Context: an optimization exercise on an open-source flow, tuned for small area. The choices shown serve that exercise and are no tape-out recipe. RTL that was checked went through simulation tests only; none was proved equivalent to the original. The series may have gaps, and a smaller design here may also do less where the tests do not look. Only the layout flow was run in runs 2 to 5; the RTL was not checked for function there.

===== design.v =====
localparam [12:0]
    START_WALLS_1 = 13'b0110100001111,
    START_WALLS_2 = 13'b0110000001111,
    START_WALLS_3 = 13'b0111000001111;
module Key(i_Clk, i_Rst, i_Push, o_Push, o_fOut);
    input i_Clk, i_Rst;
    input [3:0] i_Push;
    output [3:0] o_Push;
    output o_fOut;
    reg [5:0] c_ClkCnt;
    reg [3:0] c_Pushed;
    wire fChanged = |(i_Push ^ c_Pushed);
    wire fLstClk  = &c_ClkCnt;
    assign o_Push = ~(i_Push | c_Pushed),
           o_fOut = fLstClk && fChanged && |o_Push;
    always@(posedge i_Clk, negedge i_Rst)
        if(!i_Rst) begin
            c_ClkCnt <= 0;
            c_Pushed <= 0;
        end else begin
            c_ClkCnt <= fChanged ? c_ClkCnt + 6'd1 : 6'd0;
            if (fChanged && fLstClk) c_Pushed <= ~i_Push;
        end
endmodule
module Timer(
    input i_Clk,
    input i_Rst,
    input i_Enable,
    output reg [3:0] o_Sec0, o_Sec1, o_Sec2
);
    localparam [15:0] LST_CLK = 16'h9487;
    reg [15:0] c_ClkCnt;
    wire fLstClk  = c_ClkCnt == LST_CLK;
    wire fLstSec0 = o_Sec0 == 9,
         fLstSec1 = o_Sec1 == 9,
         fLstSec2 = o_Sec2 == 9;
    wire fIncSec1 = fLstClk && fLstSec0,
         fIncSec2 = fIncSec1 && fLstSec1;
    wire fFeedback = ~(c_ClkCnt[15] ^ c_ClkCnt[14] ^ c_ClkCnt[12] ^ c_ClkCnt[3]);
    always@ (posedge i_Clk, negedge i_Rst)
        if (!i_Rst) begin
            o_Sec0   <= 0;
            o_Sec1   <= 0;
            o_Sec2   <= 0;
            c_ClkCnt <= 0;
        end else if (!i_Enable) begin
            o_Sec0   <= 0;
            o_Sec1   <= 0;
            o_Sec2   <= 0;
            c_ClkCnt <= 0;
        end else begin
            c_ClkCnt <= fLstClk ? 16'd0 : {c_ClkCnt[14:0], fFeedback};
            if (fLstClk)  o_Sec0 <= fLstSec0 ? 4'd0 : o_Sec0 + 4'd1;
            if (fIncSec1) o_Sec1 <= fLstSec1 ? 4'd0 : o_Sec1 + 4'd1;
            if (fIncSec2) o_Sec2 <= fLstSec2 ? 4'd0 : o_Sec2 + 4'd1;
        end
endmodule
module FND(i_Data, o_FND);
input	[3:0] i_Data;
output	reg	[6:0] o_FND;	 
always@*
	case(i_Data)
		4'h0	: o_FND = 7'b1000000;
		4'h1	: o_FND = 7'b1111001;
		4'h2	: o_FND = 7'b0100100;
		4'h3	: o_FND = 7'b0110000;
		4'h4	: o_FND = 7'b0011001;
		4'h5	: o_FND = 7'b0010010;
		4'h6	: o_FND = 7'b0000010;
		4'h7	: o_FND = 7'b1011000;
		4'h8	: o_FND = 7'b0000000;
		4'h9	: o_FND = 7'b0011000;
		default	: o_FND = 7'h7f;
	endcase
endmodule
module ClkDiv(
	input Clk,
	input Rst,
	output Clk25m);
	reg r_Clk;
	assign Clk25m = r_Clk;
always@(posedge Clk, negedge Rst)
begin
	if (!Rst)
		r_Clk <= 0;
	else
		r_Clk <= ~r_Clk;
end
endmodule
module Draw (
    input i_Clk, i_Rst,
    input [1:0] i_Level,
    output reg [5:0] o_BlockPos_X,
    output reg [4:0] o_BlockPos_Y,
    output o_Clk, o_blank, o_hsync, o_vsync, o_fDrawDone);
    reg [9:0] r_PixelPos_X, r_PixelPos_Y;
    reg [5:0] r_BorderCnt_X, r_BorderCnt_Y;
    wire halfClk;
    ClkDiv clk25m(i_Clk, i_Rst, halfClk);
    wire [5:0] BlockLast = i_Level == 2'b01 ? 6'd39 :
                          (i_Level == 2'b10 ? 6'd19 :
                          (i_Level == 2'b11 ? 6'd15 : 6'd62));
    wire hBlank    = r_PixelPos_X >= 640,
         vBlank    = r_PixelPos_Y >= 480,
         hDrawDone = r_PixelPos_X == 639,
         vDrawDone = r_PixelPos_Y == 479,
         fBorder_X = r_BorderCnt_X == BlockLast,
         fBorder_Y = r_BorderCnt_Y == BlockLast;
    assign o_Clk       = halfClk,
           o_hsync     = r_PixelPos_X < 656 || r_PixelPos_X >= 752,
           o_vsync     = r_PixelPos_Y < 490 || r_PixelPos_Y >= 492,
           o_blank     = ~(hBlank || vBlank),
           o_fDrawDone = hDrawDone & vDrawDone;
    always@(posedge i_Clk, negedge i_Rst)
        if (!i_Rst) begin
            r_PixelPos_X  <= 0;
            r_PixelPos_Y  <= 0;
            r_BorderCnt_X <= 0;
            r_BorderCnt_Y <= 0;
            o_BlockPos_X  <= 0;
            o_BlockPos_Y  <= 0;
        end else if (!halfClk) begin
            r_PixelPos_X  <= r_PixelPos_X < 800 ? r_PixelPos_X + 10'd1 : 10'd0;
            if (r_PixelPos_X == 799)
                r_PixelPos_Y <= r_PixelPos_Y == 524 ? 10'd0 : r_PixelPos_Y + 10'd1;
            r_BorderCnt_X <= hBlank | fBorder_X ? 6'd0 : r_BorderCnt_X + 6'd1;
            if (hDrawDone)
                r_BorderCnt_Y <= fBorder_Y | vBlank ? 6'd0 : r_BorderCnt_Y + 6'd1;
            o_BlockPos_X  <= hBlank ? 6'd0 : (fBorder_X ? o_BlockPos_X + 6'd1 : o_BlockPos_X);
            o_BlockPos_Y  <= vBlank ? 5'd0 : (hDrawDone & fBorder_Y ? o_BlockPos_Y + 5'd1 : o_BlockPos_Y);
        end
endmodule
module MazeRom(input [1:0] i_Level, input [4:0] i_Y, input [5:0] i_X, output o_Wall);
  wire n0, n1, n2, n3, n4, n5, n6, n7, n8, n9, n10, n11, n12, n13, n14, n15, n16, n17, n18, n19, n20, n21, n22, n23, n24, n25, n26, n27, n28, n29, n30, n31, n32, n33, n34, n35, n36, n37, n38, n39, n40, n41, n42, n43, n44, n45, n46, n47, n48, n49, n50, n51, n52, n53, n54, n55, n56, n57, n58, n59, n60, n61, n62, n63, n64, n65, n66, n67, n68, n69, n70, n71, n72, n73, n74, n75, n76, n77, n78, n79, n80, n81, n82, n83, n84, n85, n86, n87, n88, n89, n90, n91, n92, n93, n94, n95, n96, n97, n98, n99, n100, n101, n102, n103, n104, n105, n106, n107, n108, n109, n110, n111, n112, n113, n114, n115, n116, n117, n118, n119, n120, n121, n122, n123, n124, n125, n126, n127, n128, n129, n130, n131, n132, n133, n134, n135, n136, n137, n138, n139, n140, n141, n142, n143, n144, n145, n146, n147, n148, n149, n150, n151, n152, n153, n154, n155, n156, n157, n158, n159, n160, n161, n162, n163, n164, n165, n166, n167, n168, n169, n170, n171, n172, n173, n174, n175, n176, n177, n178, n179, n180, n181, n182, n183, n184, n185, n186, n187, n188, n189, n190, n191, n192, n193, n194, n195, n196, n197, n198, n199, n200, n201, n202, n203, n204, n205, n206, n207, n208, n209, n210, n211, n212, n213, n214, n215, n216, n217, n218, n219, n220, n221, n222, n223, n224, n225, n226, n227, n228, n229, n230, n231, n232, n233, n234, n235, n236, n237, n238, n239, n240, n241, n242, n243, n244, n245, n246, n247, n248, n249, n250, n251, n252, n253, n254, n255, n256, n257, n258, n259, n260, n261, n262, n263, n264, n265, n266, n267, n268, n269, n270, n271, n272, n273, n274, n275, n276, n277, n278, n279, n280, n281, n282, n283, n284, n285, n286, n287, n288, n289, n290, n291, n292, n293, n294, n295, n296, n297, n298, n299, n300, n301, n302, n303, n304, n305, n306, n307, n308, n309, n310, n311, n312, n313, n314, n315, n316, n317, n318, n319, n320, n321, n322, n323;
  assign n0 = i_X[0] ? 1'b0 : 1'b1;
  assign n1 = i_X[2] ? 1'b0 : n0;
  assign n2 = i_X[0] ? 1'b1 : 1'b0;
  assign n3 = i_X[1] ? n2 : 1'b0;
  assign n4 = i_X[2] ? n3 : 1'b0;
  assign n5 = i_X[3] ? n4 : n1;
  assign n6 = i_Y[0] ? n5 : 1'b1;
  assign n7 = i_X[1] ? 1'b1 : n0;
  assign n8 = i_X[2] ? n7 : n0;
  assign n9 = i_X[1] ? n2 : 1'b1;
  assign n10 = i_X[2] ? n9 : 1'b1;
  assign n11 = i_X[3] ? n10 : n8;
  assign n12 = i_X[1] ? 1'b0 : n0;
  assign n13 = i_X[2] ? n3 : n12;
  assign n14 = i_X[3] ? n13 : n12;
  assign n15 = i_Y[0] ? n14 : n11;
  assign n16 = i_Y[1] ? n15 : n6;
  assign n17 = i_X[1] ? n0 : 1'b1;
  assign n18 = i_X[1] ? n2 : n0;
  assign n19 = i_X[1] ? 1'b1 : n2;
  assign n20 = i_X[2] ? n19 : n18;
  assign n21 = i_X[3] ? n20 : n17;
  assign n22 = i_X[2] ? n3 : 1'b1;
  assign n23 = i_X[3] ? n22 : n12;
  assign n24 = i_Y[0] ? n23 : n21;
  assign n25 = i_X[2] ? n2 : n12;
  assign n26 = i_X[3] ? n25 : n7;
  assign n27 = i_X[1] ? n0 : 1'b0;
  assign n28 = i_X[2] ? n27 : n12;
  assign n29 = i_X[2] ? n19 : 1'b1;
  assign n30 = i_X[3] ? n29 : n28;
  assign n31 = i_Y[0] ? n30 : n26;
  assign n32 = i_Y[1] ? n31 : n24;
  assign n33 = i_Y[2] ? n32 : n16;
  assign n34 = i_X[2] ? n0 : n7;
  assign n35 = i_X[3] ? n4 : n34;
  assign n36 = i_X[3] ? n9 : n8;
  assign n37 = i_Y[0] ? n36 : n35;
  assign n38 = i_X[1] ? 1'b0 : n2;
  assign n39 = i_X[2] ? n2 : n38;
  assign n40 = i_X[3] ? n39 : n12;
  assign n41 = i_Y[0] ? 1'b1 : n40;
  assign n42 = i_Y[1] ? n41 : n37;
  assign n43 = i_Y[3] ? n42 : n33;
  assign n44 = i_X[3] ? 1'b0 : n28;
  assign n45 = i_X[2] ? 1'b0 : n3;
  assign n46 = i_X[3] ? n4 : n45;
  assign n47 = i_X[4] ? n46 : n44;
  assign n48 = i_Y[0] ? n47 : 1'b1;
  assign n49 = i_X[3] ? 1'b1 : n34;
  assign n50 = i_X[3] ? n10 : n9;
  assign n51 = i_X[4] ? n50 : n49;
  assign n52 = i_X[2] ? n27 : n0;
  assign n53 = i_X[2] ? n12 : 1'b0;
  assign n54 = i_X[3] ? n53 : n52;
  assign n55 = i_X[2] ? n3 : n38;
  assign n56 = i_X[3] ? n3 : n55;
  assign n57 = i_X[4] ? n56 : n54;
  assign n58 = i_Y[0] ? n57 : n51;
  assign n59 = i_Y[1] ? n58 : n48;
  assign n60 = i_X[2] ? n9 : n0;
  assign n61 = i_X[3] ? n60 : n7;
  assign n62 = i_X[2] ? 1'b1 : n19;
  assign n63 = i_X[2] ? n19 : n9;
  assign n64 = i_X[3] ? n63 : n62;
  assign n65 = i_X[4] ? n64 : n61;
  assign n66 = i_X[2] ? n2 : n0;
  assign n67 = i_X[3] ? n66 : n12;
  assign n68 = i_X[3] ? n3 : 1'b0;
  assign n69 = i_X[4] ? n68 : n67;
  assign n70 = i_Y[0] ? n69 : n65;
  assign n71 = i_X[2] ? n17 : n0;
  assign n72 = i_X[2] ? n2 : 1'b1;
  assign n73 = i_X[3] ? n72 : n71;
  assign n74 = i_X[4] ? n10 : n73;
  assign n75 = i_X[2] ? n2 : 1'b0;
  assign n76 = i_X[3] ? n75 : n52;
  assign n77 = i_X[3] ? n75 : n55;
  assign n78 = i_X[4] ? n77 : n76;
  assign n79 = i_Y[0] ? n78 : n74;
  assign n80 = i_Y[1] ? n79 : n70;
  assign n81 = i_Y[2] ? n80 : n59;
  assign n82 = i_X[2] ? 1'b1 : n2;
  assign n83 = i_X[2] ? n2 : n19;
  assign n84 = i_X[3] ? n83 : n82;
  assign n85 = i_X[4] ? n84 : n61;
  assign n86 = i_X[2] ? n0 : n12;
  assign n87 = i_X[3] ? n66 : n86;
  assign n88 = i_X[2] ? n38 : 1'b0;
  assign n89 = i_X[3] ? n55 : n88;
  assign n90 = i_X[4] ? n89 : n87;
  assign n91 = i_Y[0] ? n90 : n85;
  assign n92 = i_X[2] ? n0 : 1'b1;
  assign n93 = i_X[2] ? n18 : n0;
  assign n94 = i_X[3] ? n93 : n92;
  assign n95 = i_X[2] ? 1'b1 : n9;
  assign n96 = i_X[3] ? n95 : n9;
  assign n97 = i_X[4] ? n96 : n94;
  assign n98 = i_X[2] ? n0 : n27;
  assign n99 = i_X[3] ? n98 : n28;
  assign n100 = i_X[2] ? 1'b0 : n2;
  assign n101 = i_X[2] ? n3 : n2;
  assign n102 = i_X[3] ? n101 : n100;
  assign n103 = i_X[4] ? n102 : n99;
  assign n104 = i_Y[0] ? n103 : n97;
  assign n105 = i_Y[1] ? n104 : n91;
  assign n106 = i_X[2] ? 1'b1 : n7;
  assign n107 = i_X[3] ? n7 : n106;
  assign n108 = i_X[2] ? n19 : n2;
  assign n109 = i_X[2] ? n9 : n2;
  assign n110 = i_X[3] ? n109 : n108;
  assign n111 = i_X[4] ? n110 : n107;
  assign n112 = i_X[2] ? 1'b0 : n12;
  assign n113 = i_X[3] ? n28 : n112;
  assign n114 = i_X[2] ? n38 : n2;
  assign n115 = i_X[3] ? n101 : n114;
  assign n116 = i_X[4] ? n115 : n113;
  assign n117 = i_Y[0] ? n116 : n111;
  assign n118 = i_X[2] ? n17 : n7;
  assign n119 = i_X[2] ? n17 : 1'b1;
  assign n120 = i_X[3] ? n119 : n118;
  assign n121 = i_X[2] ? n2 : n9;
  assign n122 = i_X[3] ? n63 : n121;
  assign n123 = i_X[4] ? n122 : n120;
  assign n124 = i_X[2] ? n27 : 1'b0;
  assign n125 = i_X[3] ? n124 : n28;
  assign n126 = i_X[2] ? n38 : n18;
  assign n127 = i_X[3] ? n39 : n126;
  assign n128 = i_X[4] ? n127 : n125;
  assign n129 = i_Y[0] ? n128 : n123;
  assign n130 = i_Y[1] ? n129 : n117;
  assign n131 = i_Y[2] ? n130 : n105;
  assign n132 = i_Y[3] ? n131 : n81;
  assign n133 = i_X[3] ? n34 : n7;
  assign n134 = i_X[3] ? n72 : n29;
  assign n135 = i_X[4] ? n134 : n133;
  assign n136 = i_X[3] ? n12 : n1;
  assign n137 = i_X[3] ? n3 : n126;
  assign n138 = i_X[4] ? n137 : n136;
  assign n139 = i_Y[0] ? n138 : n135;
  assign n140 = i_X[2] ? 1'b1 : n0;
  assign n141 = i_X[3] ? n17 : n140;
  assign n142 = i_X[2] ? n2 : n7;
  assign n143 = i_X[3] ? n9 : n142;
  assign n144 = i_X[4] ? n143 : n141;
  assign n145 = i_X[1] ? 1'b1 : 1'b0;
  assign n146 = i_X[2] ? n0 : n145;
  assign n147 = i_X[3] ? n146 : n0;
  assign n148 = i_X[2] ? n9 : n7;
  assign n149 = i_X[3] ? n108 : n148;
  assign n150 = i_X[4] ? n149 : n147;
  assign n151 = i_Y[0] ? n150 : n144;
  assign n152 = i_Y[1] ? n151 : n139;
  assign n153 = i_X[3] ? n28 : n52;
  assign n154 = i_X[2] ? n3 : n0;
  assign n155 = i_X[3] ? n3 : n154;
  assign n156 = i_X[4] ? n155 : n153;
  assign n157 = i_X[3] ? n7 : n34;
  assign n158 = i_X[3] ? n142 : n60;
  assign n159 = i_X[4] ? n158 : n157;
  assign n160 = i_Y[0] ? n159 : n156;
  assign n161 = i_X[3] ? n25 : n88;
  assign n162 = i_X[4] ? n161 : n12;
  assign n163 = i_Y[0] ? 1'b1 : n162;
  assign n164 = i_Y[1] ? n163 : n160;
  assign n165 = i_Y[2] ? n164 : n152;
  assign n166 = i_Y[4] ? n165 : n132;
  assign n167 = i_X[2] ? 1'b0 : n38;
  assign n168 = i_X[3] ? n3 : n167;
  assign n169 = i_X[4] ? n168 : n44;
  assign n170 = i_X[5] ? n4 : n169;
  assign n171 = i_Y[0] ? n170 : 1'b1;
  assign n172 = i_X[2] ? n0 : n17;
  assign n173 = i_X[2] ? 1'b1 : n17;
  assign n174 = i_X[3] ? n173 : n172;
  assign n175 = i_X[1] ? n0 : n2;
  assign n176 = i_X[2] ? 1'b1 : n175;
  assign n177 = i_X[3] ? n108 : n176;
  assign n178 = i_X[4] ? n177 : n174;
  assign n179 = i_X[5] ? n2 : n178;
  assign n180 = i_X[3] ? n86 : n12;
  assign n181 = i_X[2] ? n3 : n27;
  assign n182 = i_X[3] ? n55 : n181;
  assign n183 = i_X[4] ? n182 : n180;
  assign n184 = i_X[5] ? n2 : n183;
  assign n185 = i_Y[0] ? n184 : n179;
  assign n186 = i_Y[1] ? n185 : n171;
  assign n187 = i_X[2] ? n12 : n17;
  assign n188 = i_X[3] ? n187 : n106;
  assign n189 = i_X[2] ? n9 : n12;
  assign n190 = i_X[3] ? 1'b1 : n189;
  assign n191 = i_X[4] ? n190 : n188;
  assign n192 = i_X[5] ? n109 : n191;
  assign n193 = i_X[3] ? n39 : n112;
  assign n194 = i_X[3] ? 1'b0 : n114;
  assign n195 = i_X[4] ? n194 : n193;
  assign n196 = i_X[5] ? n101 : n195;
  assign n197 = i_Y[0] ? n196 : n192;
  assign n198 = i_X[2] ? n9 : n19;
  assign n199 = i_X[3] ? n198 : 1'b1;
  assign n200 = i_X[3] ? 1'b1 : n19;
  assign n201 = i_X[4] ? n200 : n199;
  assign n202 = i_X[5] ? n63 : n201;
  assign n203 = i_X[3] ? n75 : n112;
  assign n204 = i_X[4] ? n88 : n203;
  assign n205 = i_X[5] ? n101 : n204;
  assign n206 = i_Y[0] ? n205 : n202;
  assign n207 = i_Y[1] ? n206 : n197;
  assign n208 = i_Y[2] ? n207 : n186;
  assign n209 = i_X[3] ? n10 : n106;
  assign n210 = i_X[3] ? n109 : n62;
  assign n211 = i_X[4] ? n210 : n209;
  assign n212 = i_X[5] ? n84 : n211;
  assign n213 = i_X[3] ? n3 : n12;
  assign n214 = i_X[4] ? n55 : n213;
  assign n215 = i_X[5] ? n4 : n214;
  assign n216 = i_Y[0] ? n215 : n212;
  assign n217 = i_X[2] ? n7 : n17;
  assign n218 = i_X[3] ? n63 : n217;
  assign n219 = i_X[3] ? n62 : n9;
  assign n220 = i_X[4] ? n219 : n218;
  assign n221 = i_X[5] ? 1'b1 : n220;
  assign n222 = i_X[2] ? n38 : n27;
  assign n223 = i_X[3] ? n222 : n12;
  assign n224 = i_X[3] ? 1'b0 : n38;
  assign n225 = i_X[4] ? n224 : n223;
  assign n226 = i_X[5] ? n4 : n225;
  assign n227 = i_Y[0] ? n226 : n221;
  assign n228 = i_Y[1] ? n227 : n216;
  assign n229 = i_X[3] ? n148 : n34;
  assign n230 = i_X[4] ? n200 : n229;
  assign n231 = i_X[5] ? n10 : n230;
  assign n232 = i_X[3] ? n13 : n52;
  assign n233 = i_X[2] ? n2 : n3;
  assign n234 = i_X[3] ? n4 : n233;
  assign n235 = i_X[4] ? n234 : n232;
  assign n236 = i_X[5] ? n4 : n235;
  assign n237 = i_Y[0] ? n236 : n231;
  assign n238 = i_X[3] ? 1'b1 : n118;
  assign n239 = i_X[3] ? n198 : n9;
  assign n240 = i_X[4] ? n239 : n238;
  assign n241 = i_X[5] ? n64 : n240;
  assign n242 = i_X[3] ? n13 : n1;
  assign n243 = i_X[3] ? n39 : n88;
  assign n244 = i_X[4] ? n243 : n242;
  assign n245 = i_X[5] ? n4 : n244;
  assign n246 = i_Y[0] ? n245 : n241;
  assign n247 = i_Y[1] ? n246 : n237;
  assign n248 = i_Y[2] ? n247 : n228;
  assign n249 = i_Y[3] ? n248 : n208;
  assign n250 = i_X[3] ? n148 : n140;
  assign n251 = i_X[3] ? n9 : n83;
  assign n252 = i_X[4] ? n251 : n250;
  assign n253 = i_X[5] ? n10 : n252;
  assign n254 = i_X[2] ? n2 : n27;
  assign n255 = i_X[3] ? n254 : n0;
  assign n256 = i_X[2] ? n19 : n38;
  assign n257 = i_X[2] ? n38 : n3;
  assign n258 = i_X[3] ? n257 : n256;
  assign n259 = i_X[4] ? n258 : n255;
  assign n260 = i_X[5] ? n75 : n259;
  assign n261 = i_Y[0] ? n260 : n253;
  assign n262 = i_X[2] ? n18 : n12;
  assign n263 = i_X[3] ? n262 : n28;
  assign n264 = i_X[2] ? 1'b0 : n19;
  assign n265 = i_X[3] ? n101 : n264;
  assign n266 = i_X[4] ? n265 : n263;
  assign n267 = i_X[2] ? n3 : n19;
  assign n268 = i_X[5] ? n267 : n266;
  assign n269 = i_X[2] ? n7 : 1'b1;
  assign n270 = i_X[3] ? n269 : n118;
  assign n271 = i_X[3] ? n95 : n108;
  assign n272 = i_X[4] ? n271 : n270;
  assign n273 = i_X[5] ? n110 : n272;
  assign n274 = i_Y[0] ? n273 : n268;
  assign n275 = i_Y[1] ? n274 : n261;
  assign n276 = i_X[3] ? n112 : n1;
  assign n277 = i_X[3] ? 1'b0 : n257;
  assign n278 = i_X[4] ? n277 : n276;
  assign n279 = i_X[5] ? n3 : n278;
  assign n280 = i_X[3] ? n106 : n140;
  assign n281 = i_X[3] ? 1'b1 : n29;
  assign n282 = i_X[4] ? n281 : n280;
  assign n283 = i_X[5] ? n10 : n282;
  assign n284 = i_Y[0] ? n283 : n279;
  assign n285 = i_X[3] ? n1 : n12;
  assign n286 = i_X[3] ? 1'b0 : n3;
  assign n287 = i_X[4] ? n286 : n285;
  assign n288 = i_X[5] ? n75 : n287;
  assign n289 = i_X[3] ? n148 : n269;
  assign n290 = i_X[3] ? n62 : n10;
  assign n291 = i_X[4] ? n290 : n289;
  assign n292 = i_X[5] ? n50 : n291;
  assign n293 = i_Y[0] ? n292 : n288;
  assign n294 = i_Y[1] ? n293 : n284;
  assign n295 = i_Y[2] ? n294 : n275;
  assign n296 = i_X[2] ? n38 : n12;
  assign n297 = i_X[3] ? n296 : n12;
  assign n298 = i_X[3] ? n167 : n88;
  assign n299 = i_X[4] ? n298 : n297;
  assign n300 = i_X[5] ? n56 : n299;
  assign n301 = i_X[3] ? n29 : n0;
  assign n302 = i_X[3] ? n29 : n63;
  assign n303 = i_X[4] ? n302 : n301;
  assign n304 = i_X[5] ? n64 : n303;
  assign n305 = i_Y[0] ? n304 : n300;
  assign n306 = i_X[3] ? n45 : n52;
  assign n307 = i_X[3] ? n257 : n3;
  assign n308 = i_X[4] ? n307 : n306;
  assign n309 = i_X[5] ? n56 : n308;
  assign n310 = i_X[3] ? n109 : n10;
  assign n311 = i_X[4] ? n310 : n106;
  assign n312 = i_X[5] ? n50 : n311;
  assign n313 = i_Y[0] ? n312 : n309;
  assign n314 = i_Y[1] ? n313 : n305;
  assign n315 = i_X[3] ? n167 : 1'b0;
  assign n316 = i_X[4] ? n315 : n112;
  assign n317 = i_X[5] ? n75 : n316;
  assign n318 = i_Y[0] ? 1'b1 : n317;
  assign n319 = i_Y[2] ? n318 : n314;
  assign n320 = i_Y[3] ? n319 : n295;
  assign n321 = i_Y[4] ? n320 : n249;
  assign n322 = i_Level[0] ? n321 : n166;
  assign n323 = i_Level[1] ? n322 : n43;
  assign o_Wall = n323;
endmodule
module Top(
    input i_Clk, i_Rst,
    input [3:0] i_Keyboard,
    output [6:0] o_FND0, o_FND1, o_FND2,
    output [7:0] o_Red, o_Green, o_Blue,
    output o_Clk, o_blank, o_hsync, o_vsync,
    output [1:0] o_LED0,
    output [3:0] o_LED1,
    output [3:0] o_LED2);
localparam [12:0]
    START_WALLS_1 = 13'b0110100001111,
    START_WALLS_2 = 13'b0110000001111,
    START_WALLS_3 = 13'b0111000001111;
    localparam
        IDLE     = 2'b00,
        RUNNING  = 2'b01,
        MOVE     = 2'b10,
        LV_CHECK = 2'b11;
    localparam
        LEFT  = 2'b00,
        UP    = 2'b01,
        DOWN  = 2'b10,
        RIGHT = 2'b11;
    reg [1:0] c_State;
    reg [1:0] c_Level;
    reg       c_Lag;             
    reg [5:0] c_PlayerPos_X;     
    reg [4:0] c_PlayerPos_Y;     
    reg [1:0] c_NextDirection;
    reg       c_NeedMove;
    reg wC, wL, wU, wD, wR, wLL, wUU, wDD, wRR, wUL, wUR, wDL, wDR;
    wire [3:0] Key_o_Direction;
    wire       Key_o_fOut;
    wire [3:0] Timer_o_Sec0, Timer_o_Sec1, Timer_o_Sec2;
    wire [5:0] BlockPos_X;
    wire [4:0] BlockPos_Y;
    wire       fDrawDone;
    wire       RomWall;
    wire       fRunning = c_State != IDLE;
    Key K0(i_Clk, i_Rst, i_Keyboard, Key_o_Direction, Key_o_fOut);
    Timer T0(i_Clk, i_Rst, fRunning, Timer_o_Sec0, Timer_o_Sec1, Timer_o_Sec2);
    Draw D0(i_Clk, i_Rst, c_Level, BlockPos_X, BlockPos_Y, o_Clk, o_blank, o_hsync, o_vsync, fDrawDone);
    MazeRom R0(c_Level, BlockPos_Y, BlockPos_X, RomWall);
    FND F0(Timer_o_Sec0, o_FND0);
    FND F1(Timer_o_Sec1, o_FND1);
    FND F2(Timer_o_Sec2, o_FND2);
    wire [5:0] dX = BlockPos_X - c_PlayerPos_X;
    wire [4:0] dY = BlockPos_Y - c_PlayerPos_Y;
    wire dXm2 = dX == 6'd62, dXm1 = dX == 6'd63, dX0 = dX == 6'd0, dXp1 = dX == 6'd1, dXp2 = dX == 6'd2;
    wire dYm2 = dY == 5'd30, dYm1 = dY == 5'd31, dY0 = dY == 5'd0, dYp1 = dY == 5'd1, dYp2 = dY == 5'd2;
    wire fPlayer = dX0 & dY0;
    wire fWall   = RomWall & ~c_Lag & (c_Level != 2'd0);
    wire fGoal   = (c_Level == 2'd1 & BlockPos_X == 6'd14 & BlockPos_Y == 5'd10) |
                   (c_Level == 2'd2 & BlockPos_X == 6'd30 & BlockPos_Y == 5'd22) |
                   (c_Level == 2'd3 & BlockPos_X == 6'd38 & BlockPos_Y == 5'd28);
    assign o_Red   = {8{fPlayer | fWall}},
           o_Green = {8{fGoal | fWall}},
           o_Blue  = {8{fWall}};
    reg [3:0] LagFree;
    always @*
        case (c_Level)
            2'd2:    LagFree = ~START_WALLS_1[11:8];
            2'd3:    LagFree = ~START_WALLS_2[11:8];
            default: LagFree = 4'b1111;
        endcase
    wire [3:0] Free = c_Lag ? LagFree : ~{wL, wU, wD, wR};
    wire fLeft = Free[3], fUp = Free[2], fDown = Free[1], fRight = Free[0];
    wire fStart   = c_State == IDLE & Key_o_fOut,
         fMove    = c_State == MOVE,
         fLvCheck = c_State == LV_CHECK;
    wire fNeedMove = fRunning & |(Key_o_Direction & Free);
    wire fAtGoal = (c_Level == 2'd1 & c_PlayerPos_X == 6'd14 & c_PlayerPos_Y == 5'd10) |
                   (c_Level == 2'd2 & c_PlayerPos_X == 6'd30 & c_PlayerPos_Y == 5'd22) |
                   (c_Level == 2'd3 & c_PlayerPos_X == 6'd38 & c_PlayerPos_Y == 5'd28);
    wire fLevelUP = fLvCheck & fAtGoal;
    wire fLoad = fStart | fLevelUP;
    reg [12:0] StartWalls;
    always @*
        case (c_Level)
            2'd0:    StartWalls = START_WALLS_1;
            2'd1:    StartWalls = START_WALLS_2;
            default: StartWalls = START_WALLS_3;
        endcase
    assign o_LED0 = c_State,
           o_LED1 = i_Keyboard,
           o_LED2 = Free;
    always @(posedge i_Clk, negedge i_Rst)
        if (!i_Rst) begin
            c_State <= IDLE;
            c_Level <= 0;
            c_Lag   <= 0;
            c_PlayerPos_X   <= 0;
            c_PlayerPos_Y   <= 0;
            c_NeedMove      <= 0;
            c_NextDirection <= 0;
            {wC, wL, wU, wD, wR, wLL, wUU, wDD, wRR, wUL, wUR, wDL, wDR} <= 0;
        end else begin
            c_Lag <= fLoad;
            if (fLoad) c_Level <= c_Level + 2'd1;
            c_NeedMove <= fNeedMove ? 1'b1 : (fMove ? 1'b0 : c_NeedMove);
            if (fNeedMove)
                c_NextDirection <= Key_o_Direction[3] ? LEFT :
                                  (Key_o_Direction[2] ? UP :
                                  (Key_o_Direction[1] ? DOWN : RIGHT));
            case (c_State)
                IDLE:     if (fStart) c_State <= RUNNING;
                RUNNING:  if (fDrawDone && c_NeedMove) c_State <= MOVE;
                MOVE:     c_State <= LV_CHECK;
                LV_CHECK: c_State <= RUNNING;
            endcase
            if (fLoad) begin
                c_PlayerPos_X <= 1;
                c_PlayerPos_Y <= 1;
                {wC, wL, wU, wD, wR, wLL, wUU, wDD, wRR, wUL, wUR, wDL, wDR} <= StartWalls;
            end else if (fMove) begin
                case (c_NextDirection)
                    LEFT: begin
                        c_PlayerPos_X <= c_PlayerPos_X - 6'd1;
                        {wC, wL, wU, wD, wR} <= {wL, wLL, wUL, wDL, wC};
                        {wLL, wUU, wDD, wRR} <= {1'b0, 1'b0, 1'b0, wR};
                        {wUL, wUR, wDL, wDR} <= {1'b0, wU, 1'b0, wD};
                    end
                    RIGHT: begin
                        c_PlayerPos_X <= c_PlayerPos_X + 6'd1;
                        {wC, wL, wU, wD, wR} <= {wR, wC, wUR, wDR, wRR};
                        {wLL, wUU, wDD, wRR} <= {wL, 1'b0, 1'b0, 1'b0};
                        {wUL, wUR, wDL, wDR} <= {wU, 1'b0, wD, 1'b0};
                    end
                    UP: begin
                        c_PlayerPos_Y <= c_PlayerPos_Y - 5'd1;
                        {wC, wL, wU, wD, wR} <= {wU, wUL, wUU, wC, wUR};
                        {wLL, wUU, wDD, wRR} <= {1'b0, 1'b0, wD, 1'b0};
                        {wUL, wUR, wDL, wDR} <= {1'b0, 1'b0, wL, wR};
                    end
                    DOWN: begin
                        c_PlayerPos_Y <= c_PlayerPos_Y + 5'd1;
                        {wC, wL, wU, wD, wR} <= {wD, wDL, wC, wDD, wDR};
                        {wLL, wUU, wDD, wRR} <= {1'b0, wU, 1'b0, 1'b0};
                        {wUL, wUR, wDL, wDR} <= {wL, wR, 1'b0, 1'b0};
                    end
                endcase
            end else if (o_blank) begin
                if (dX0  & dY0 ) wC  <= RomWall;
                if (dXm1 & dY0 ) wL  <= RomWall;
                if (dX0  & dYm1) wU  <= RomWall;
                if (dX0  & dYp1) wD  <= RomWall;
                if (dXp1 & dY0 ) wR  <= RomWall;
                if (dXm2 & dY0 ) wLL <= RomWall;
                if (dX0  & dYm2) wUU <= RomWall;
                if (dX0  & dYp2) wDD <= RomWall;
                if (dXp2 & dY0 ) wRR <= RomWall;
                if (dXm1 & dYm1) wUL <= RomWall;
                if (dXp1 & dYm1) wUR <= RomWall;
                if (dXm1 & dYp1) wDL <= RomWall;
                if (dXp1 & dYp1) wDR <= RomWall;
            end
        end
endmodule

===== run.sh =====
#!/bin/bash
# synth_recipe.tcl (not shown) runs the flow's synth.tcl, then flattens the netlist and writes it again
# the make line also repeats each setting of config.mk as NAME=value (left out here)
make -C /OpenROAD-flow-scripts/flow DESIGN_CONFIG=/design/flow/config.mk WORK_HOME=/design/flow/orfs CLKGATE_MAP_FILE= SYNTH_SCRIPT=/design/flow/synth_recipe.tcl finish

===== config.mk =====
export PLATFORM = sky130hd
export DESIGN_NAME = Top
export DESIGN_NICKNAME = Top
export VERILOG_FILES = /design/flow/design.v
export SDC_FILE = /design/flow/constraint.sdc
export NUM_CORES = 8
export LEC_CHECK = 0
export CAP_MARGIN = 20
export CORE_MARGIN = 2
export CORE_UTILIZATION = 40
export SLEW_MARGIN = 20

===== constraint.sdc =====
create_clock -name core_clock -period 20.0 [get_ports {i_Clk}]
set_input_delay 4.0000 -clock core_clock [delete_from_list [all_inputs] [get_ports {i_Clk}]]
set_output_delay 4.0000 -clock core_clock [all_outputs]
set_load 0.01 [all_outputs]

**Run 1: CTS result over the die**

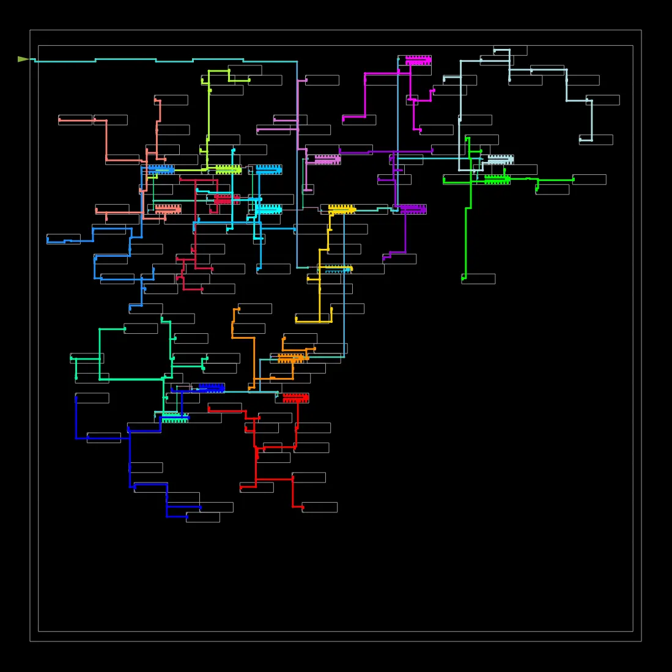
flip-flop and latch count: 114
number of clock buffers inserted by TritonCTS: 17

**Run 1: the metal 3 layer**

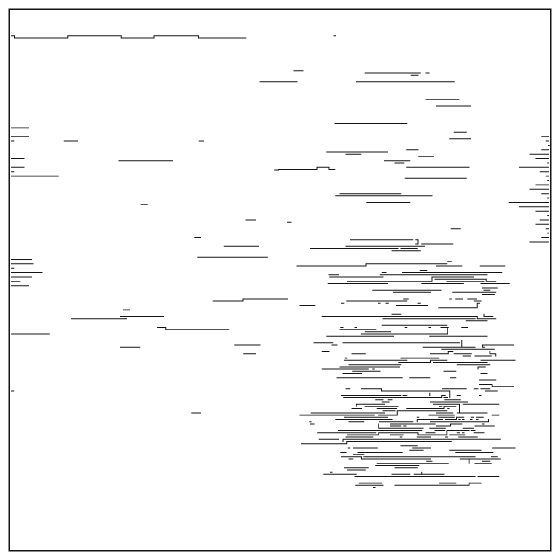
172 nets have wire on it. The wires run mostly horizontal. The longest straight run is 48.8 µm. The layer holds 8.4% of the routed length. The layer carries 2670 µm of wire.
met3 routing resource usage after global routing: 5.18%
routed wire length: 31800 µm
number of vias after detailed routing: 10003

==> run notes, run 1 <==
- TritonCTS built the clock tree.
- Clock skew on the completed layout was measured at 0.00949 ns.
- For this run, the leading register cell type out of synthesis is dfrtp_1.
- The count of instances resized after the clock tree is built is 0.
- The register with the most flip-flops in the final layout is T0.c_ClkCnt.
- The maximum operating frequency is between 100 and 150 MHz.
- In the final design database the tool counted 1369 nets.
- The sequential cells in the finished layout cover a total of 2860 µm².
- In this run the standard cell core region covers 26100 µm².
- Once layout is done, the placed cells without fillers occupy roughly 12000 µm².
- The worst reg2reg path endpoint is wRR.
- The final sum of negative setup slack is 0 ns.
- The met1 track demand over resource is 31.2%.
- The final period utilization is between 40% and 50%.
- The routed length on met2 is roughly 14000 µm.
- The most critical setup path has its startpoint at D0.o_BlockPos_X[0].
- The run finished with no timing, DRC or antenna violations.
- The kind of path behind the tightest hold check is register to register.
- The flip-flop count of the largest register after layout is 16.
- The worst hold path terminates at T0.c_ClkCnt[8].
- The required time of the critical path is 16.00 ns.
- The largest net degree at the start of global routing is between 90 and 100.
- The first global-routing pass estimated approximately 52000 µm of wire.
- The shortest clock period the worst path allows after layout is 9.50 ns.
- The routability congestion estimate from global placement is slightly below 1.
- The critical path crosses 11 cells after its start point.
- The mapped netlist covers about 11000 µm².
- Counting every net in the synthesized netlist gives 1394.
- In this run the cell area measured after placement is approximately 11000 µm².
- The register-to-register path setup slack is around 16 ns.
- The die is approximately 170 µm tall.
- Clock latency on the worst-skew pair, taken at its later pin, is between 0.4 and 0.5 ns.
- The initial antenna violation count is 0.
- The commonest non-fill, non-tap cell in the layout is nor2_1.
- Synthesis produced about 1300 cells.
- The post-place setup slack is 10.95 ns.
- The critical path goes through inv_1, ha_1, and2b_1, a211oi_1, o311ai_0, a31oi_1, o32a_1, o221ai_4, nand2_2, o311ai_1, clkdlybuf4s50_1.
- The synthesized area per cell is ~8 µm².
- Detailed routing placed a total of approximately 2700 µm of wire on met3.
- 65 I/O pins were placed.
- After synthesis, the largest family of logic cells by area is compound AO/OA/AOI/OAI gates.
- Setup violations remaining at the end of the flow were counted as 0.
- Across the run, the number of max-cap violations was 0.
- The average detailed-routed wire length per instance is around 20 µm.
- The register bit total from synthesis is about 110.
- On the worst path, the slowest cell contributes a delay of between 0.8 and 0.9 ns.
- In the layout the commonest cells are nor2_1 (119), dfrtp_1 (111), o21ai_0 (101), nand2_1 (98), ha_1 (72).
- The H-tree generated during clock tree synthesis spans 4 levels.
- The horizontal die dimension is between 150 and 200 µm.
- The cell total after placement is between 1500 and 2000.
- The synthesized netlist devotes roughly 4.0% of its cell area to XOR and XNOR gates.
- The number of clock sinks seen by CTS is approximately 110.
- The final non-filler cell total is 1635.
- The cell family with the largest share of critical-path delay is compound AO/OA/AOI/OAI gates.
- In the routed layout, each cell is associated on average with a via count of a little over 6.
- The initial utilization of the core area, before any placement, comes to between 40% and 50%.
- The number of buffers and inverters on the critical path is 2.
- The final hold violation count is 0.
- STA classifies the critical path startpoint as a register.
- During synthesis, Yosys emitted a total of 6 warnings.
- Relative to the synthesized area, the layout overhead comes to 10.1%.
- The reg-to-reg critical path startpoint is D0.o_BlockPos_X[0].
- The clock transition time at the flip-flop clock pins of the worst setup and hold paths is 0.06 ns.
- STA classifies the critical path endpoint as an output pin.
- After filler insertion, the fill cell instance count of the layout stands at 2579.
- For this block, the initial DRC count from the detailed router was 1206.
- Following the worst setup path forward leads to its endpoint at o_Green[3].
- Port buffering added 64 buffers.
- The top metal layer carrying routed signals is met4.
- By startpoint and endpoint, the worst setup path is classified as register to output pin.
- The share of synthesized flip-flops with an asynchronous set or reset is 100%.
- The number of global-route vias before repair is 9377.
- The most used routing layer is met2.
- The number of cells traversed by the worst register-to-register path is 10.
- Cells fill 45.0% of the core in the end.
- Hold timing on the final database bottoms out at a slack of 0.477 ns.
- The measured slew at the worst slew-check pin is roughly 0.94 ns.
- Setup repair after global routing left no endpoint under its margin.
**Run 1: M2 wires**

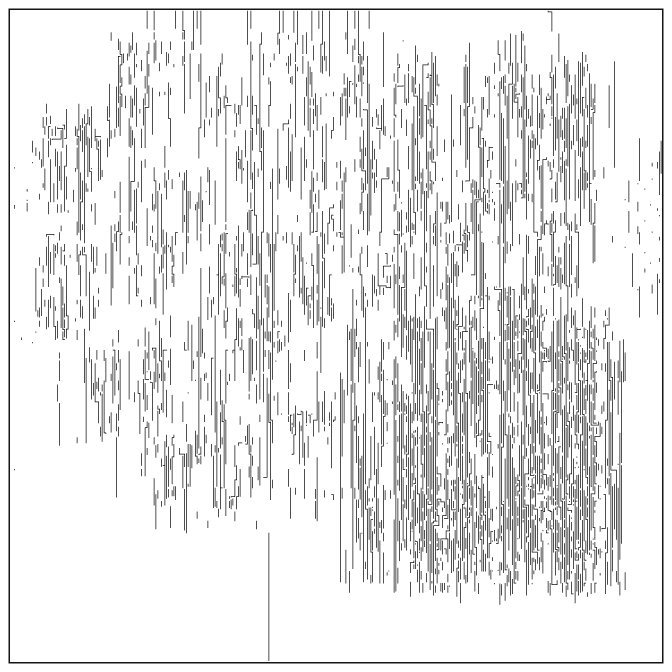
The longest straight run is 54.1 µm. The layer holds 44% of the routed length. 1087 nets have wire on it. The wires run mostly vertical. The layer carries 13900 µm of wire.
global-route track usage on met2: 34.6%

run 1: cells in the mapped netlist, drive strengths merged, types with 6 or more instances:
master   count  area share, %
or3         10           0.59
dfrtp      114             27
xnor2       20            1.6
o211ai      18            1.3
a31oi       30            1.8
nand4       11           0.64
a21o        14           0.98
nor4b        6           0.49
nor2       120            4.2
a211oi      18            1.3
o21ai      106            5.0
and2        24            1.4
nand3b       6           0.42
mux4         6            1.3
nand2b      29            1.7
and3        18            1.1
clkbuf      44            1.5
mux2i       23            2.3
nand2       99            3.5
xor2        29            2.4
inv         63            2.2
nor2b       31            1.8
o31ai       22            1.8
nor3b        8           0.56
ha          72            8.4
o311ai      10           0.89
nor3        28            1.3
or2          9           0.53
nand3       47            2.2
mux2         8           0.84
a221oi       9           0.80
a21oi       71            3.3
a211o        6           0.49
a311oi      10           0.82
buf         76            4.9
a2111oi      6           0.55
run 1: area by class of cell:
type / count / share of cell area, %
Multi-Input combinational cell: 1014 / 58.7
Timing Repair Buffer: 76 / 6.19
Clock buffer: 22 / 4.20
Sequential cell: 114 / 24.3
Inverter: 64 / 2.04
Clock inverter: 10 / 1.05
Tap cell: 335 / 3.56
==> run 2, diff against run 1 <==
--- a/design.v
+++ b/design.v
@@ -576,35 +576,24 @@
                 case (c_NextDirection)
                     LEFT: begin
                         c_PlayerPos_X <= c_PlayerPos_X - 6'd1;
-                        {wC, wL, wU, wD, wR} <= {wL, wLL, wUL, wDL, wC};
-                        {wLL, wUU, wDD, wRR} <= {1'b0, 1'b0, 1'b0, wR};
-                        {wUL, wUR, wDL, wDR} <= {1'b0, wU, 1'b0, wD};
+                        {wL, wU, wD, wR} <= {wLL, wUL, wDL, wC};
                     end
                     RIGHT: begin
                         c_PlayerPos_X <= c_PlayerPos_X + 6'd1;
-                        {wC, wL, wU, wD, wR} <= {wR, wC, wUR, wDR, wRR};
-                        {wLL, wUU, wDD, wRR} <= {wL, 1'b0, 1'b0, 1'b0};
-                        {wUL, wUR, wDL, wDR} <= {wU, 1'b0, wD, 1'b0};
+                        {wL, wU, wD, wR} <= {wC, wUR, wDR, wRR};
                     end
                     UP: begin
                         c_PlayerPos_Y <= c_PlayerPos_Y - 5'd1;
-                        {wC, wL, wU, wD, wR} <= {wU, wUL, wUU, wC, wUR};
-                        {wLL, wUU, wDD, wRR} <= {1'b0, 1'b0, wD, 1'b0};
-                        {wUL, wUR, wDL, wDR} <= {1'b0, 1'b0, wL, wR};
+                        {wL, wU, wD, wR} <= {wUL, wUU, wC, wUR};
                     end
                     DOWN: begin
                         c_PlayerPos_Y <= c_PlayerPos_Y + 5'd1;
-                        {wC, wL, wU, wD, wR} <= {wD, wDL, wC, wDD, wDR};
-                        {wLL, wUU, wDD, wRR} <= {1'b0, wU, 1'b0, 1'b0};
-                        {wUL, wUR, wDL, wDR} <= {wL, wR, 1'b0, 1'b0};
+                        {wL, wU, wD, wR} <= {wDL, wC, wDD, wDR};
                     end
                 endcase
+                {wC, wLL, wUU, wDD, wRR, wUL, wUR, wDL, wDR} <= 0;
             end else if (o_blank) begin
                 if (dX0  & dY0 ) wC  <= RomWall;
-                if (dXm1 & dY0 ) wL  <= RomWall;
-                if (dX0  & dYm1) wU  <= RomWall;
-                if (dX0  & dYp1) wD  <= RomWall;
-                if (dXp1 & dY0 ) wR  <= RomWall;
                 if (dXm2 & dY0 ) wLL <= RomWall;
                 if (dX0  & dYm2) wUU <= RomWall;
                 if (dX0  & dYp2) wDD <= RomWall;
==> flow/run.sh (new file) <==
#!/bin/bash
# Layout flow: the standard ORFS flow (standard.sh), changed only in how
# cells are chosen:
#  - synthesis is the standard flow's script (synth_recipe.tcl's steps, same registers),
#    except that ABC maps the logic with an area-oriented script (abc.script)
#    and adders are left to ABC instead of full/half-adder cells;
#    pass-through wires get buf_1 instead of buf_4
#  - ports are buffered with buf_1
# Every tool writes its full log under orfs/logs; make's output is in flow.log.
set -euo pipefail
F=$(cd "$(dirname "${BASH_SOURCE[0]}")" && pwd)
export MY_ABC_SCRIPT=$F/abc.script
bash standard.sh \
  SYNTH_SCRIPT=$F/synth.tcl \
  ADDER_MAP_FILE= \
  "MIN_BUF_CELL_AND_PORTS=sky130_fd_sc_hd__buf_1 A X" \
  "BUFFER_PORTS_ARGS=-buffer_cell sky130_fd_sc_hd__buf_1" \
  finish > flow.log 2>&1
==> flow/abc.script (new file) <==
strash
dch -f
map -a
strash
dc2
dch -f
map -a
strash
dc2
dch -f
map -a
topo
==> flow/synth.tcl (new file) <==
# synth_recipe.tcl with one change: the abc call uses $MY_ABC_SCRIPT.
proc synth {args} { yosys synth -nofsm -noshare {*}$args }
proc abc {args} {
  set i [lsearch -exact $args -script]
  if { $i >= 0 } { set args [lreplace $args [expr {$i + 1}] [expr {$i + 1}] $::env(MY_ABC_SCRIPT)] }
  yosys abc {*}$args
}
source $::env(SCRIPTS_DIR)/synth.tcl
# left out here: clear keep_hierarchy, flatten, clean up, hide names made inside functions, write 1_2_yosys.v
==> standard.sh (new file) <==
#!/bin/bash
# synth_recipe.tcl (not shown) runs the flow's synth.tcl, then flattens the netlist and writes it again
# the make line also repeats each setting of config.mk as NAME=value (left out here)
make -C /OpenROAD-flow-scripts/flow DESIGN_CONFIG=/design/flow/config.mk WORK_HOME=/design/flow/orfs CLKGATE_MAP_FILE= SYNTH_SCRIPT=/design/flow/synth_recipe.tcl "${@:-finish}"
--- a/config.mk
+++ b/config.mk
@@ -8,4 +8,7 @@
 export CAP_MARGIN = 20
 export CORE_MARGIN = 2
 export CORE_UTILIZATION = 40
+export CTS_BUF_LIST = sky130_fd_sc_hd__clkbuf_4 sky130_fd_sc_hd__clkbuf_8
+export CTS_CLUSTER_DIAMETER = 100
+export CTS_CLUSTER_SIZE = 30
 export SLEW_MARGIN = 20
removed: run.sh
**Run 2: M2 wires**

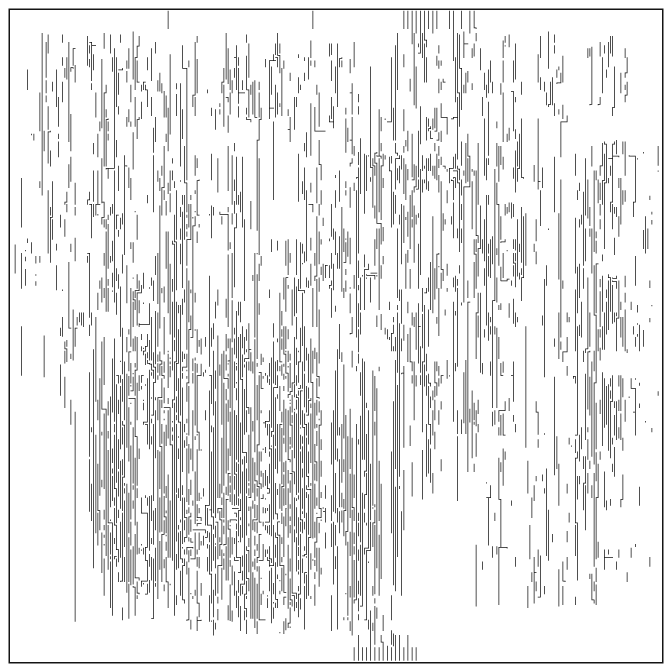
global-route track usage on met2: 39.0%
routed wire length: 28000 µm
number of vias after detailed routing: 9006

**Run 2: signal metal coverage by tile**

Bar = 50 µm. The die is cut into 29 by 29 equal tiles; black is low, pale yellow is high, scaled to the fullest tile. Values are wire area over tile area, all layers added.
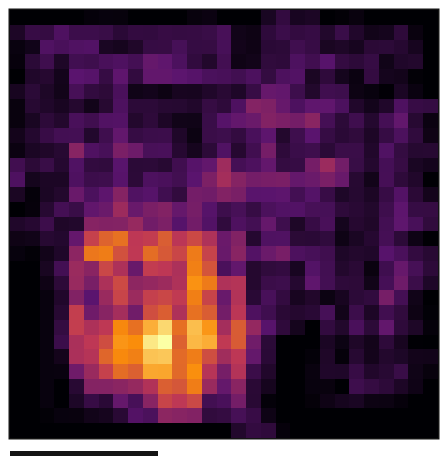
The densest ninth of the die: bottom center. 15% of the tiles are nearly empty. The fullest tile reaches 1.2. The emptiest ninth of the die: lower right. The mean over all tiles is 0.23. 9.0% of the tiles are over half the peak.
average wire length per cell after detail routing: 17.9 µm
combined global-route utilization of all metal layers: 26.7%

**Run 2: clock network drawn from the DEF**

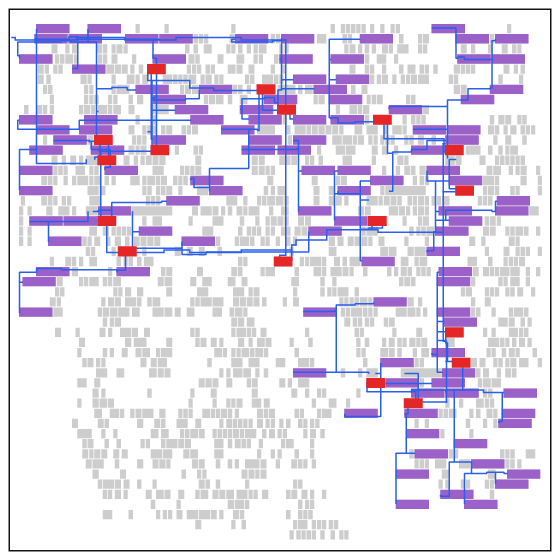
flip-flops: shown in purple, count 114. clock wires: shown in blue, length 1800 µm. cells driving clock nets: shown in red, count 17.
Position of the flops: all over the die.
clock latency reported for the late side of the worst-skew pair: 0.46 ns

==> run notes, run 2 <==
- The run finished with no timing, DRC or antenna violations.
- At the pin with the least slew margin, the transition time is between 1 and 1.5 ns.
- The placed instances occupy a cell area of between 8000 and 9000 µm².
- The largest net degree at the start of global routing is 63.
- The initial core utilization is between 40% and 50%.
- The met1 track demand over resource is between 30% and 40%.
- The die height is ~150 µm.
- The routability congestion estimate from global placement is 1.11.
- Measured in cells, the most critical reg-to-reg path has a length of 17.
- A synthesized cell averages ~6.5 µm².
- The sequential share of cell area is 31.9%.
- Measured on the finished design, the core utilization comes to between 40 and 50%.
- From left edge to right edge, the die measures 145 µm.
- Traced cell by cell, the critical path runs through clkinv_1, nor2_1, clkinv_1, nor2_1, nor2_1, nor2_1, o21ai_0, a311oi_1, a31oi_1, nand2_1, a31oi_1, nor2_1, o311ai_0, o22ai_1, o21ai_0, nor3_1, clkinv_1, nand2_1, buf_1.
- Summed over all nets, wire length on met3 after detailed routing comes to 2890 µm.
- The well tap count is about 270.
- The sequential standard cell area is around 2900 µm².
- At the end of the flow, the number of nets in the layout was roughly 1300.
- The final hold violation count is 0.
- Counting the fill cells in the layout gives around 2100.
- Setup repair after global routing left no endpoint under its margin.
- The capture point of the worst path is o_Green[2].
- The shortest clock period the worst path allows after layout is 10.36 ns.
- The maximum operating frequency is roughly 97 MHz.
- Using the TritonRoute via totals, the vias-per-cell ratio works out to about 5.8.
- The final worst clock skew is between 0.015 and 0.02 ns.
- For this block, the initial DRC count from the detailed router was about 1100.
- Signal routing reaches up to met4.
- In this run, synthesis produced a sequential element count of about 110.
- For this run, the slowest stage of the critical path takes roughly 0.87 ns.
- The share of synthesized area in the top cell type comes to a little over a third.
- Summing every instance area after synthesis gives around 8000 µm².
- The CTS buffer count is 17.
- The depth of the CTS H-tree is 4.
- The root buffer selected by CTS is clkbuf_8.
- Sorting the synthesized cells by how often they occur yields nor2_1 (308), clkinv_1 (194), nand2_1 (136).
- The count of final setup violators is 0.
- The required time of the critical path is 16.00 ns.
- The post-place setup slack is 10.24 ns.
- The cell family with the largest share of critical-path delay is simple AND/OR/NAND/NOR gates.
- The share of synthesized flip-flops with an asynchronous set or reset is 100%.
- The worst setup path is captured at an output pin.
- The most used routing layer is met2.
- Post-CTS repair changed the size of 0 cells.
- The final sum of negative setup slack is 0 ns.
- The sink of the worst hold path is K0.c_ClkCnt[0].
- The launch point of the worst path is D0.o_BlockPos_X[2].
- The worst reg2reg path endpoint is wUR.
- In this run the number of cells on the critical path is 19.
- The routed length on met2 is 11700 µm.
- The design has roughly 110 sequential cells.
- The multi-input combinational cell count is ~890.
- The kind of start point of the critical path is a register.
- Leaving out the clock tree, the finished layout contains an inverter count of 194.
- In the synthesized netlist the dominant register cell turns out to be dfrtp_1.
- The net count after synthesis is 1229.
- The number of global-route vias before repair is ~8300.
- In the finished design, the share of the clock period the worst path needs comes to 51.8%.
- The path class of the tightest hold or removal check is register to register.
- The top register by number of flip-flops is T0.c_ClkCnt.
- The number of buffers inserted by port buffering is 64.
- The max-slew violation count came to 0.
- The cell total after placement is between 1500 and 2000.
- The most frequent cell after synthesis is nor2_1.
- Non-clock buffers in the final layout number 76.
- Max-cap violations in this run came to 0.
- The initial antenna violation count came to 0.
- Non-clock buffering takes up roughly 3.7% of total cell area after layout.
- The flip-flop count of the largest register after layout is 16.
- Synthesis produced roughly 1200 cells.
- The area added between synthesis and finish is 12.5%.
- In the final layout, multi-input gates take up between 40 and 50% of the cell area.
- The critical path is of the register to output pin type.
- The Yosys step of the flow raised 6 warnings.
- The first global-routing pass estimated 44600 µm of wire.
- TritonCTS built the clock tree.
- The core outline area is 19500 µm².
- Setup slack on the worst reg-to-reg path comes out at approximately 15 ns.
- The finished cells cover ~9000 µm².
- After clock tree synthesis, the clock-pin slew on the worst setup and hold paths is approximately 0.070 ns.
- The library cells used most frequently in the layout, excluding fill and tap cells, are nor2_1 (308), clkinv_1 (194), nand2_1 (136), dfrtp_1 (114), o21ai_0 (93).
- Counting both buffers and inverters, the worst setup path holds a total of 4.
- The global routing usage on met3 is 7.77%.
- Sorting the synthesized cells by area gives the leading types as dfrtp_1 (36%), nor2_1 (15%), clkinv_1 (9.1%), nand2_1 (6.4%), o21ai_0 (5.8%).
- The commonest non-fill, non-tap cell in the layout is nor2_1.
- The portion of the layout cell area used by clock cells is under 10%.
==> run 2: changes by cell type after synthesis, moves of 30 or more <==
| cell | change |
|---|---|
| clkbuf_1 | -44 |
| ha_1 | -72 |
| nor2b_1 | -31 |
| clkinv_1 | +193 |
| buf_4 | -39 |
| nor2_1 | +189 |
| nand2_1 | +38 |
| inv_1 | -59 |
| nor3_1 | +30 |
==> run 2: per-stage QoR <==
step                      hold WS, ns
after global placement          0.447
after floorplan                 0.426
after global routing            0.493
after CTS                       0.458
after detailed placement        0.447
final                           0.455
==> run 2: cells by family (layout without fill, tap and decap cells) <==
| kind of cell | after synthesis | count (layout) | share of synthesized area, % |
|---|---|---|---|
| XOR/XNOR | 18 | 18 | 1.98 |
| AO/OA/AOI/OAI | 285 | 285 | 21.3 |
| AND/OR/NAND/NOR | 582 | 582 | 30.3 |
| flip-flops | 114 | 114 | 35.8 |
| buffers and inverters | 224 | 302 | 10.6 |
## Run 3: files that changed since run 2, shown whole
removed: flow/run.sh
removed: flow/abc.script
removed: flow/synth.tcl
removed: standard.sh
==> design.v <==
parameter
    IDLE        = 3'b000,
    RUNNING     = 3'b001,
    MOVE        = 3'b010,
    LV_CHECK    = 3'b011,
    CLEAR       = 3'b100;
parameter
    PIXEL_EZ = 6'd40,
    PIXEL_MI = 6'd20,
    PIXEL_HD = 6'd16;
parameter
    ROW     = 6'd40,
    COLUMN  = 5'd30;
parameter
    LEFT    = 2'b00,
    UP      = 2'b01,
    DOWN    = 2'b10,
    RIGHT   = 2'b11;
parameter
    BLOCK_EZ_COL = 6'd16,  
    BLOCK_EZ_ROW = 5'd12,
    BLOCK_MI_COL = 6'd32,  
    BLOCK_MI_ROW = 5'd24,
    BLOCK_HD_COL = 6'd40,  
    BLOCK_HD_ROW = 5'd30;
parameter
    [ROW * COLUMN - 1:0] MAZE_EZ = {
        40'b1111111111111111000000000000000000000000,
        40'b1010000000000001000000000000000000000000,
        40'b1010101111111101000000000000000000000000,
        40'b1000100010000001000000000000000000000000,
        40'b1110111010010111000000000000000000000000,  
        40'b1000100011110001000000000000000000000000,
        40'b1011101110000101000000000000000000000000,
        40'b1000001011110111000000000000000000000000,
        40'b1011101000000001000000000000000000000000,
        40'b1010101111011101000000000000000000000000,  
        40'b1000100001000101000000000000000000000000,
        40'b1111111111111111000000000000000000000000,
        40'b0000000000000000000000000000000000000000,
        40'b0000000000000000000000000000000000000000,
        40'b0000000000000000000000000000000000000000,  
        40'b0000000000000000000000000000000000000000,
        40'b0000000000000000000000000000000000000000,
        40'b0000000000000000000000000000000000000000,
        40'b0000000000000000000000000000000000000000,
        40'b0000000000000000000000000000000000000000,  
        40'b0000000000000000000000000000000000000000,
        40'b0000000000000000000000000000000000000000,
        40'b0000000000000000000000000000000000000000,
        40'b0000000000000000000000000000000000000000,
        40'b0000000000000000000000000000000000000000,  
        40'b0000000000000000000000000000000000000000,
        40'b0000000000000000000000000000000000000000,
        40'b0000000000000000000000000000000000000000,
        40'b0000000000000000000000000000000000000000,
        40'b0000000000000000000000000000000000000000  
    },
    MAZE_MI = {
        40'b1111111111111111111111111111111100000000,
        40'b1000001000000000000100000000000100000000,
        40'b1011101011111111110111011111110100000000,
        40'b1010001000001000010000010001000100000000,
        40'b1011101110101101011111111101011100000000,  
        40'b1000100010100101000000000001000100000000,
        40'b1010111011110101111111011111110100000000,
        40'b1010001000000101010000010000010100000000,
        40'b1011101110101101010111110111010100000000,
        40'b1000101010100101000001000100000100000000,  
        40'b1111101010101001110111011101111100000000,
        40'b1000001000101010010100000101000100000000,
        40'b1011111110111011010101110101110100000000,
        40'b1000000010000010010101000101000100000000,
        40'b1011111011111110110101011101011100000000,  
        40'b1000001000000010100101000100010100000000,
        40'b1011101110111010111101111111010100000000,
        40'b1010000010001000100101000001000100000000,
        40'b1010111111101110101101011101110100000000,
        40'b1010101000111010101111010101011100000000,  
        40'b1010001010000010101000010001000100000000,
        40'b1011101010111011101011011011010100000000,
        40'b1000100010001000000001001000010100000000,
        40'b1111111111111111111111111111111100000000,
        40'b0000000000000000000000000000000000000000,  
        40'b0000000000000000000000000000000000000000,
        40'b0000000000000000000000000000000000000000,
        40'b0000000000000000000000000000000000000000,
        40'b0000000000000000000000000000000000000000,
        40'b0000000000000000000000000000000000000000  
    },
    MAZE_HD = {
        40'b1111111111111111111111111111111111111111,
        40'b1000001000000000010000000001000100000001,
        40'b1110101011101111011011110101011101010101,
        40'b1000100010001010001000010100000101010101,
        40'b1011111111101000100011011111111101011101,
        40'b1000000001000101010101000000000001010001,
        40'b1111111101111101011101111111111111010111,
        40'b1000000000000101000001000000010001010001,
        40'b1011111111111101011111110101110101011111,
        40'b1000100000010001010000010100000100000001,
        40'b1110101111010111110111010111111111111111,
        40'b1000100000100100010001000000000000000001,
        40'b1011101010111101011101111111111111111101,
        40'b1010001010000001000101010000000100000001,
        40'b1011111011111111110111010111110101111111,
        40'b1010000010000001000001000100010100000001,
        40'b1010111110111101011101011101110111111101,
        40'b1010101000100101010001110001010000000101,
        40'b1000001010001001011100000101000101110001,
        40'b1011111011111011010101111101111101010111,
        40'b1010000010000000000101000000000000010001,
        40'b1010111110111111111101111111111111111101,
        40'b1000100010100000000100010000000000000101,
        40'b1111101110111101111111010111111111011101,
        40'b1000100010000100000001000100000001000001,
        40'b1010101011110111110101111111011101111111,
        40'b1010001000010000000100010001010001000001,
        40'b1011111110111111111111010101110111011101,
        40'b1000000010000000000000000100000000000101,
        40'b1111111111111111111111111111111111111111
    };
module Key(i_Clk, i_Rst, i_Push, o_Push, o_fOut, o_LED);
    input i_Clk, i_Rst;
    input [3:0] i_Push;
    output [3:0] o_Push;
    output [3:0] o_LED;
    output o_fOut;
    reg c_State, n_State;
    reg [5:0] c_ClkCnt, n_ClkCnt;
    reg [3:0] c_Pushed, n_Pushed;
    reg [3:0] c_LED, n_LED;
    wire 
        fChanged,
        fLstClk;
    parameter
        IDLE = 1'b0,
        CHANGE = 1'b1;
    always@(posedge i_Clk, negedge i_Rst)
        if(!i_Rst) begin
            c_State <= IDLE;
            c_ClkCnt <= 0;
            c_Pushed <= 0;
            c_LED <= 0;
        end else begin
            c_State <= n_State;
            c_ClkCnt <= n_ClkCnt;
            c_Pushed <= n_Pushed;
            c_LED <= n_LED;
        end
    assign 
        fChanged = |(i_Push ^ c_Pushed),
        fLstClk = &c_ClkCnt;
    assign
        o_fOut = (fLstClk && fChanged) && |o_Push,
        o_Push = ~(i_Push | c_Pushed),
        o_LED = c_LED;
    always@*
    begin
        n_ClkCnt = fChanged ? c_ClkCnt + 1 : 0;
        n_Pushed = fChanged && fLstClk ? ~i_Push : c_Pushed;
        n_LED = o_fOut ? c_LED ^ o_Push : c_LED;
        n_State = c_State;
        case (c_State)
            IDLE:
                n_State = fChanged ? CHANGE : c_State;
            CHANGE:
                n_State = fLstClk ? IDLE : c_State;
        endcase
    end
endmodule
module Timer(
    input i_Clk,
    input i_Rst,
    input i_Enable,
    output [3:0] o_Sec0, o_Sec1, o_Sec2
);
    parameter LST_CLK = 1_000_000 / 20 - 1;
    reg [3:0] c_Sec0, n_Sec0;
    reg [3:0] c_Sec1, n_Sec1;
    reg [3:0] c_Sec2, n_Sec2;
    reg [25:0] c_ClkCnt, n_ClkCnt;
    wire fLstClk;
    wire fIncSec0, fIncSec1, fIncSec2;
    wire fLstSec0, fLstSec1, fLstSec2;
    always@ (posedge i_Clk, negedge i_Rst)
        if (!i_Rst) begin
            c_Sec0   <= 0;
            c_Sec1   <= 0;
            c_Sec2   <= 0;
            c_ClkCnt <= 0;
        end else begin
            c_Sec0   <= n_Sec0;
            c_Sec1   <= n_Sec1;
            c_Sec2   <= n_Sec2;
            c_ClkCnt <= n_ClkCnt;
        end
    assign  o_Sec0 = c_Sec0,
            o_Sec1 = c_Sec1,
            o_Sec2 = c_Sec2;
    assign  fLstClk = c_ClkCnt == LST_CLK;
    assign  fLstSec0 = c_Sec0 == 9,
            fLstSec1 = c_Sec1 == 9,
            fLstSec2 = c_Sec2 == 9;
    assign  fIncSec0 = fLstClk,
            fIncSec1 = fIncSec0 && fLstSec0,
            fIncSec2 = fIncSec1 && fLstSec1;
    always@*
    begin  
        n_ClkCnt = i_Enable ? (fLstClk ? 0 : c_ClkCnt + 1) : 0;
        n_Sec0 = i_Enable ? (fIncSec0 ? (fLstSec0 ? 0 : c_Sec0 + 1) : c_Sec0) : 0;
        n_Sec1 = i_Enable ? (fIncSec1 ? (fLstSec1 ? 0 : c_Sec1 + 1) : c_Sec1) : 0;
        n_Sec2 = i_Enable ? (fIncSec2 ? (fLstSec2 ? 0 : c_Sec2 + 1) : c_Sec2) : 0;
    end
endmodule
module FND(i_Data, o_FND);
input	[3:0] i_Data;
output	reg	[6:0] o_FND;	 
always@*
	case(i_Data)
		4'h0	: o_FND = 7'b1000000;
		4'h1	: o_FND = 7'b1111001;
		4'h2	: o_FND = 7'b0100100;
		4'h3	: o_FND = 7'b0110000;
		4'h4	: o_FND = 7'b0011001;
		4'h5	: o_FND = 7'b0010010;
		4'h6	: o_FND = 7'b0000010;
		4'h7	: o_FND = 7'b1011000;
		4'h8	: o_FND = 7'b0000000;
		4'h9	: o_FND = 7'b0011000;
		default	: o_FND = 7'h7f;
	endcase
endmodule
module ClkDiv(
	input Clk,
	input Rst,
	output Clk25m);
	reg r_Clk;
	assign Clk25m = r_Clk;
always@(posedge Clk, negedge Rst)
begin
	if (!Rst)
		r_Clk <= 0;
	else
		r_Clk <= ~r_Clk;
end
endmodule
module Draw (
    input i_Clk, i_Rst,
    input [1:0] i_Level,
    input [1199:0] i_Map,
    input [5:0] i_PlayerPos_X, i_GoalPos_X, 
    input [4:0] i_PlayerPos_Y, i_GoalPos_Y, 
    output wire [7:0] o_Red, o_Green, o_Blue, 
    output wire o_Clk, o_blank, o_hsync, o_vsync, o_fDrawDone);
    reg [9:0] r_PixelPos_X, r_PixelPos_Y;
	reg [5:0] r_BorderCnt_X, r_BorderCnt_Y, r_BlockPos_X; 
    reg [4:0] r_BlockPos_Y;
    wire [5:0] BlockSize;
    wire [10:0] BlockPosition;
    wire fPlayer, fWall, fGoal;
    wire fBorder_X, fBorder_Y;   
    wire halfClk;
    wire hDrawDone, vDrawDone;
    wire hBlank, vBlank;
    ClkDiv  clk25m(i_Clk, i_Rst, halfClk);
    parameter 
        PIXEL_EZ = 6'd40,
        PIXEL_MI = 6'd20,
        PIXEL_HD = 6'd16;
    parameter
        ROW      = 6'd40;
    parameter
        H_DISPLAY = 640,
        V_DISPLAY = 480,
        H_LIMIT = 800,
        V_LIMIT = 525;
    assign  BlockSize = i_Level == 2'b01 ? PIXEL_EZ : 
                       (i_Level == 2'b10 ? PIXEL_MI : 
                       (i_Level == 2'b11 ? PIXEL_HD : 6'b111_111));
    assign  fPlayer = (r_BlockPos_X == i_PlayerPos_X & r_BlockPos_Y == i_PlayerPos_Y),
            fWall   = i_Map[1199-BlockPosition],
            fGoal   = (r_BlockPos_X == i_GoalPos_X & r_BlockPos_Y == i_GoalPos_Y);
    assign  BlockPosition = (r_BlockPos_Y * ROW) + r_BlockPos_X;
    assign  o_Clk       = halfClk;
    assign  o_hsync     = r_PixelPos_X < 656 || r_PixelPos_X >= 752,
            o_vsync     = r_PixelPos_Y < 490 || r_PixelPos_Y >= 492;
    assign  hBlank 	    = r_PixelPos_X >= 640,
            vBlank 	    = r_PixelPos_Y >= 480,
            o_blank     = ~(hBlank || vBlank);
    assign  hDrawDone 	= r_PixelPos_X == H_DISPLAY - 1,
            vDrawDone 	= r_PixelPos_Y == V_DISPLAY - 1;
    assign  fBorder_X   = r_BorderCnt_X == BlockSize - 1,
            fBorder_Y   = r_BorderCnt_Y == BlockSize - 1;
    assign  o_Red   = fPlayer | fWall ? 8'b1111_1111 : 8'b0000_0000, 
            o_Green = fGoal | fWall ? 8'b1111_1111 : 8'b0000_0000, 
            o_Blue  = fWall ? 8'b1111_1111 : 8'b0000_0000;
    assign  o_fDrawDone  = hDrawDone & vDrawDone;
    always@(posedge i_Clk, negedge i_Rst)
		if (!i_Rst) begin
			r_PixelPos_X    <= 0;
            r_PixelPos_Y    <= 0;
			r_BorderCnt_X   <= 0;
            r_BorderCnt_Y   <= 0;
            r_BlockPos_X    <= 0;
            r_BlockPos_Y    <= 0;
		end else if (!halfClk) begin
			r_PixelPos_X    <= r_PixelPos_X < H_LIMIT ? r_PixelPos_X + 1 : 0;
            r_PixelPos_Y    <= r_PixelPos_X == H_LIMIT - 1 ? (r_PixelPos_Y == V_LIMIT - 1 ? 0 : r_PixelPos_Y + 1) : r_PixelPos_Y;
			r_BorderCnt_X   <= hBlank | fBorder_X ? 0 : r_BorderCnt_X + 1;
            r_BorderCnt_Y   <= hDrawDone ? (fBorder_Y | vBlank ? 0 : r_BorderCnt_Y + 1) : r_BorderCnt_Y;
            r_BlockPos_X    <= hBlank ? 0 : (fBorder_X ? r_BlockPos_X + 1 : r_BlockPos_X);
            r_BlockPos_Y    <= vBlank ? 0 : (hDrawDone & fBorder_Y ? r_BlockPos_Y + 1 : r_BlockPos_Y);
		end
endmodule
module Top(
    input i_Clk, i_Rst,
    input [3:0] i_Keyboard,
    output [6:0] o_FND0, o_FND1, o_FND2,
    output [7:0] o_Red, o_Green, o_Blue,
    output o_Clk, o_blank, o_hsync, o_vsync,
    output [1:0] o_LED0,
    output [3:0] o_LED1,
    output [3:0] o_LED2);
parameter
    IDLE        = 3'b000,
    RUNNING     = 3'b001,
    MOVE        = 3'b010,
    LV_CHECK    = 3'b011,
    CLEAR       = 3'b100;
parameter
    PIXEL_EZ = 6'd40,
    PIXEL_MI = 6'd20,
    PIXEL_HD = 6'd16;
parameter
    ROW     = 6'd40,
    COLUMN  = 5'd30;
parameter
    LEFT    = 2'b00,
    UP      = 2'b01,
    DOWN    = 2'b10,
    RIGHT   = 2'b11;
parameter
    BLOCK_EZ_COL = 6'd16,  
    BLOCK_EZ_ROW = 5'd12,
    BLOCK_MI_COL = 6'd32,  
    BLOCK_MI_ROW = 5'd24,
    BLOCK_HD_COL = 6'd40,  
    BLOCK_HD_ROW = 5'd30;
parameter
    [ROW * COLUMN - 1:0] MAZE_EZ = {
        40'b1111111111111111000000000000000000000000,
        40'b1010000000000001000000000000000000000000,
        40'b1010101111111101000000000000000000000000,
        40'b1000100010000001000000000000000000000000,
        40'b1110111010010111000000000000000000000000,  
        40'b1000100011110001000000000000000000000000,
        40'b1011101110000101000000000000000000000000,
        40'b1000001011110111000000000000000000000000,
        40'b1011101000000001000000000000000000000000,
        40'b1010101111011101000000000000000000000000,  
        40'b1000100001000101000000000000000000000000,
        40'b1111111111111111000000000000000000000000,
        40'b0000000000000000000000000000000000000000,
        40'b0000000000000000000000000000000000000000,
        40'b0000000000000000000000000000000000000000,  
        40'b0000000000000000000000000000000000000000,
        40'b0000000000000000000000000000000000000000,
        40'b0000000000000000000000000000000000000000,
        40'b0000000000000000000000000000000000000000,
        40'b0000000000000000000000000000000000000000,  
        40'b0000000000000000000000000000000000000000,
        40'b0000000000000000000000000000000000000000,
        40'b0000000000000000000000000000000000000000,
        40'b0000000000000000000000000000000000000000,
        40'b0000000000000000000000000000000000000000,  
        40'b0000000000000000000000000000000000000000,
        40'b0000000000000000000000000000000000000000,
        40'b0000000000000000000000000000000000000000,
        40'b0000000000000000000000000000000000000000,
        40'b0000000000000000000000000000000000000000  
    },
    MAZE_MI = {
        40'b1111111111111111111111111111111100000000,
        40'b1000001000000000000100000000000100000000,
        40'b1011101011111111110111011111110100000000,
        40'b1010001000001000010000010001000100000000,
        40'b1011101110101101011111111101011100000000,  
        40'b1000100010100101000000000001000100000000,
        40'b1010111011110101111111011111110100000000,
        40'b1010001000000101010000010000010100000000,
        40'b1011101110101101010111110111010100000000,
        40'b1000101010100101000001000100000100000000,  
        40'b1111101010101001110111011101111100000000,
        40'b1000001000101010010100000101000100000000,
        40'b1011111110111011010101110101110100000000,
        40'b1000000010000010010101000101000100000000,
        40'b1011111011111110110101011101011100000000,  
        40'b1000001000000010100101000100010100000000,
        40'b1011101110111010111101111111010100000000,
        40'b1010000010001000100101000001000100000000,
        40'b1010111111101110101101011101110100000000,
        40'b1010101000111010101111010101011100000000,  
        40'b1010001010000010101000010001000100000000,
        40'b1011101010111011101011011011010100000000,
        40'b1000100010001000000001001000010100000000,
        40'b1111111111111111111111111111111100000000,
        40'b0000000000000000000000000000000000000000,  
        40'b0000000000000000000000000000000000000000,
        40'b0000000000000000000000000000000000000000,
        40'b0000000000000000000000000000000000000000,
        40'b0000000000000000000000000000000000000000,
        40'b0000000000000000000000000000000000000000  
    },
    MAZE_HD = {
        40'b1111111111111111111111111111111111111111,
        40'b1000001000000000010000000001000100000001,
        40'b1110101011101111011011110101011101010101,
        40'b1000100010001010001000010100000101010101,
        40'b1011111111101000100011011111111101011101,
        40'b1000000001000101010101000000000001010001,
        40'b1111111101111101011101111111111111010111,
        40'b1000000000000101000001000000010001010001,
        40'b1011111111111101011111110101110101011111,
        40'b1000100000010001010000010100000100000001,
        40'b1110101111010111110111010111111111111111,
        40'b1000100000100100010001000000000000000001,
        40'b1011101010111101011101111111111111111101,
        40'b1010001010000001000101010000000100000001,
        40'b1011111011111111110111010111110101111111,
        40'b1010000010000001000001000100010100000001,
        40'b1010111110111101011101011101110111111101,
        40'b1010101000100101010001110001010000000101,
        40'b1000001010001001011100000101000101110001,
        40'b1011111011111011010101111101111101010111,
        40'b1010000010000000000101000000000000010001,
        40'b1010111110111111111101111111111111111101,
        40'b1000100010100000000100010000000000000101,
        40'b1111101110111101111111010111111111011101,
        40'b1000100010000100000001000100000001000001,
        40'b1010101011110111110101111111011101111111,
        40'b1010001000010000000100010001010001000001,
        40'b1011111110111111111111010101110111011101,
        40'b1000000010000000000000000100000000000101,
        40'b1111111111111111111111111111111111111111
    };
    reg [2:0] c_State, n_State;
    reg [ROW*COLUMN-1:0] c_Map, n_Map;
    reg [5:0] c_Col, n_Col;
    reg [4:0] c_Row, n_Row;
    reg [1:0] c_Level, n_Level;
    reg [5:0] c_PlayerPos_X, n_PlayerPos_X;  
    reg [4:0] c_PlayerPos_Y, n_PlayerPos_Y;  
    reg [1:0] c_NextDirection, n_NextDirection;
    reg c_NeedMove, n_NeedMove;
    wire [3:0] Key_o_Direction;
    wire Key_o_fOut;
    wire [3:0] Timer_o_Sec0, Timer_o_Sec1, Timer_o_Sec2;
    wire [5:0] GoalPos_X;
    wire [4:0] GoalPos_Y;
    wire fStart;
    wire fRunning;
    wire fMove, fLvCheck;
    wire fNeedMove, fNeedLevelUP;
    wire fLevelUP;
    wire fDrawDone;
    wire fLeft, fUp, fDown, fRight;
    wire [10:0] PlayerPos;
    Key K0(i_Clk, i_Rst, i_Keyboard, Key_o_Direction, Key_o_fOut, );
    Timer T0(i_Clk, i_Rst, fRunning, Timer_o_Sec0, Timer_o_Sec1, Timer_o_Sec2);
    Draw D0(i_Clk, i_Rst, c_Level, c_Map, c_PlayerPos_X, GoalPos_X, c_PlayerPos_Y, GoalPos_Y, o_Red, o_Green, o_Blue, o_Clk, o_blank, o_hsync, o_vsync, fDrawDone);
    FND F0(Timer_o_Sec0, o_FND0);
    FND F1(Timer_o_Sec1, o_FND1);
    FND F2(Timer_o_Sec2, o_FND2);
    assign  PlayerPos = (c_PlayerPos_Y * ROW) + c_PlayerPos_X;
    assign  GoalPos_X = c_Col - 2,
            GoalPos_Y = c_Row - 2;
    assign  fLeft   = !c_Map[1199 - (PlayerPos - 1)],
            fUp     = !c_Map[1199 - (PlayerPos - ROW)],
            fDown   = !c_Map[1199 - (PlayerPos + ROW)],
            fRight  = !c_Map[1199 - (PlayerPos + 1)];
    assign  fLevelUP = fLvCheck & fNeedLevelUP;
    assign  fStart      = c_State == IDLE & Key_o_fOut,
            fRunning    = c_State != IDLE,
            fMove       = c_State == MOVE,
            fLvCheck    = c_State == LV_CHECK,
            fNeedMove   = fRunning ? (
                (Key_o_Direction[3] & fLeft) |
                (Key_o_Direction[2] & fUp)   |
                (Key_o_Direction[1] & fDown) |
                (Key_o_Direction[0] & fRight)
            ) : 0,
            fNeedLevelUP = c_PlayerPos_X == GoalPos_X & c_PlayerPos_Y == GoalPos_Y;
    assign  o_LED0 = c_State,
            o_LED1 = i_Keyboard,
            o_LED2 = {fLeft, fUp, fDown, fRight};  
    always@ (posedge i_Clk, negedge i_Rst)
        if (!i_Rst) begin
            c_State <= IDLE;
            c_Map   <= 0;
            c_Col   <= 0;
            c_Row   <= 0;
            c_Level <= 0;
            c_PlayerPos_X   <= 0;
            c_PlayerPos_Y   <= 0;
            c_NeedMove      <= 0;
            c_NextDirection <= 0;
        end else begin
            c_State <= n_State;
            c_Map   <= n_Map;
            c_Col   <= n_Col;
            c_Row   <= n_Row;
            c_Level <= n_Level;
            c_PlayerPos_X   <= n_PlayerPos_X;
            c_PlayerPos_Y   <= n_PlayerPos_Y;
            c_NeedMove      <= n_NeedMove;
            c_NextDirection <= n_NextDirection;
        end
    always@*
    begin
        n_NeedMove = fNeedMove ? 1 : (fMove ? 0 : c_NeedMove);
        n_Map =  c_Level == 1 ? MAZE_EZ :
                (c_Level == 2 ? MAZE_MI :
                (c_Level == 3 ? MAZE_HD : 0));
        n_Col =  c_Level == 1 ? BLOCK_EZ_COL : 
                (c_Level == 2 ? BLOCK_MI_COL :
                (c_Level == 3 ? BLOCK_HD_COL : 0));
        n_Row =  c_Level == 1 ? BLOCK_EZ_ROW : 
                (c_Level == 2 ? BLOCK_MI_ROW :
                (c_Level == 3 ? BLOCK_HD_ROW : 0));
        n_PlayerPos_X = fLevelUP | fStart ? 1 : (fMove ? (c_NextDirection == LEFT  ? c_PlayerPos_X - 1 : 
                                                         (c_NextDirection == RIGHT ? c_PlayerPos_X + 1 : c_PlayerPos_X)) : c_PlayerPos_X);
        n_PlayerPos_Y = fLevelUP | fStart ? 1 : (fMove ? (c_NextDirection == UP    ? c_PlayerPos_Y - 1 :
                                                         (c_NextDirection == DOWN  ? c_PlayerPos_Y + 1 : c_PlayerPos_Y)) : c_PlayerPos_Y);
        n_Level = fStart | (fLevelUP & fNeedLevelUP) ? c_Level + 1 : c_Level;
        n_NextDirection = fNeedMove ? (Key_o_Direction[3] ? LEFT : 
                                      (Key_o_Direction[2] ? UP :
                                      (Key_o_Direction[1] ? DOWN : RIGHT))) : c_NextDirection;
        n_State = c_State;
        case(c_State)
            IDLE:
                n_State = fStart ? RUNNING : c_State;
            RUNNING:
                n_State = fDrawDone && c_NeedMove ? MOVE : c_State;
            MOVE:
                n_State = LV_CHECK;
            LV_CHECK:
                n_State = RUNNING;
        endcase
    end
endmodule
==> run.sh <==
#!/bin/bash
# synth_recipe.tcl (not shown) runs the flow's synth.tcl, then flattens the netlist and writes it again
# the make line also repeats each setting of config.mk as NAME=value (left out here)
make -C /OpenROAD-flow-scripts/flow DESIGN_CONFIG=/design/flow/config.mk WORK_HOME=/design/flow/orfs CLKGATE_MAP_FILE= SYNTH_SCRIPT=/design/flow/synth_recipe.tcl finish
==> config.mk <==
export PLATFORM = sky130hd
export DESIGN_NAME = Top
export DESIGN_NICKNAME = Top
export VERILOG_FILES = /design/flow/design.v
export SDC_FILE = /design/flow/constraint.sdc
export NUM_CORES = 8
export LEC_CHECK = 0
export CAP_MARGIN = 20
export CORE_MARGIN = 2
export CORE_UTILIZATION = 40
export SLEW_MARGIN = 20
**Run 3: clock network drawn from the DEF**

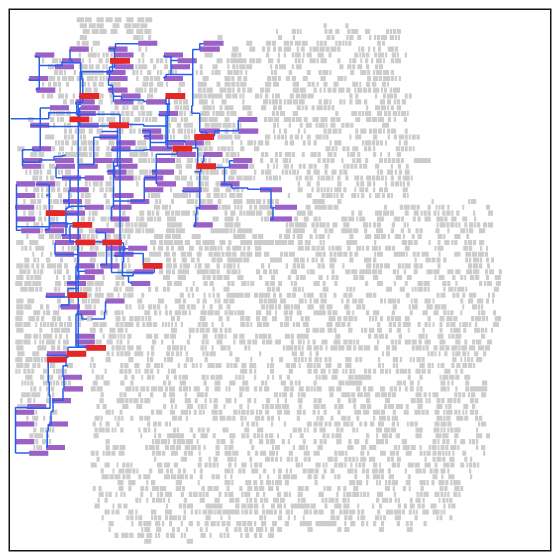
flip-flops: shown in purple, count 117. cells driving clock nets: shown in red, count 17. clock wires: shown in blue, length 1730 µm.
There are 18 routed clock nets.
worst clock skew on the final layout: 0.0119 ns
clock latency reported for the late side of the worst-skew pair: 0.43 ns

**Run 3: CTS result over the die**

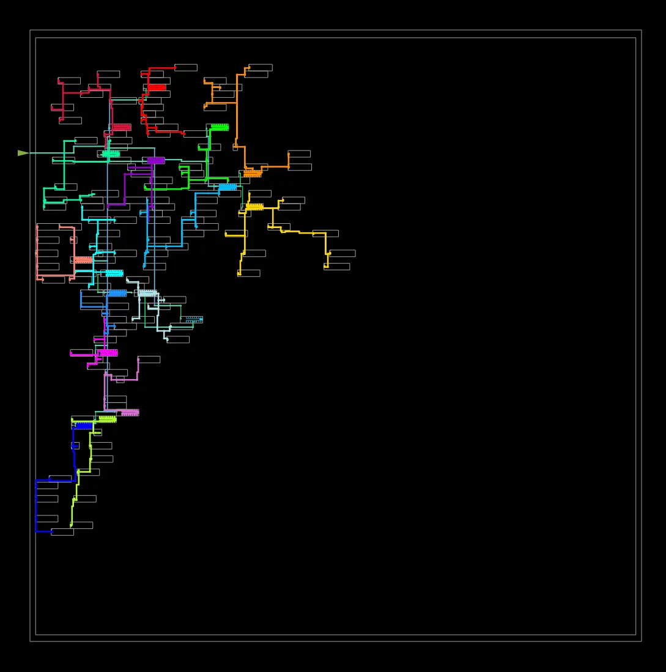
clock tree sinks: 117
clock tree root driver cell: clkbuf_16

**Run 3: the metal 3 layer**

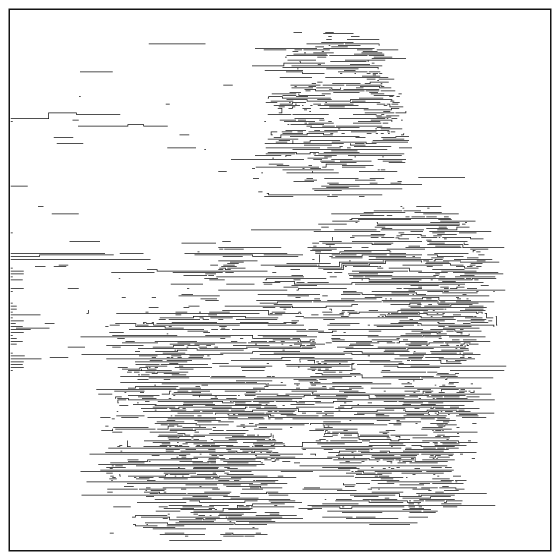
The layer holds 15% of the routed length. 656 nets have wire on it.
routed wire length: 118000 µm
met3 routing resource usage after global routing: 12.4%
number of vias after detailed routing: 31659

==> run notes, run 3 <==
- The quantity of hold-fixing buffers added after cts is 0.
- The met1 track demand over resource is a little under half.
- The required time of the critical path is about 16 ns.
- met2 is the most crowded layer.
- The initial core utilization is between 40% and 50%.
- Along the worst hold path, the cell count comes to 1.
- The depth of the CTS H-tree is 4.
- The slowest stage of the critical path belongs to the cell fa_1.
- Counting cells, the worst reg-to-reg path comes to 18.
- The final non-filler cell total is between 4000 and 5000.
- The kind of path behind the tightest hold check is register to register.
- The worst reg2reg path endpoint is c_NextDirection[0].
- The clock transition time at the flip-flop clock pins of the worst setup and hold paths is approximately 0.060 ns.
- For hold timing, the worst endpoint is T0.c_ClkCnt[0].
- The max-slew violation count was 0.
- The register bit total from synthesis is 117.
- Counting along the longest clock path gives a buffer depth of 2.
- STA classifies the critical path endpoint as an output pin.
- Counting tap cells, the placed design contains a total of between 4000 and 5000 instances.
- Routed signal wires occupy layers up through met5.
- After detailed routing, the met2 layer carries between 40000 and 50000 µm of wire.
- The synthesized area per cell is around 6.5 µm².
- Summed over all nets, wire length on met3 after detailed routing comes to roughly 18000 µm.
- The cell area that synthesis handed to floorplanning was 24300 µm².
- The final critical path takes up 56.8% of the cycle.
- Traced cell by cell, the critical path runs through ha_4, inv_1, fa_1, clkinv_1, xnor2_2, buf_4, inv_1, buf_4, ha_1, nand2_1, nor2b_1, nor4b_1, a311oi_1, o311ai_0, a41oi_1, a311o_1, and2_1, clkdlybuf4s50_1.
- The top register by number of flip-flops is T0.c_ClkCnt.
- The routed design could run at a clock period as short as between 10 and 15 ns.
- Tracing the worst setup path back leads to its startpoint at c_PlayerPos_Y[0].
- The area added between synthesis and finish is 4.83%.
- The detail-routed via count per cell is roughly 7.4.
- The top fanout value on the critical path is 47.
- Setup repair after global routing left no endpoint under its margin.
- The first global-routing pass estimated roughly 180000 µm of wire.
- The total non-filler cell area in the finished layout is about 26000 µm².
- The largest net degree at the start of global routing is a little over 80.
- The boundary pin count is 65.
- The area of placed instances is approximately 25000 µm².
- The prevailing post-synth register cell is dfrtp_1.
- The horizontal die dimension is 251 µm.
- The final hold violation count is 0.
- The startpoint identified for the worst register-to-register timing path is c_PlayerPos_Y[0].
- The flip-flop count of the largest register after layout is 26.
- The register-to-register path setup slack is ~13 ns.
- The number of buffers and inverters on the critical path is 6.
- The normalized max-slew margin is between 10% and 20%.
- The synthesized design devotes to its leading area cell type between 10% and 20% of total area.
- Hold is met by between 0.4 and 0.5 ns.
- The library cell used most frequently in the layout, excluding fill and tap cells, is nand2_1.
- Routability-driven placement finished with a final weighted congestion of roughly 1.1.
- The starting DRC count in detailed routing is roughly 6700.
- Synthesis produced a netlist with a net count of around 3800.
- The post-route core utilization is a little over two fifths.
- The tool flagged a number of max-cap violations equal to 0.
- The global-route usage over all layers is approximately 36%.
- The total number of yosys warnings is 6.
- The floorplan step set the die height to ~250 µm.
- Of the synthesized area, sequential elements account for between 10% and 20%.
- Port buffering added 64 buffers.
- In the routed design, unresolved DRC markers number 0.
- In the post-synthesis netlist, the biggest area contributors are dfrtp_1 (12%), o21ai_0 (7.6%), nand2_1 (6.5%), a21oi_1 (6.4%), nor2_1 (5.6%).
- The capture point of the worst path is o_LED2[3].
- The die covers ~63000 µm².
- The sum of routed wire segments on met1 is 44400 µm.
- Counting the buffers created by CTS gives 17.
- Post-CTS repair changed the size of 0 cells.
- The net count reported at finish is 3579.
- The global-route track usage on met2 is a little over 50%.
- The TritonCTS clock tree is done.
- Setup slack closes at roughly 8.6 ns.
- Sorting the synthesized cells by how often they occur yields nand2_1 (419), o21ai_0 (368), nor2_1 (361).
- After clock tree synthesis, the setup repair step added 0 buffers.
- The most frequent cell after synthesis is nand2_1.
- The initial antenna violation count is 4.
- The critical path runs through a total of 18 cells.
- Of the cells placed in the final design, the portion with a size suffix greater than 1 is about 6.4%.
- For this run, the detailed router's first-pass iteration total came to 9.
- The core outline area is about 60000 µm².
- The type of the setup path with the least slack is register to output pin.
- Adding up every negative setup slack in the final design gives 0 ns.
- In the layout the commonest cells are nand2_1 (419), o21ai_0 (366), nor2_1 (359), a21oi_1 (312), nand3_1 (128).
- The critical path's largest stage delay is slightly above 1 ns.
- In the final routed layout, each cell accounts on average for approximately 28 µm.
- The cell family with the largest share of critical-path delay is adder cells.
- Setup violations remaining at the end of the flow were counted as 0.
- Timing would allow up to ~88 MHz.
- The number of instances in the synthesized netlist is around 3700.
- The number of global-route vias before repair is about 28000.
- At the pin with the least slew margin, the transition time is 1.26 ns.
- The run finished with no timing, DRC or antenna violations.
- The kind of start point of the critical path is a register.
- The share of synthesized flip-flops with an asynchronous set or reset is 100%.
- The cell taking the most area after synthesis is dfrtp_1.
- At the placement stage, the worst setup path has a slack of about 9.3 ns.
[run 3: cell types whose count changed after synthesis, sizes merged, moves of 77 or more]
cell    before  now
clkbuf       0  237
nand2      136  420
a31oi       16   93
clkinv     194    9
a21oi       91  315
nand3       37  129
o21ai       93  377
xnor2       10   90
buf         30  189
[run 3: cell type report]
class,instances,area [µm²]
Antenna cell,5,12.5
Multi-Input combinational cell,3131,19400
Inverter,71,267
Clock buffer,19,453
Tap cell,782,978
Sequential cell,117,2950
Timing Repair Buffer,156,1330
Fill cell,6387,34700
Clock inverter,13,145
[run 3: cells by family after synthesis]
kind of cell / synth area share (%)
AOI/OAI and AO/OA: 40.9
DFF: 12.0
buffers and inverters: 8.91
xor gates and xnor gates: 6.20
and+or+nand+nor: 25.7
muxes: 1.95
adders and majority gates: 4.33
--- run 4: outline of the changes from run 3 ---
design.v: 551 -> 637 lines; modules unchanged: 2
  Key: edited, 49 -> 21 lines
  Timer: edited, 44 -> 32 lines
  Draw: edited, 68 -> 43 lines
  MazeRom: new, 358 lines
  Top: edited, 236 -> 147 lines
==> module Top as of run 4 <==
module Top(
    input i_Clk, i_Rst,
    input [3:0] i_Keyboard,
    output [6:0] o_FND0, o_FND1, o_FND2,
    output [7:0] o_Red, o_Green, o_Blue,
    output o_Clk, o_blank, o_hsync, o_vsync,
    output [1:0] o_LED0,
    output [3:0] o_LED1,
    output [3:0] o_LED2);
localparam [12:0]
    START_WALLS_1 = 13'b0110100001111,
    START_WALLS_2 = 13'b0110000001111,
    START_WALLS_3 = 13'b0111000001111;
    localparam
        IDLE     = 2'b00,
        RUNNING  = 2'b01,
        MOVE     = 2'b10,
        LV_CHECK = 2'b11;
    localparam
        LV_IDLE = 2'd1,
        LV_1    = 2'd2,
        LV_2    = 2'd3,
        LV_3    = 2'd0;
    localparam
        LEFT  = 2'b00,
        UP    = 2'b01,
        DOWN  = 2'b10,
        RIGHT = 2'b11;
    reg [1:0] c_State;
    reg [1:0] c_Level;           
    reg       c_Lag;             
    reg [5:0] c_PlayerPos_X;     
    reg [4:0] c_PlayerPos_Y;     
    reg [1:0] c_NextDirection;
    reg       c_NeedMove;
    reg wC, wL, wU, wD, wR, wLL, wUU, wDD, wRR, wUL, wUR, wDL, wDR;
    wire [3:0] Key_o_Direction;
    wire       Key_o_fOut;
    wire [3:0] Timer_o_Sec0, Timer_o_Sec1, Timer_o_Sec2;
    wire [5:0] BlockPos_X;
    wire [4:0] BlockPos_Y;
    wire       fDrawDone;
    wire       RomWall;
    wire       fRunning = c_State != IDLE;
    Key K0(i_Clk, i_Rst, i_Keyboard, Key_o_Direction, Key_o_fOut);
    Timer T0(i_Clk, i_Rst, fRunning, Timer_o_Sec0, Timer_o_Sec1, Timer_o_Sec2);
    Draw D0(i_Clk, i_Rst, c_Level, BlockPos_X, BlockPos_Y, o_Clk, o_blank, o_hsync, o_vsync, fDrawDone);
    MazeRom R0(c_Level, BlockPos_Y, BlockPos_X, RomWall);
    FND F0(Timer_o_Sec0, o_FND0);
    FND F1(Timer_o_Sec1, o_FND1);
    FND F2(Timer_o_Sec2, o_FND2);
    wire [5:0] dX = BlockPos_X - c_PlayerPos_X;
    wire [4:0] dY = BlockPos_Y - c_PlayerPos_Y;
    wire dXm2 = dX == 6'd62, dXm1 = dX == 6'd63, dX0 = dX == 6'd0, dXp1 = dX == 6'd1, dXp2 = dX == 6'd2;
    wire dYm2 = dY == 5'd30, dYm1 = dY == 5'd31, dY0 = dY == 5'd0, dYp1 = dY == 5'd1, dYp2 = dY == 5'd2;
    wire fPlayer = dX0 & dY0;
    wire fWall   = RomWall & ~c_Lag & (c_Level != LV_IDLE);
    wire fGoal   = (c_Level == LV_1 & BlockPos_X == 6'd14 & BlockPos_Y == 5'd10) |
                   (c_Level == LV_2 & BlockPos_X == 6'd30 & BlockPos_Y == 5'd22) |
                   (c_Level == LV_3 & BlockPos_X == 6'd38 & BlockPos_Y == 5'd28);
    assign o_Red   = {8{fPlayer | fWall}},
           o_Green = {8{fGoal | fWall}},
           o_Blue  = {8{fWall}};
    reg [3:0] LagFree;
    always @*
        case (c_Level)
            LV_2:    LagFree = ~START_WALLS_1[11:8];
            LV_3:    LagFree = ~START_WALLS_2[11:8];
            default: LagFree = 4'b1111;
        endcase
    wire [3:0] Free = c_Lag ? LagFree : ~{wL, wU, wD, wR};
    wire fLeft = Free[3], fUp = Free[2], fDown = Free[1], fRight = Free[0];
    wire fStart   = c_State == IDLE & Key_o_fOut,
         fMove    = c_State == MOVE,
         fLvCheck = c_State == LV_CHECK;
    wire fNeedMove = fRunning & |(Key_o_Direction & Free);
    wire fAtGoal = (c_Level == LV_1 & c_PlayerPos_X == 6'd14 & c_PlayerPos_Y == 5'd10) |
                   (c_Level == LV_2 & c_PlayerPos_X == 6'd30 & c_PlayerPos_Y == 5'd22) |
                   (c_Level == LV_3 & c_PlayerPos_X == 6'd38 & c_PlayerPos_Y == 5'd28);
    wire fLevelUP = fLvCheck & fAtGoal;
    wire fLoad = fStart | fLevelUP;
    reg [12:0] StartWalls;
    always @*
        case (c_Level)
            LV_IDLE: StartWalls = START_WALLS_1;
            LV_1:    StartWalls = START_WALLS_2;
            default: StartWalls = START_WALLS_3;
        endcase
    assign o_LED0 = c_State,
           o_LED1 = i_Keyboard,
           o_LED2 = Free;
    always @(posedge i_Clk, negedge i_Rst)
        if (!i_Rst) begin
            c_State <= IDLE;
            c_Level <= LV_IDLE;
            c_PlayerPos_X   <= 0;
            c_PlayerPos_Y   <= 0;
            c_NeedMove      <= 0;
        end else begin
            if (fLoad) c_Level <= c_Level + 2'd1;
            c_NeedMove <= fNeedMove ? 1'b1 : (fMove ? 1'b0 : c_NeedMove);
            case (c_State)
                IDLE:     if (fStart) c_State <= RUNNING;
                RUNNING:  if (fDrawDone && c_NeedMove) c_State <= MOVE;
                MOVE:     c_State <= LV_CHECK;
                LV_CHECK: c_State <= RUNNING;
            endcase
            if (fLoad) begin
                c_PlayerPos_X <= 1;
                c_PlayerPos_Y <= 1;
            end else if (fMove)
                case (c_NextDirection)
                    LEFT:  c_PlayerPos_X <= c_PlayerPos_X - 6'd1;
                    RIGHT: c_PlayerPos_X <= c_PlayerPos_X + 6'd1;
                    UP:    c_PlayerPos_Y <= c_PlayerPos_Y - 5'd1;
                    DOWN:  c_PlayerPos_Y <= c_PlayerPos_Y + 5'd1;
                endcase
        end
    always @(posedge i_Clk) begin
        c_Lag <= fLoad;
        if (fNeedMove)
            c_NextDirection <= Key_o_Direction[3] ? LEFT :
                              (Key_o_Direction[2] ? UP :
                              (Key_o_Direction[1] ? DOWN : RIGHT));
        if (fLoad)
            {wC, wL, wU, wD, wR, wLL, wUU, wDD, wRR, wUL, wUR, wDL, wDR} <= StartWalls;
        else if (fMove) begin
            case (c_NextDirection)
                LEFT:  {wL, wU, wD, wR} <= {wLL, wUL, wDL, wC};
                RIGHT: {wL, wU, wD, wR} <= {wC, wUR, wDR, wRR};
                UP:    {wL, wU, wD, wR} <= {wUL, wUU, wC, wUR};
                DOWN:  {wL, wU, wD, wR} <= {wDL, wC, wDD, wDR};
            endcase
            {wC, wLL, wUU, wDD, wRR, wUL, wUR, wDL, wDR} <= 0;
        end else if (o_blank) begin
            if (dX0  & dY0 ) wC  <= RomWall;
            if (dXm2 & dY0 ) wLL <= RomWall;
            if (dX0  & dYm2) wUU <= RomWall;
            if (dX0  & dYp2) wDD <= RomWall;
            if (dXp2 & dY0 ) wRR <= RomWall;
            if (dXm1 & dYm1) wUL <= RomWall;
            if (dXp1 & dYm1) wUR <= RomWall;
            if (dXm1 & dYp1) wDL <= RomWall;
            if (dXp1 & dYp1) wDR <= RomWall;
        end
    end
endmodule
==> module Key as of run 4 <==
module Key(i_Clk, i_Rst, i_Push, o_Push, o_fOut);
    input i_Clk, i_Rst;
    input [3:0] i_Push;
    output [3:0] o_Push;
    output o_fOut;
    reg [5:0] c_ClkCnt;
    reg [3:0] c_Pushed;
    wire fLowZero = ~|c_ClkCnt[4:0];
    wire fChanged = |(i_Push ^ c_Pushed);
    wire fLstClk  = c_ClkCnt[5] & fLowZero;
    assign o_Push = ~(i_Push | c_Pushed),
           o_fOut = fLstClk && fChanged && |o_Push;
    always@(posedge i_Clk, negedge i_Rst)
        if(!i_Rst) begin
            c_ClkCnt <= 0;
            c_Pushed <= 0;
        end else begin
            c_ClkCnt <= fChanged ? {c_ClkCnt[4:0], c_ClkCnt[5] ^ c_ClkCnt[4] ^ fLowZero} : 6'd0;
            if (fChanged && fLstClk) c_Pushed <= ~i_Push;
        end
endmodule
==> flow/run.sh (new file) <==
#!/bin/bash
# Layout flow: the standard ORFS flow (standard.sh), changed only in how
# cells are chosen:
#  - synthesis is the standard flow's script (synth_recipe.tcl's steps, same registers),
#    except that ABC maps the logic with an area-oriented script (abc.script)
#    and adders are left to ABC instead of full/half-adder cells;
#    pass-through wires get buf_1 instead of buf_4
#  - ports are buffered with buf_1
#  - clock tree: clkbuf_8 buffers, no dummy loads
# Every tool writes its full log under orfs/logs; make's output is in flow.log.
set -euo pipefail
F=$(cd "$(dirname "${BASH_SOURCE[0]}")" && pwd)
export MY_ABC_SCRIPT=$F/abc.script
bash standard.sh \
  SYNTH_SCRIPT=$F/synth.tcl \
  ADDER_MAP_FILE= \
  "MIN_BUF_CELL_AND_PORTS=sky130_fd_sc_hd__buf_1 A X" \
  "BUFFER_PORTS_ARGS=-buffer_cell sky130_fd_sc_hd__buf_1" \
  "CTS_ARGS=-sink_clustering_enable -repair_clock_nets -buf_list sky130_fd_sc_hd__clkbuf_8 -dont_use_dummy_load" \
  finish > flow.log 2>&1
==> flow/abc.script (new file) <==
strash
&get -n
&deepsyn -T 120
&dch -f
&nf -p -R 1000 -C 32 -F 8 -A 8
&put
topo
==> flow/synth.tcl (new file) <==
# synth_recipe.tcl with one change: the abc call uses $MY_ABC_SCRIPT.
proc synth {args} { yosys synth -nofsm -noshare {*}$args }
proc abc {args} {
  set i [lsearch -exact $args -script]
  if { $i >= 0 } { set args [lreplace $args [expr {$i + 1}] [expr {$i + 1}] $::env(MY_ABC_SCRIPT)] }
  yosys abc {*}$args
}
source $::env(SCRIPTS_DIR)/synth.tcl
# left out here: clear keep_hierarchy, flatten, clean up, hide names made inside functions, write 1_2_yosys.v
==> standard.sh (new file) <==
#!/bin/bash
# synth_recipe.tcl (not shown) runs the flow's synth.tcl, then flattens the netlist and writes it again
# the make line also repeats each setting of config.mk as NAME=value (left out here)
make -C /OpenROAD-flow-scripts/flow DESIGN_CONFIG=/design/flow/config.mk WORK_HOME=/design/flow/orfs CLKGATE_MAP_FILE= SYNTH_SCRIPT=/design/flow/synth_recipe.tcl "${@:-finish}"
removed: run.sh
**Run 4: signal metal coverage by tile**

Bar = 50 µm. The die is cut into 28 by 28 equal tiles; black is low, pale yellow is high, scaled to the fullest tile. Values are wire area over tile area, all layers added.
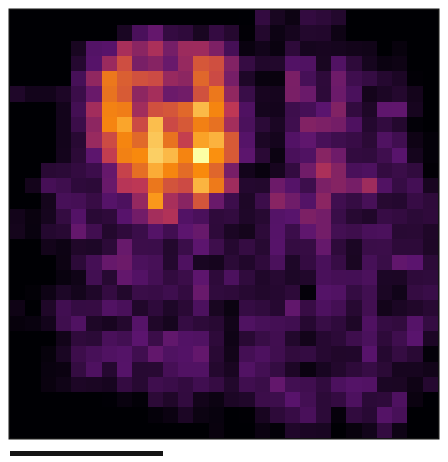
The emptiest ninth of the die: lower left. 19% of the tiles are nearly empty. 7.8% of the tiles are over half the peak.
combined global-route utilization of all metal layers: 22.6%
number of vias after detailed routing: 7487

**Run 4: clock network drawn from the DEF**

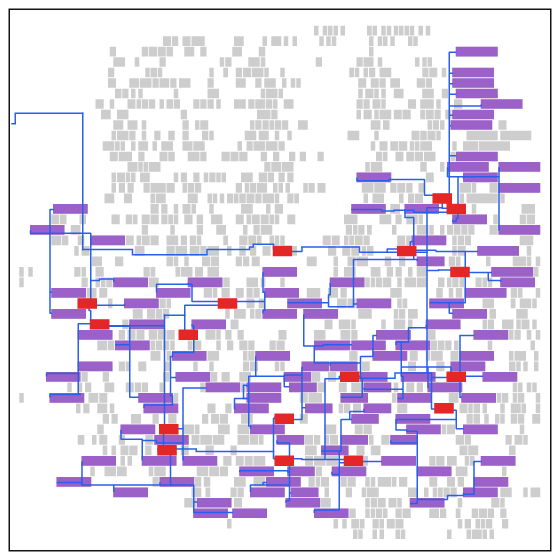
cells driving clock nets: shown in red, count 17. clock wires: shown in blue, length 1490 µm. flip-flops: shown in purple, count 114.
There are 18 routed clock nets.

**Run 4: M2 wires**

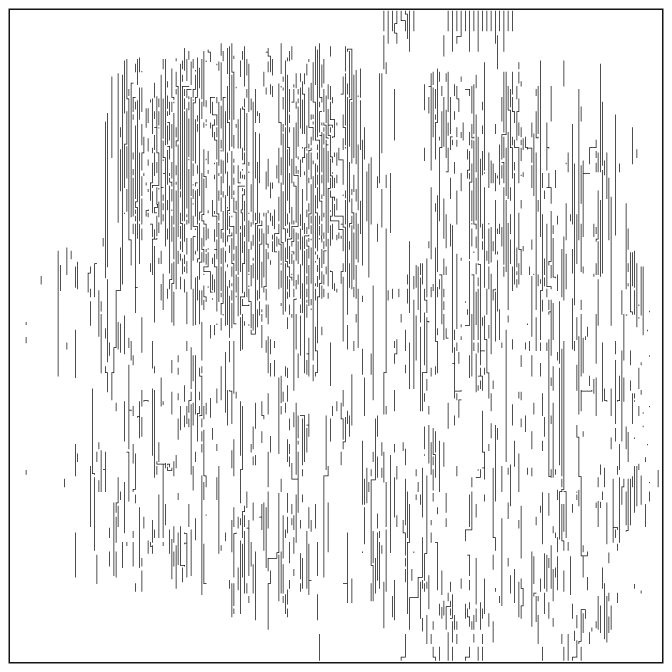
global-route track usage on met2: 33.4%
routed wire length: 22400 µm

==> run notes, run 4 <==
- The amount of wire on met3 after detailed routing is around 1900 µm.
- The smallest clock period supported by the final layout is computed as roughly 9 ns.
- The clock drives 114 sinks.
- The critical path depth in cells is 13.
- The register bit total from synthesis is 114.
- 0 antenna diodes ended up in the layout.
- The highest metal layer carrying signal wires in the routed design is met4.
- The number of cells traversed by the worst register-to-register path is 12.
- The final period utilization is between 40 and 50%.
- The largest family of logic cells by synthesized area is simple AND/OR/NAND/NOR gates.
- In the final layout, the multi-input gates occupy around 4300 µm².
- The well tap count is approximately 230.
- The count of instances resized after the clock tree is built is 0.
- The initial utilization of the core area, before any placement, comes to slightly above 40%.
- The final routed DRC violation total is 0.
- The critical-path cell with the highest stage delay is dfrtp_1.
- In this run the critical register-to-register path is captured at wDL.
- Of all nets on the critical path, the largest fanout is 13.
- The number of global-route vias before repair came to a little under 7000.
- The sequential share of cell area is about a third.
- The net count reported at finish is 1003.
- The measured slew at the worst slew-check pin is approximately 0.99 ns.
- Each instance of the synthesized netlist takes up on average roughly 7.9 µm².
- Counting the clock-network buffers in the layout gives 17.
- Static timing analysis puts the maximum clock frequency at about 110 MHz.
- The worst setup path is captured at an output pin.
- The type of the setup path with the least slack is register to output pin.
- The kind of path behind the tightest hold check is register to register.
- The number of nets in the synthesized netlist is 939.
- In the final layout, multi-input gates take up between 50% and 60% of the cell area.
- The CTS buffer count is 17.
- The worst register-to-register path begins at D0.o_BlockPos_X[3].
- Adding up every negative setup slack in the final design gives 0 ns.
- The buffers plus inverters on the worst setup path is 2.
- The worst slack on hold paths is 0.452 ns.
- The largest net degree at the start of global routing is 46.
- Following the worst setup path forward leads to its endpoint at o_Green[1].
- The post-synth design cell area is ~7400 µm².
- The required time of the critical path is about 16 ns.
- The depth of the CTS H-tree is 4.
- The TritonCTS clock tree is done.
- The initial antenna violation count is 0.
- The clock reaches the later pin of the worst-skew pair after roughly 0.43 ns.
- The number of optimization iterations in the first detailed-route pass is 7.
- Setup violations remaining at the end of the flow were counted as 0.
- In this run the vertical extent of the chip is roughly 140 µm.
- Sequential cells placed in the final layout were counted as between 100 and 150.
- Across the routed clock network, the largest skew measured is about 0.022 ns.
- The most frequent cell after synthesis is nor2_1.
- After Yosys synthesis, XOR and XNOR cells account for roughly 4% of the synthesized area.
- The non-clock inverters instantiated in the layout total 24.
- The root buffer selected by CTS is clkbuf_8.
- For this run, the leading register cell type out of synthesis is dfrtp_1.
- Leaving out the clock tree, the finished layout contains a buffer count of 75.
- Setup repair after global routing left no endpoint under its margin.
- The flow ran to the end and the layout has no timing, DRC or antenna violations.
- Across all register-to-register paths, the minimum setup slack is ~16 ns.
- The most critical setup path has its startpoint at D0.o_BlockPos_Y[1].
- Counting along the longest clock path gives a buffer depth of 2.
- The die is about 140 µm wide.
- The arithmetic-cell share of the synthesized area counting full adders, half adders and majority gates is 0%.
- The routed length on met2 is roughly 9500 µm.
- The final hold violation count is 0.
- The buffering overhead is 4.02%.
- Multiplexer cells account for under 10% of the synthesized area.
- The fill cell total of the finished layout is ~1900.
- The synthesized netlist devotes between 30% and 40% of its cell area to simple gates.
- The max-slew violation count was 0.
- The count of maximum capacitance violations is 0.
- Ranked by total cell area, the synthesized netlist is headed by dfrtp_1 (27%), nor2_1 (6.9%), edfxtp_1 (6.1%), a21oi_1 (5.6%), dfxtp_1 (4.6%).
- Buffers added to address setup during post-CTS repair amount to 0.
- The most used routing layer is met2.
- The cell family with the largest share of critical-path delay is compound AO/OA/AOI/OAI gates.
- The detail-routed via count per cell is 6.12.
- The commonest cells after synthesis are nor2_1 (135), nand2_1 (87), a21oi_1 (83).
- The sum of routed wire segments on met1 is around 10000 µm.
- The normalized max-slew margin is roughly a third.
- Of the post-synthesis cell area, the dominant cell type holds between 20% and 30%.
- In the global route stage, met1 resource usage came out at a little under a third.
- In the synthesized netlist the async set-or-reset flop fraction comes to a little under three quarters.
- Ranked by total area, the top cell class in this layout is multi-input gates.
- The quantity of hold-fixing buffers added after cts is 0.
- The number of buffers inserted by port buffering is 64.
- Cells with a size suffix above 1 make up around 3.4% of the layout.
- Leaving out fill and tap cells, the most frequent cells in the layout are nor2_1 (135), nand2_1 (87), a21oi_1 (83), dfrtp_1 (81).
- In this design, the stage delay of the slowest critical-path cell is a little over 0.6 ns.
- The cell taking the most area after synthesis is dfrtp_1.
- For this run, global-route usage on met3 was measured as under 10%.
- The number of multi-input combinational cells in the layout is between 700 and 800.
- The die covers 19600 µm².
- The clock transition time at the flip-flop clock pins of the worst setup and hold paths is 0.06 ns.
- The synthesized netlist devotes roughly 22% of its cell area to compound gates.
- The kind of start point of the critical path is a register.
- The total number of yosys warnings is 6.
- The boundary pin count is 65.
- The critical path goes through clkinv_1, nor2_1, a2111oi_0, a311o_1, a221oi_1, nor3_1, o21ai_0, o211ai_1, o311ai_0, o21ai_0, or3_1, o21ai_0, buf_1.
- The first routing iteration left approximately 1000 violations.
- More flip-flops sit in one register than any other, and that register is T0.c_ClkCnt.
- The first global-routing pass estimated 35900 µm of wire.
- The commonest non-fill, non-tap cell in the layout is nor2_1.
- Registers take ~2800 µm².
- The portion of the layout cell area used by clock cells is 2.88%.
==> run 4: cell types whose count changed after synthesis, moves of 74 or more <==
cell / change
a31oi_1: -74
o211ai_1: -74
nor2_1: -226
clkbuf_1: -231
a21oi_1: -229
nand3_1: -108
buf_2: -85
nand2_1: -332
o21ai_0: -305
==> run 4: worst min path at each step <==
stage	cells after the start	slack, ns	startpoint	end
after floorplan	1	0.42	T0.c_ClkCnt[2]	T0.c_ClkCnt[3]
after global placement	1	0.43	T0.c_ClkCnt[2]	T0.c_ClkCnt[3]
after detailed placement	1	0.44	T0.c_ClkCnt[7]	T0.c_ClkCnt[8]
after CTS	1	0.46	T0.c_ClkCnt[2]	T0.c_ClkCnt[3]
after global routing	1	0.47	T0.c_ClkCnt[4]	T0.c_ClkCnt[5]
final	1	0.45	T0.c_ClkCnt[2]	T0.c_ClkCnt[3]
==> run 4: per-stage QoR <==
step                cells  area (µm²)  util, %  worst slack [ns]
floorplan             933        7390        -             11.88
global placement     1207        7900     43.8             11.65
detailed placement   1207        7900     43.8             11.63
CTS                  1224        8130     45.1             11.31
global route         1224        8130     45.1             10.94
finish               1224        8130     45.1             11.11
==> run 5, diff against run 4 <==
--- a/config.mk
+++ b/config.mk
@@ -7,5 +7,5 @@
 export LEC_CHECK = 0
 export CAP_MARGIN = 20
 export CORE_MARGIN = 2
-export CORE_UTILIZATION = 40
+export CORE_UTILIZATION = 65
 export SLEW_MARGIN = 20
**Run 5: CTS result over the die**

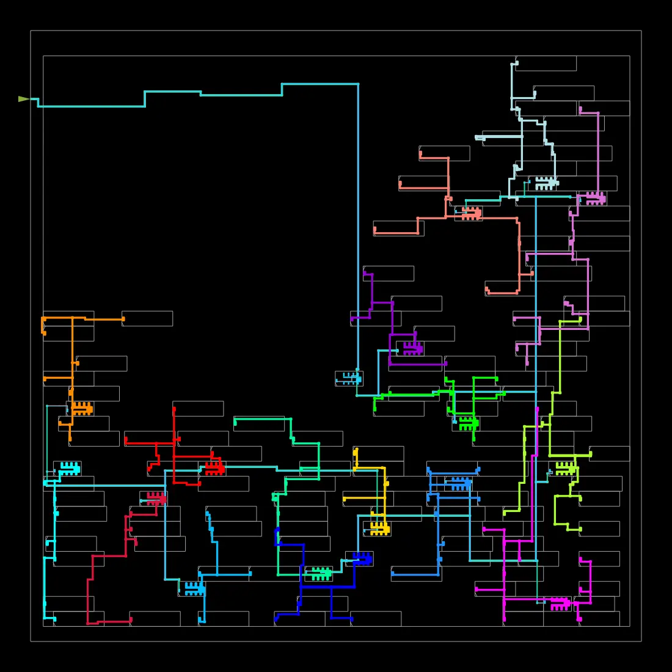
CTS H-tree depth: 4
clock tree root driver cell: clkbuf_8
clock tree sinks: 114

**Run 5: clock network drawn from the DEF**

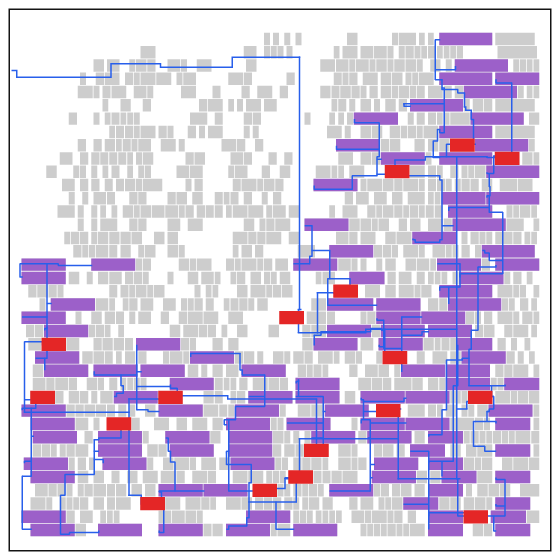
clock wires: shown in blue, length 1420 µm. cells driving clock nets: shown in red, count 17. flip-flops: shown in purple, count 114.
Position of the flops: all over the die.
worst clock skew on the final layout: 0.0314 ns

**Run 5: signal metal coverage by tile**

Bar = 20 µm. The die is cut into 22 by 22 equal tiles; black is low, pale yellow is high, scaled to the fullest tile. Values are wire area over tile area, all layers added.
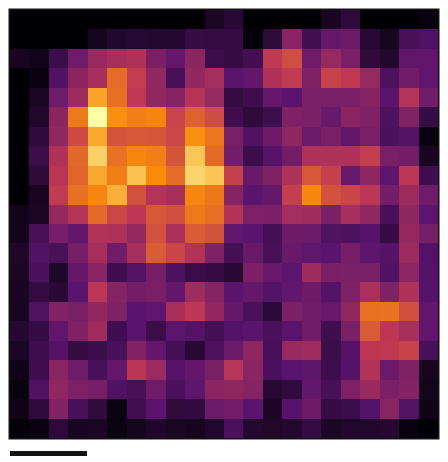
16% of the tiles are over half the peak. The mean over all tiles is 0.35. The emptiest ninth of the die: lower left.
average wire length per cell after detail routing: 21.6 µm
number of vias after detailed routing: 8088
combined global-route utilization of all metal layers: 39.6%
routed wire length: 24500 µm

==> run notes, run 5 <==
- The deepest clock path buffer count is 2.
- The worst setup path is captured at an output pin.
- The maximum operating frequency is between 100 and 150 MHz.
- The routability congestion estimate from global placement is roughly 1.1.
- In the layout the commonest cells are nor2_1 (135), nand2_1 (87), a21oi_1 (83), dfrtp_1 (81).
- T0.c_ClkCnt holds more flip-flops than any other register.
- The share of synthesized flip-flops with an asynchronous set or reset is between 70% and 80%.
- The well tap count is 140.
- The starting DRC count in detailed routing is 1502.
- between 700 and 800 cells are multi-input combinational gates.
- At the pin with the least slew margin, the transition time is 1.09 ns.
- The buffers plus inverters on the worst setup path is 1.
- The area enclosed by the die boundary is 12200 µm².
- The arithmetic-cell share of the synthesized area counting full adders, half adders and majority gates is 0%.
- The layout has between 70 and 80 buffers outside the clock class.
- TritonCTS built the clock tree.
- Measured against the total synthesized area, the mux share comes to just over 2%.
- The hold-critical path depth is 1.
- The count of final setup violators is 0.
- The library cell used most frequently in the layout, excluding fill and tap cells, is nor2_1.
- The capture point of the worst path is o_Green[7].
- In this run the tightest slew margin relative to its limit is between 20% and 30%.
- The die is roughly 110 µm tall.
- Once placement finished, the instance area stood at slightly below 8000 µm².
- The total non-filler cell area in the finished layout is 8010 µm².
- The most used flip-flop cell after synthesis is dfrtp_1.
- In this run, post-CTS hold repair placed 0 buffers.
- The commonest cells after synthesis are nor2_1 (135), nand2_1 (87), a21oi_1 (83).
- The max-slew violation count is 0.
- On the critical path, the stage with the largest delay is an instance of nor2_1.
- The worst setup slack after layout is 11.05 ns.
- The register bit total from synthesis is roughly 110.
- Across all register-to-register paths, the minimum setup slack is approximately 16 ns.
- Counting buffers and inverters, the worst setup path is 13 cells deep.
- After layout, the inverter instance count without clock inverters stands at 24.
- The cell area that synthesis handed to floorplanning was about 7400 µm².
- The first detailed-routing pass ran for 10 iterations.
- The initial utilization of the core area, before any placement, comes to just under 70%.
- Across all hold checks on the routed design, the worst slack comes to 0.461 ns.
- The shortest clock period the worst path allows after layout is ~9 ns.
- The design has roughly 110 sequential cells.
- The boundary pin count is 65.
- The tool flagged a number of max-cap violations equal to 0.
- Of the cells placed in the final design, the portion with a size suffix greater than 1 is 3.22%.
- The flow ran to the end and the layout has no timing, DRC or antenna violations.
- The share of the final layout cell area in multi-input gates is 54.3%.
- The initial antenna violation count was 0.
- Sorting the synthesized cells by area gives the leading types as dfrtp_1 (27%), nor2_1 (6.9%), edfxtp_1 (6.1%), a21oi_1 (5.6%), dfxtp_1 (4.6%).
- The number of setup buffers added after CTS is 0.
- The most frequent cell after synthesis is nor2_1.
- The first-pass GRT wire length is approximately 39000 µm.
- The cell class ranked first by area is multi-input gates.
- After synthesis, the mean cell area works out to 7.93 µm².
- The area used by multi-input combinational logic is around 4300 µm².
- The reg-to-reg critical path startpoint is D0.o_BlockPos_X[5].
- The launch instance of the worst min-delay path is T0.c_ClkCnt[2].
- The post-place setup slack is ~12 ns.
- Adding up every negative setup slack in the final design gives 0 ns.
- The number of instances in the synthesized netlist is about 930.
- The kind of start point of the critical path is a register.
- The final period utilization is 44.8%.
- By area, the combinational part of the netlist is dominated by simple AND/OR/NAND/NOR gates.
- The CTS buffer count is 17.
- The final routed DRC violation total is 0.
- The share of synthesized area in the top cell type comes to between 20% and 30%.
- The area fraction in compound gates after synthesis is between 20% and 30%.
- The fill cell total of the finished layout is 777.
- The detail-routed via count per cell is just over 7.
[run 5: cell counts after synthesis]
Identical to the previous run, type by type.
[run 5: worst register-to-register path: stages, from the launching register on]
cell	delay [ns]
dfrtp_1	0.64
nor2_1	0.75
a21boi_0	0.54
nand2_1	0.14
o21ai_0	0.17
a21oi_1	0.13
o21ai_0	0.12
a31oi_1	0.11
a211oi_1	0.41
a41oi_1	0.18
o21ai_0	0.42
nor2_1	0.18
or2_0	0.29
[run 5: layer usage]
layer  global-route usage, %  vias up  wire (µm)
met3                    8.86      189       2710
li1                        -     3548          -
met1                    49.8     3713       8870
met2                    62.7      638      11300
met5                       0        -          0
met4                    23.8        0       1570
[run 5: per-stage QoR]
stage          util [%]  std cells
5_1_grt            72.9       1133
6_report           72.9       1133
3_3_place_gp       70.7       1116
3_5_place_dp       70.7       1116
2_1_floorplan         -        933
4_1_cts            72.9       1133

==> notes/layouts.md <==
Pictures saved along the way, in no particular order.

The metal 3 layer.
image #1
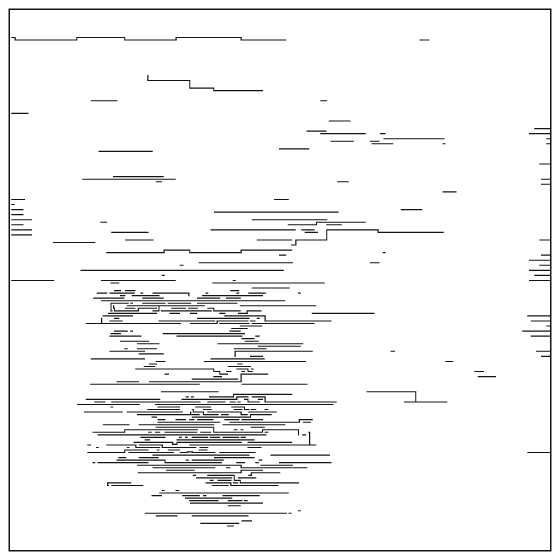
image #2
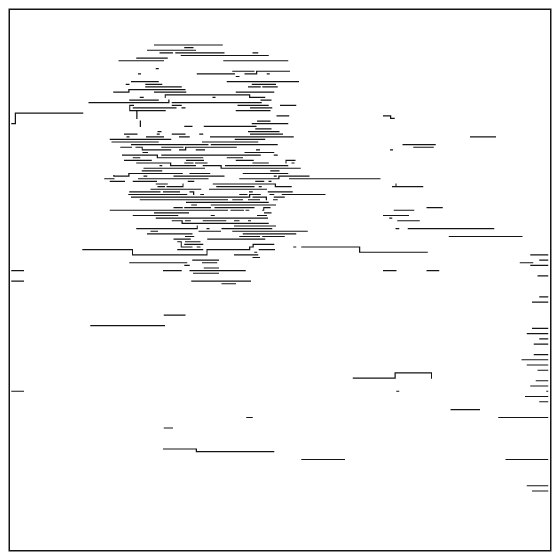
Image #2 is run 4.
Image #1 is run 2.

Key to image #2:
The layer carries 1880 µm of wire. The layer holds 8.4% of the routed length. The longest straight run is 30.6 µm. The wires run mostly horizontal. 139 nets have wire on it.

==> re-timing with driven ports <==
How much do the figures lean on ideal ports? The routed layouts below were timed once more, with nothing changed but the port constraints.
Step 1, drivers: a clkbuf_16 drives i_Clk and a buf_2 each remaining input, both assumed.
Step 2 moves the port delays by t, midway between the first and last clock arrival at a register: inputs arrive t later, outputs are due t later. That takes back most of the time a late clock gives input paths.
Three values: ideal, step 1, step 2; two values: the first two.
| run | t (ns) | slack for setup (ns) | worst setup path after step 2 |
|---|---|---|---|
| run 1 | 0.454 | 10.496 / 10.452 / 10.906 | register to output |
| run 2 | 0.489 | 9.644 / 9.601 / 10.091 | register to output |
| run 3 | 0.470 | 8.631 / 8.584 / 9.054 | register to output |
| run 4 | 0.455 | 11.112 / 11.075 / 11.530 | register to output |
| run 5 | 0.485 | 11.050 / 11.008 / 11.493 | register to output |
After both steps setup and hold are still met in every run listed.
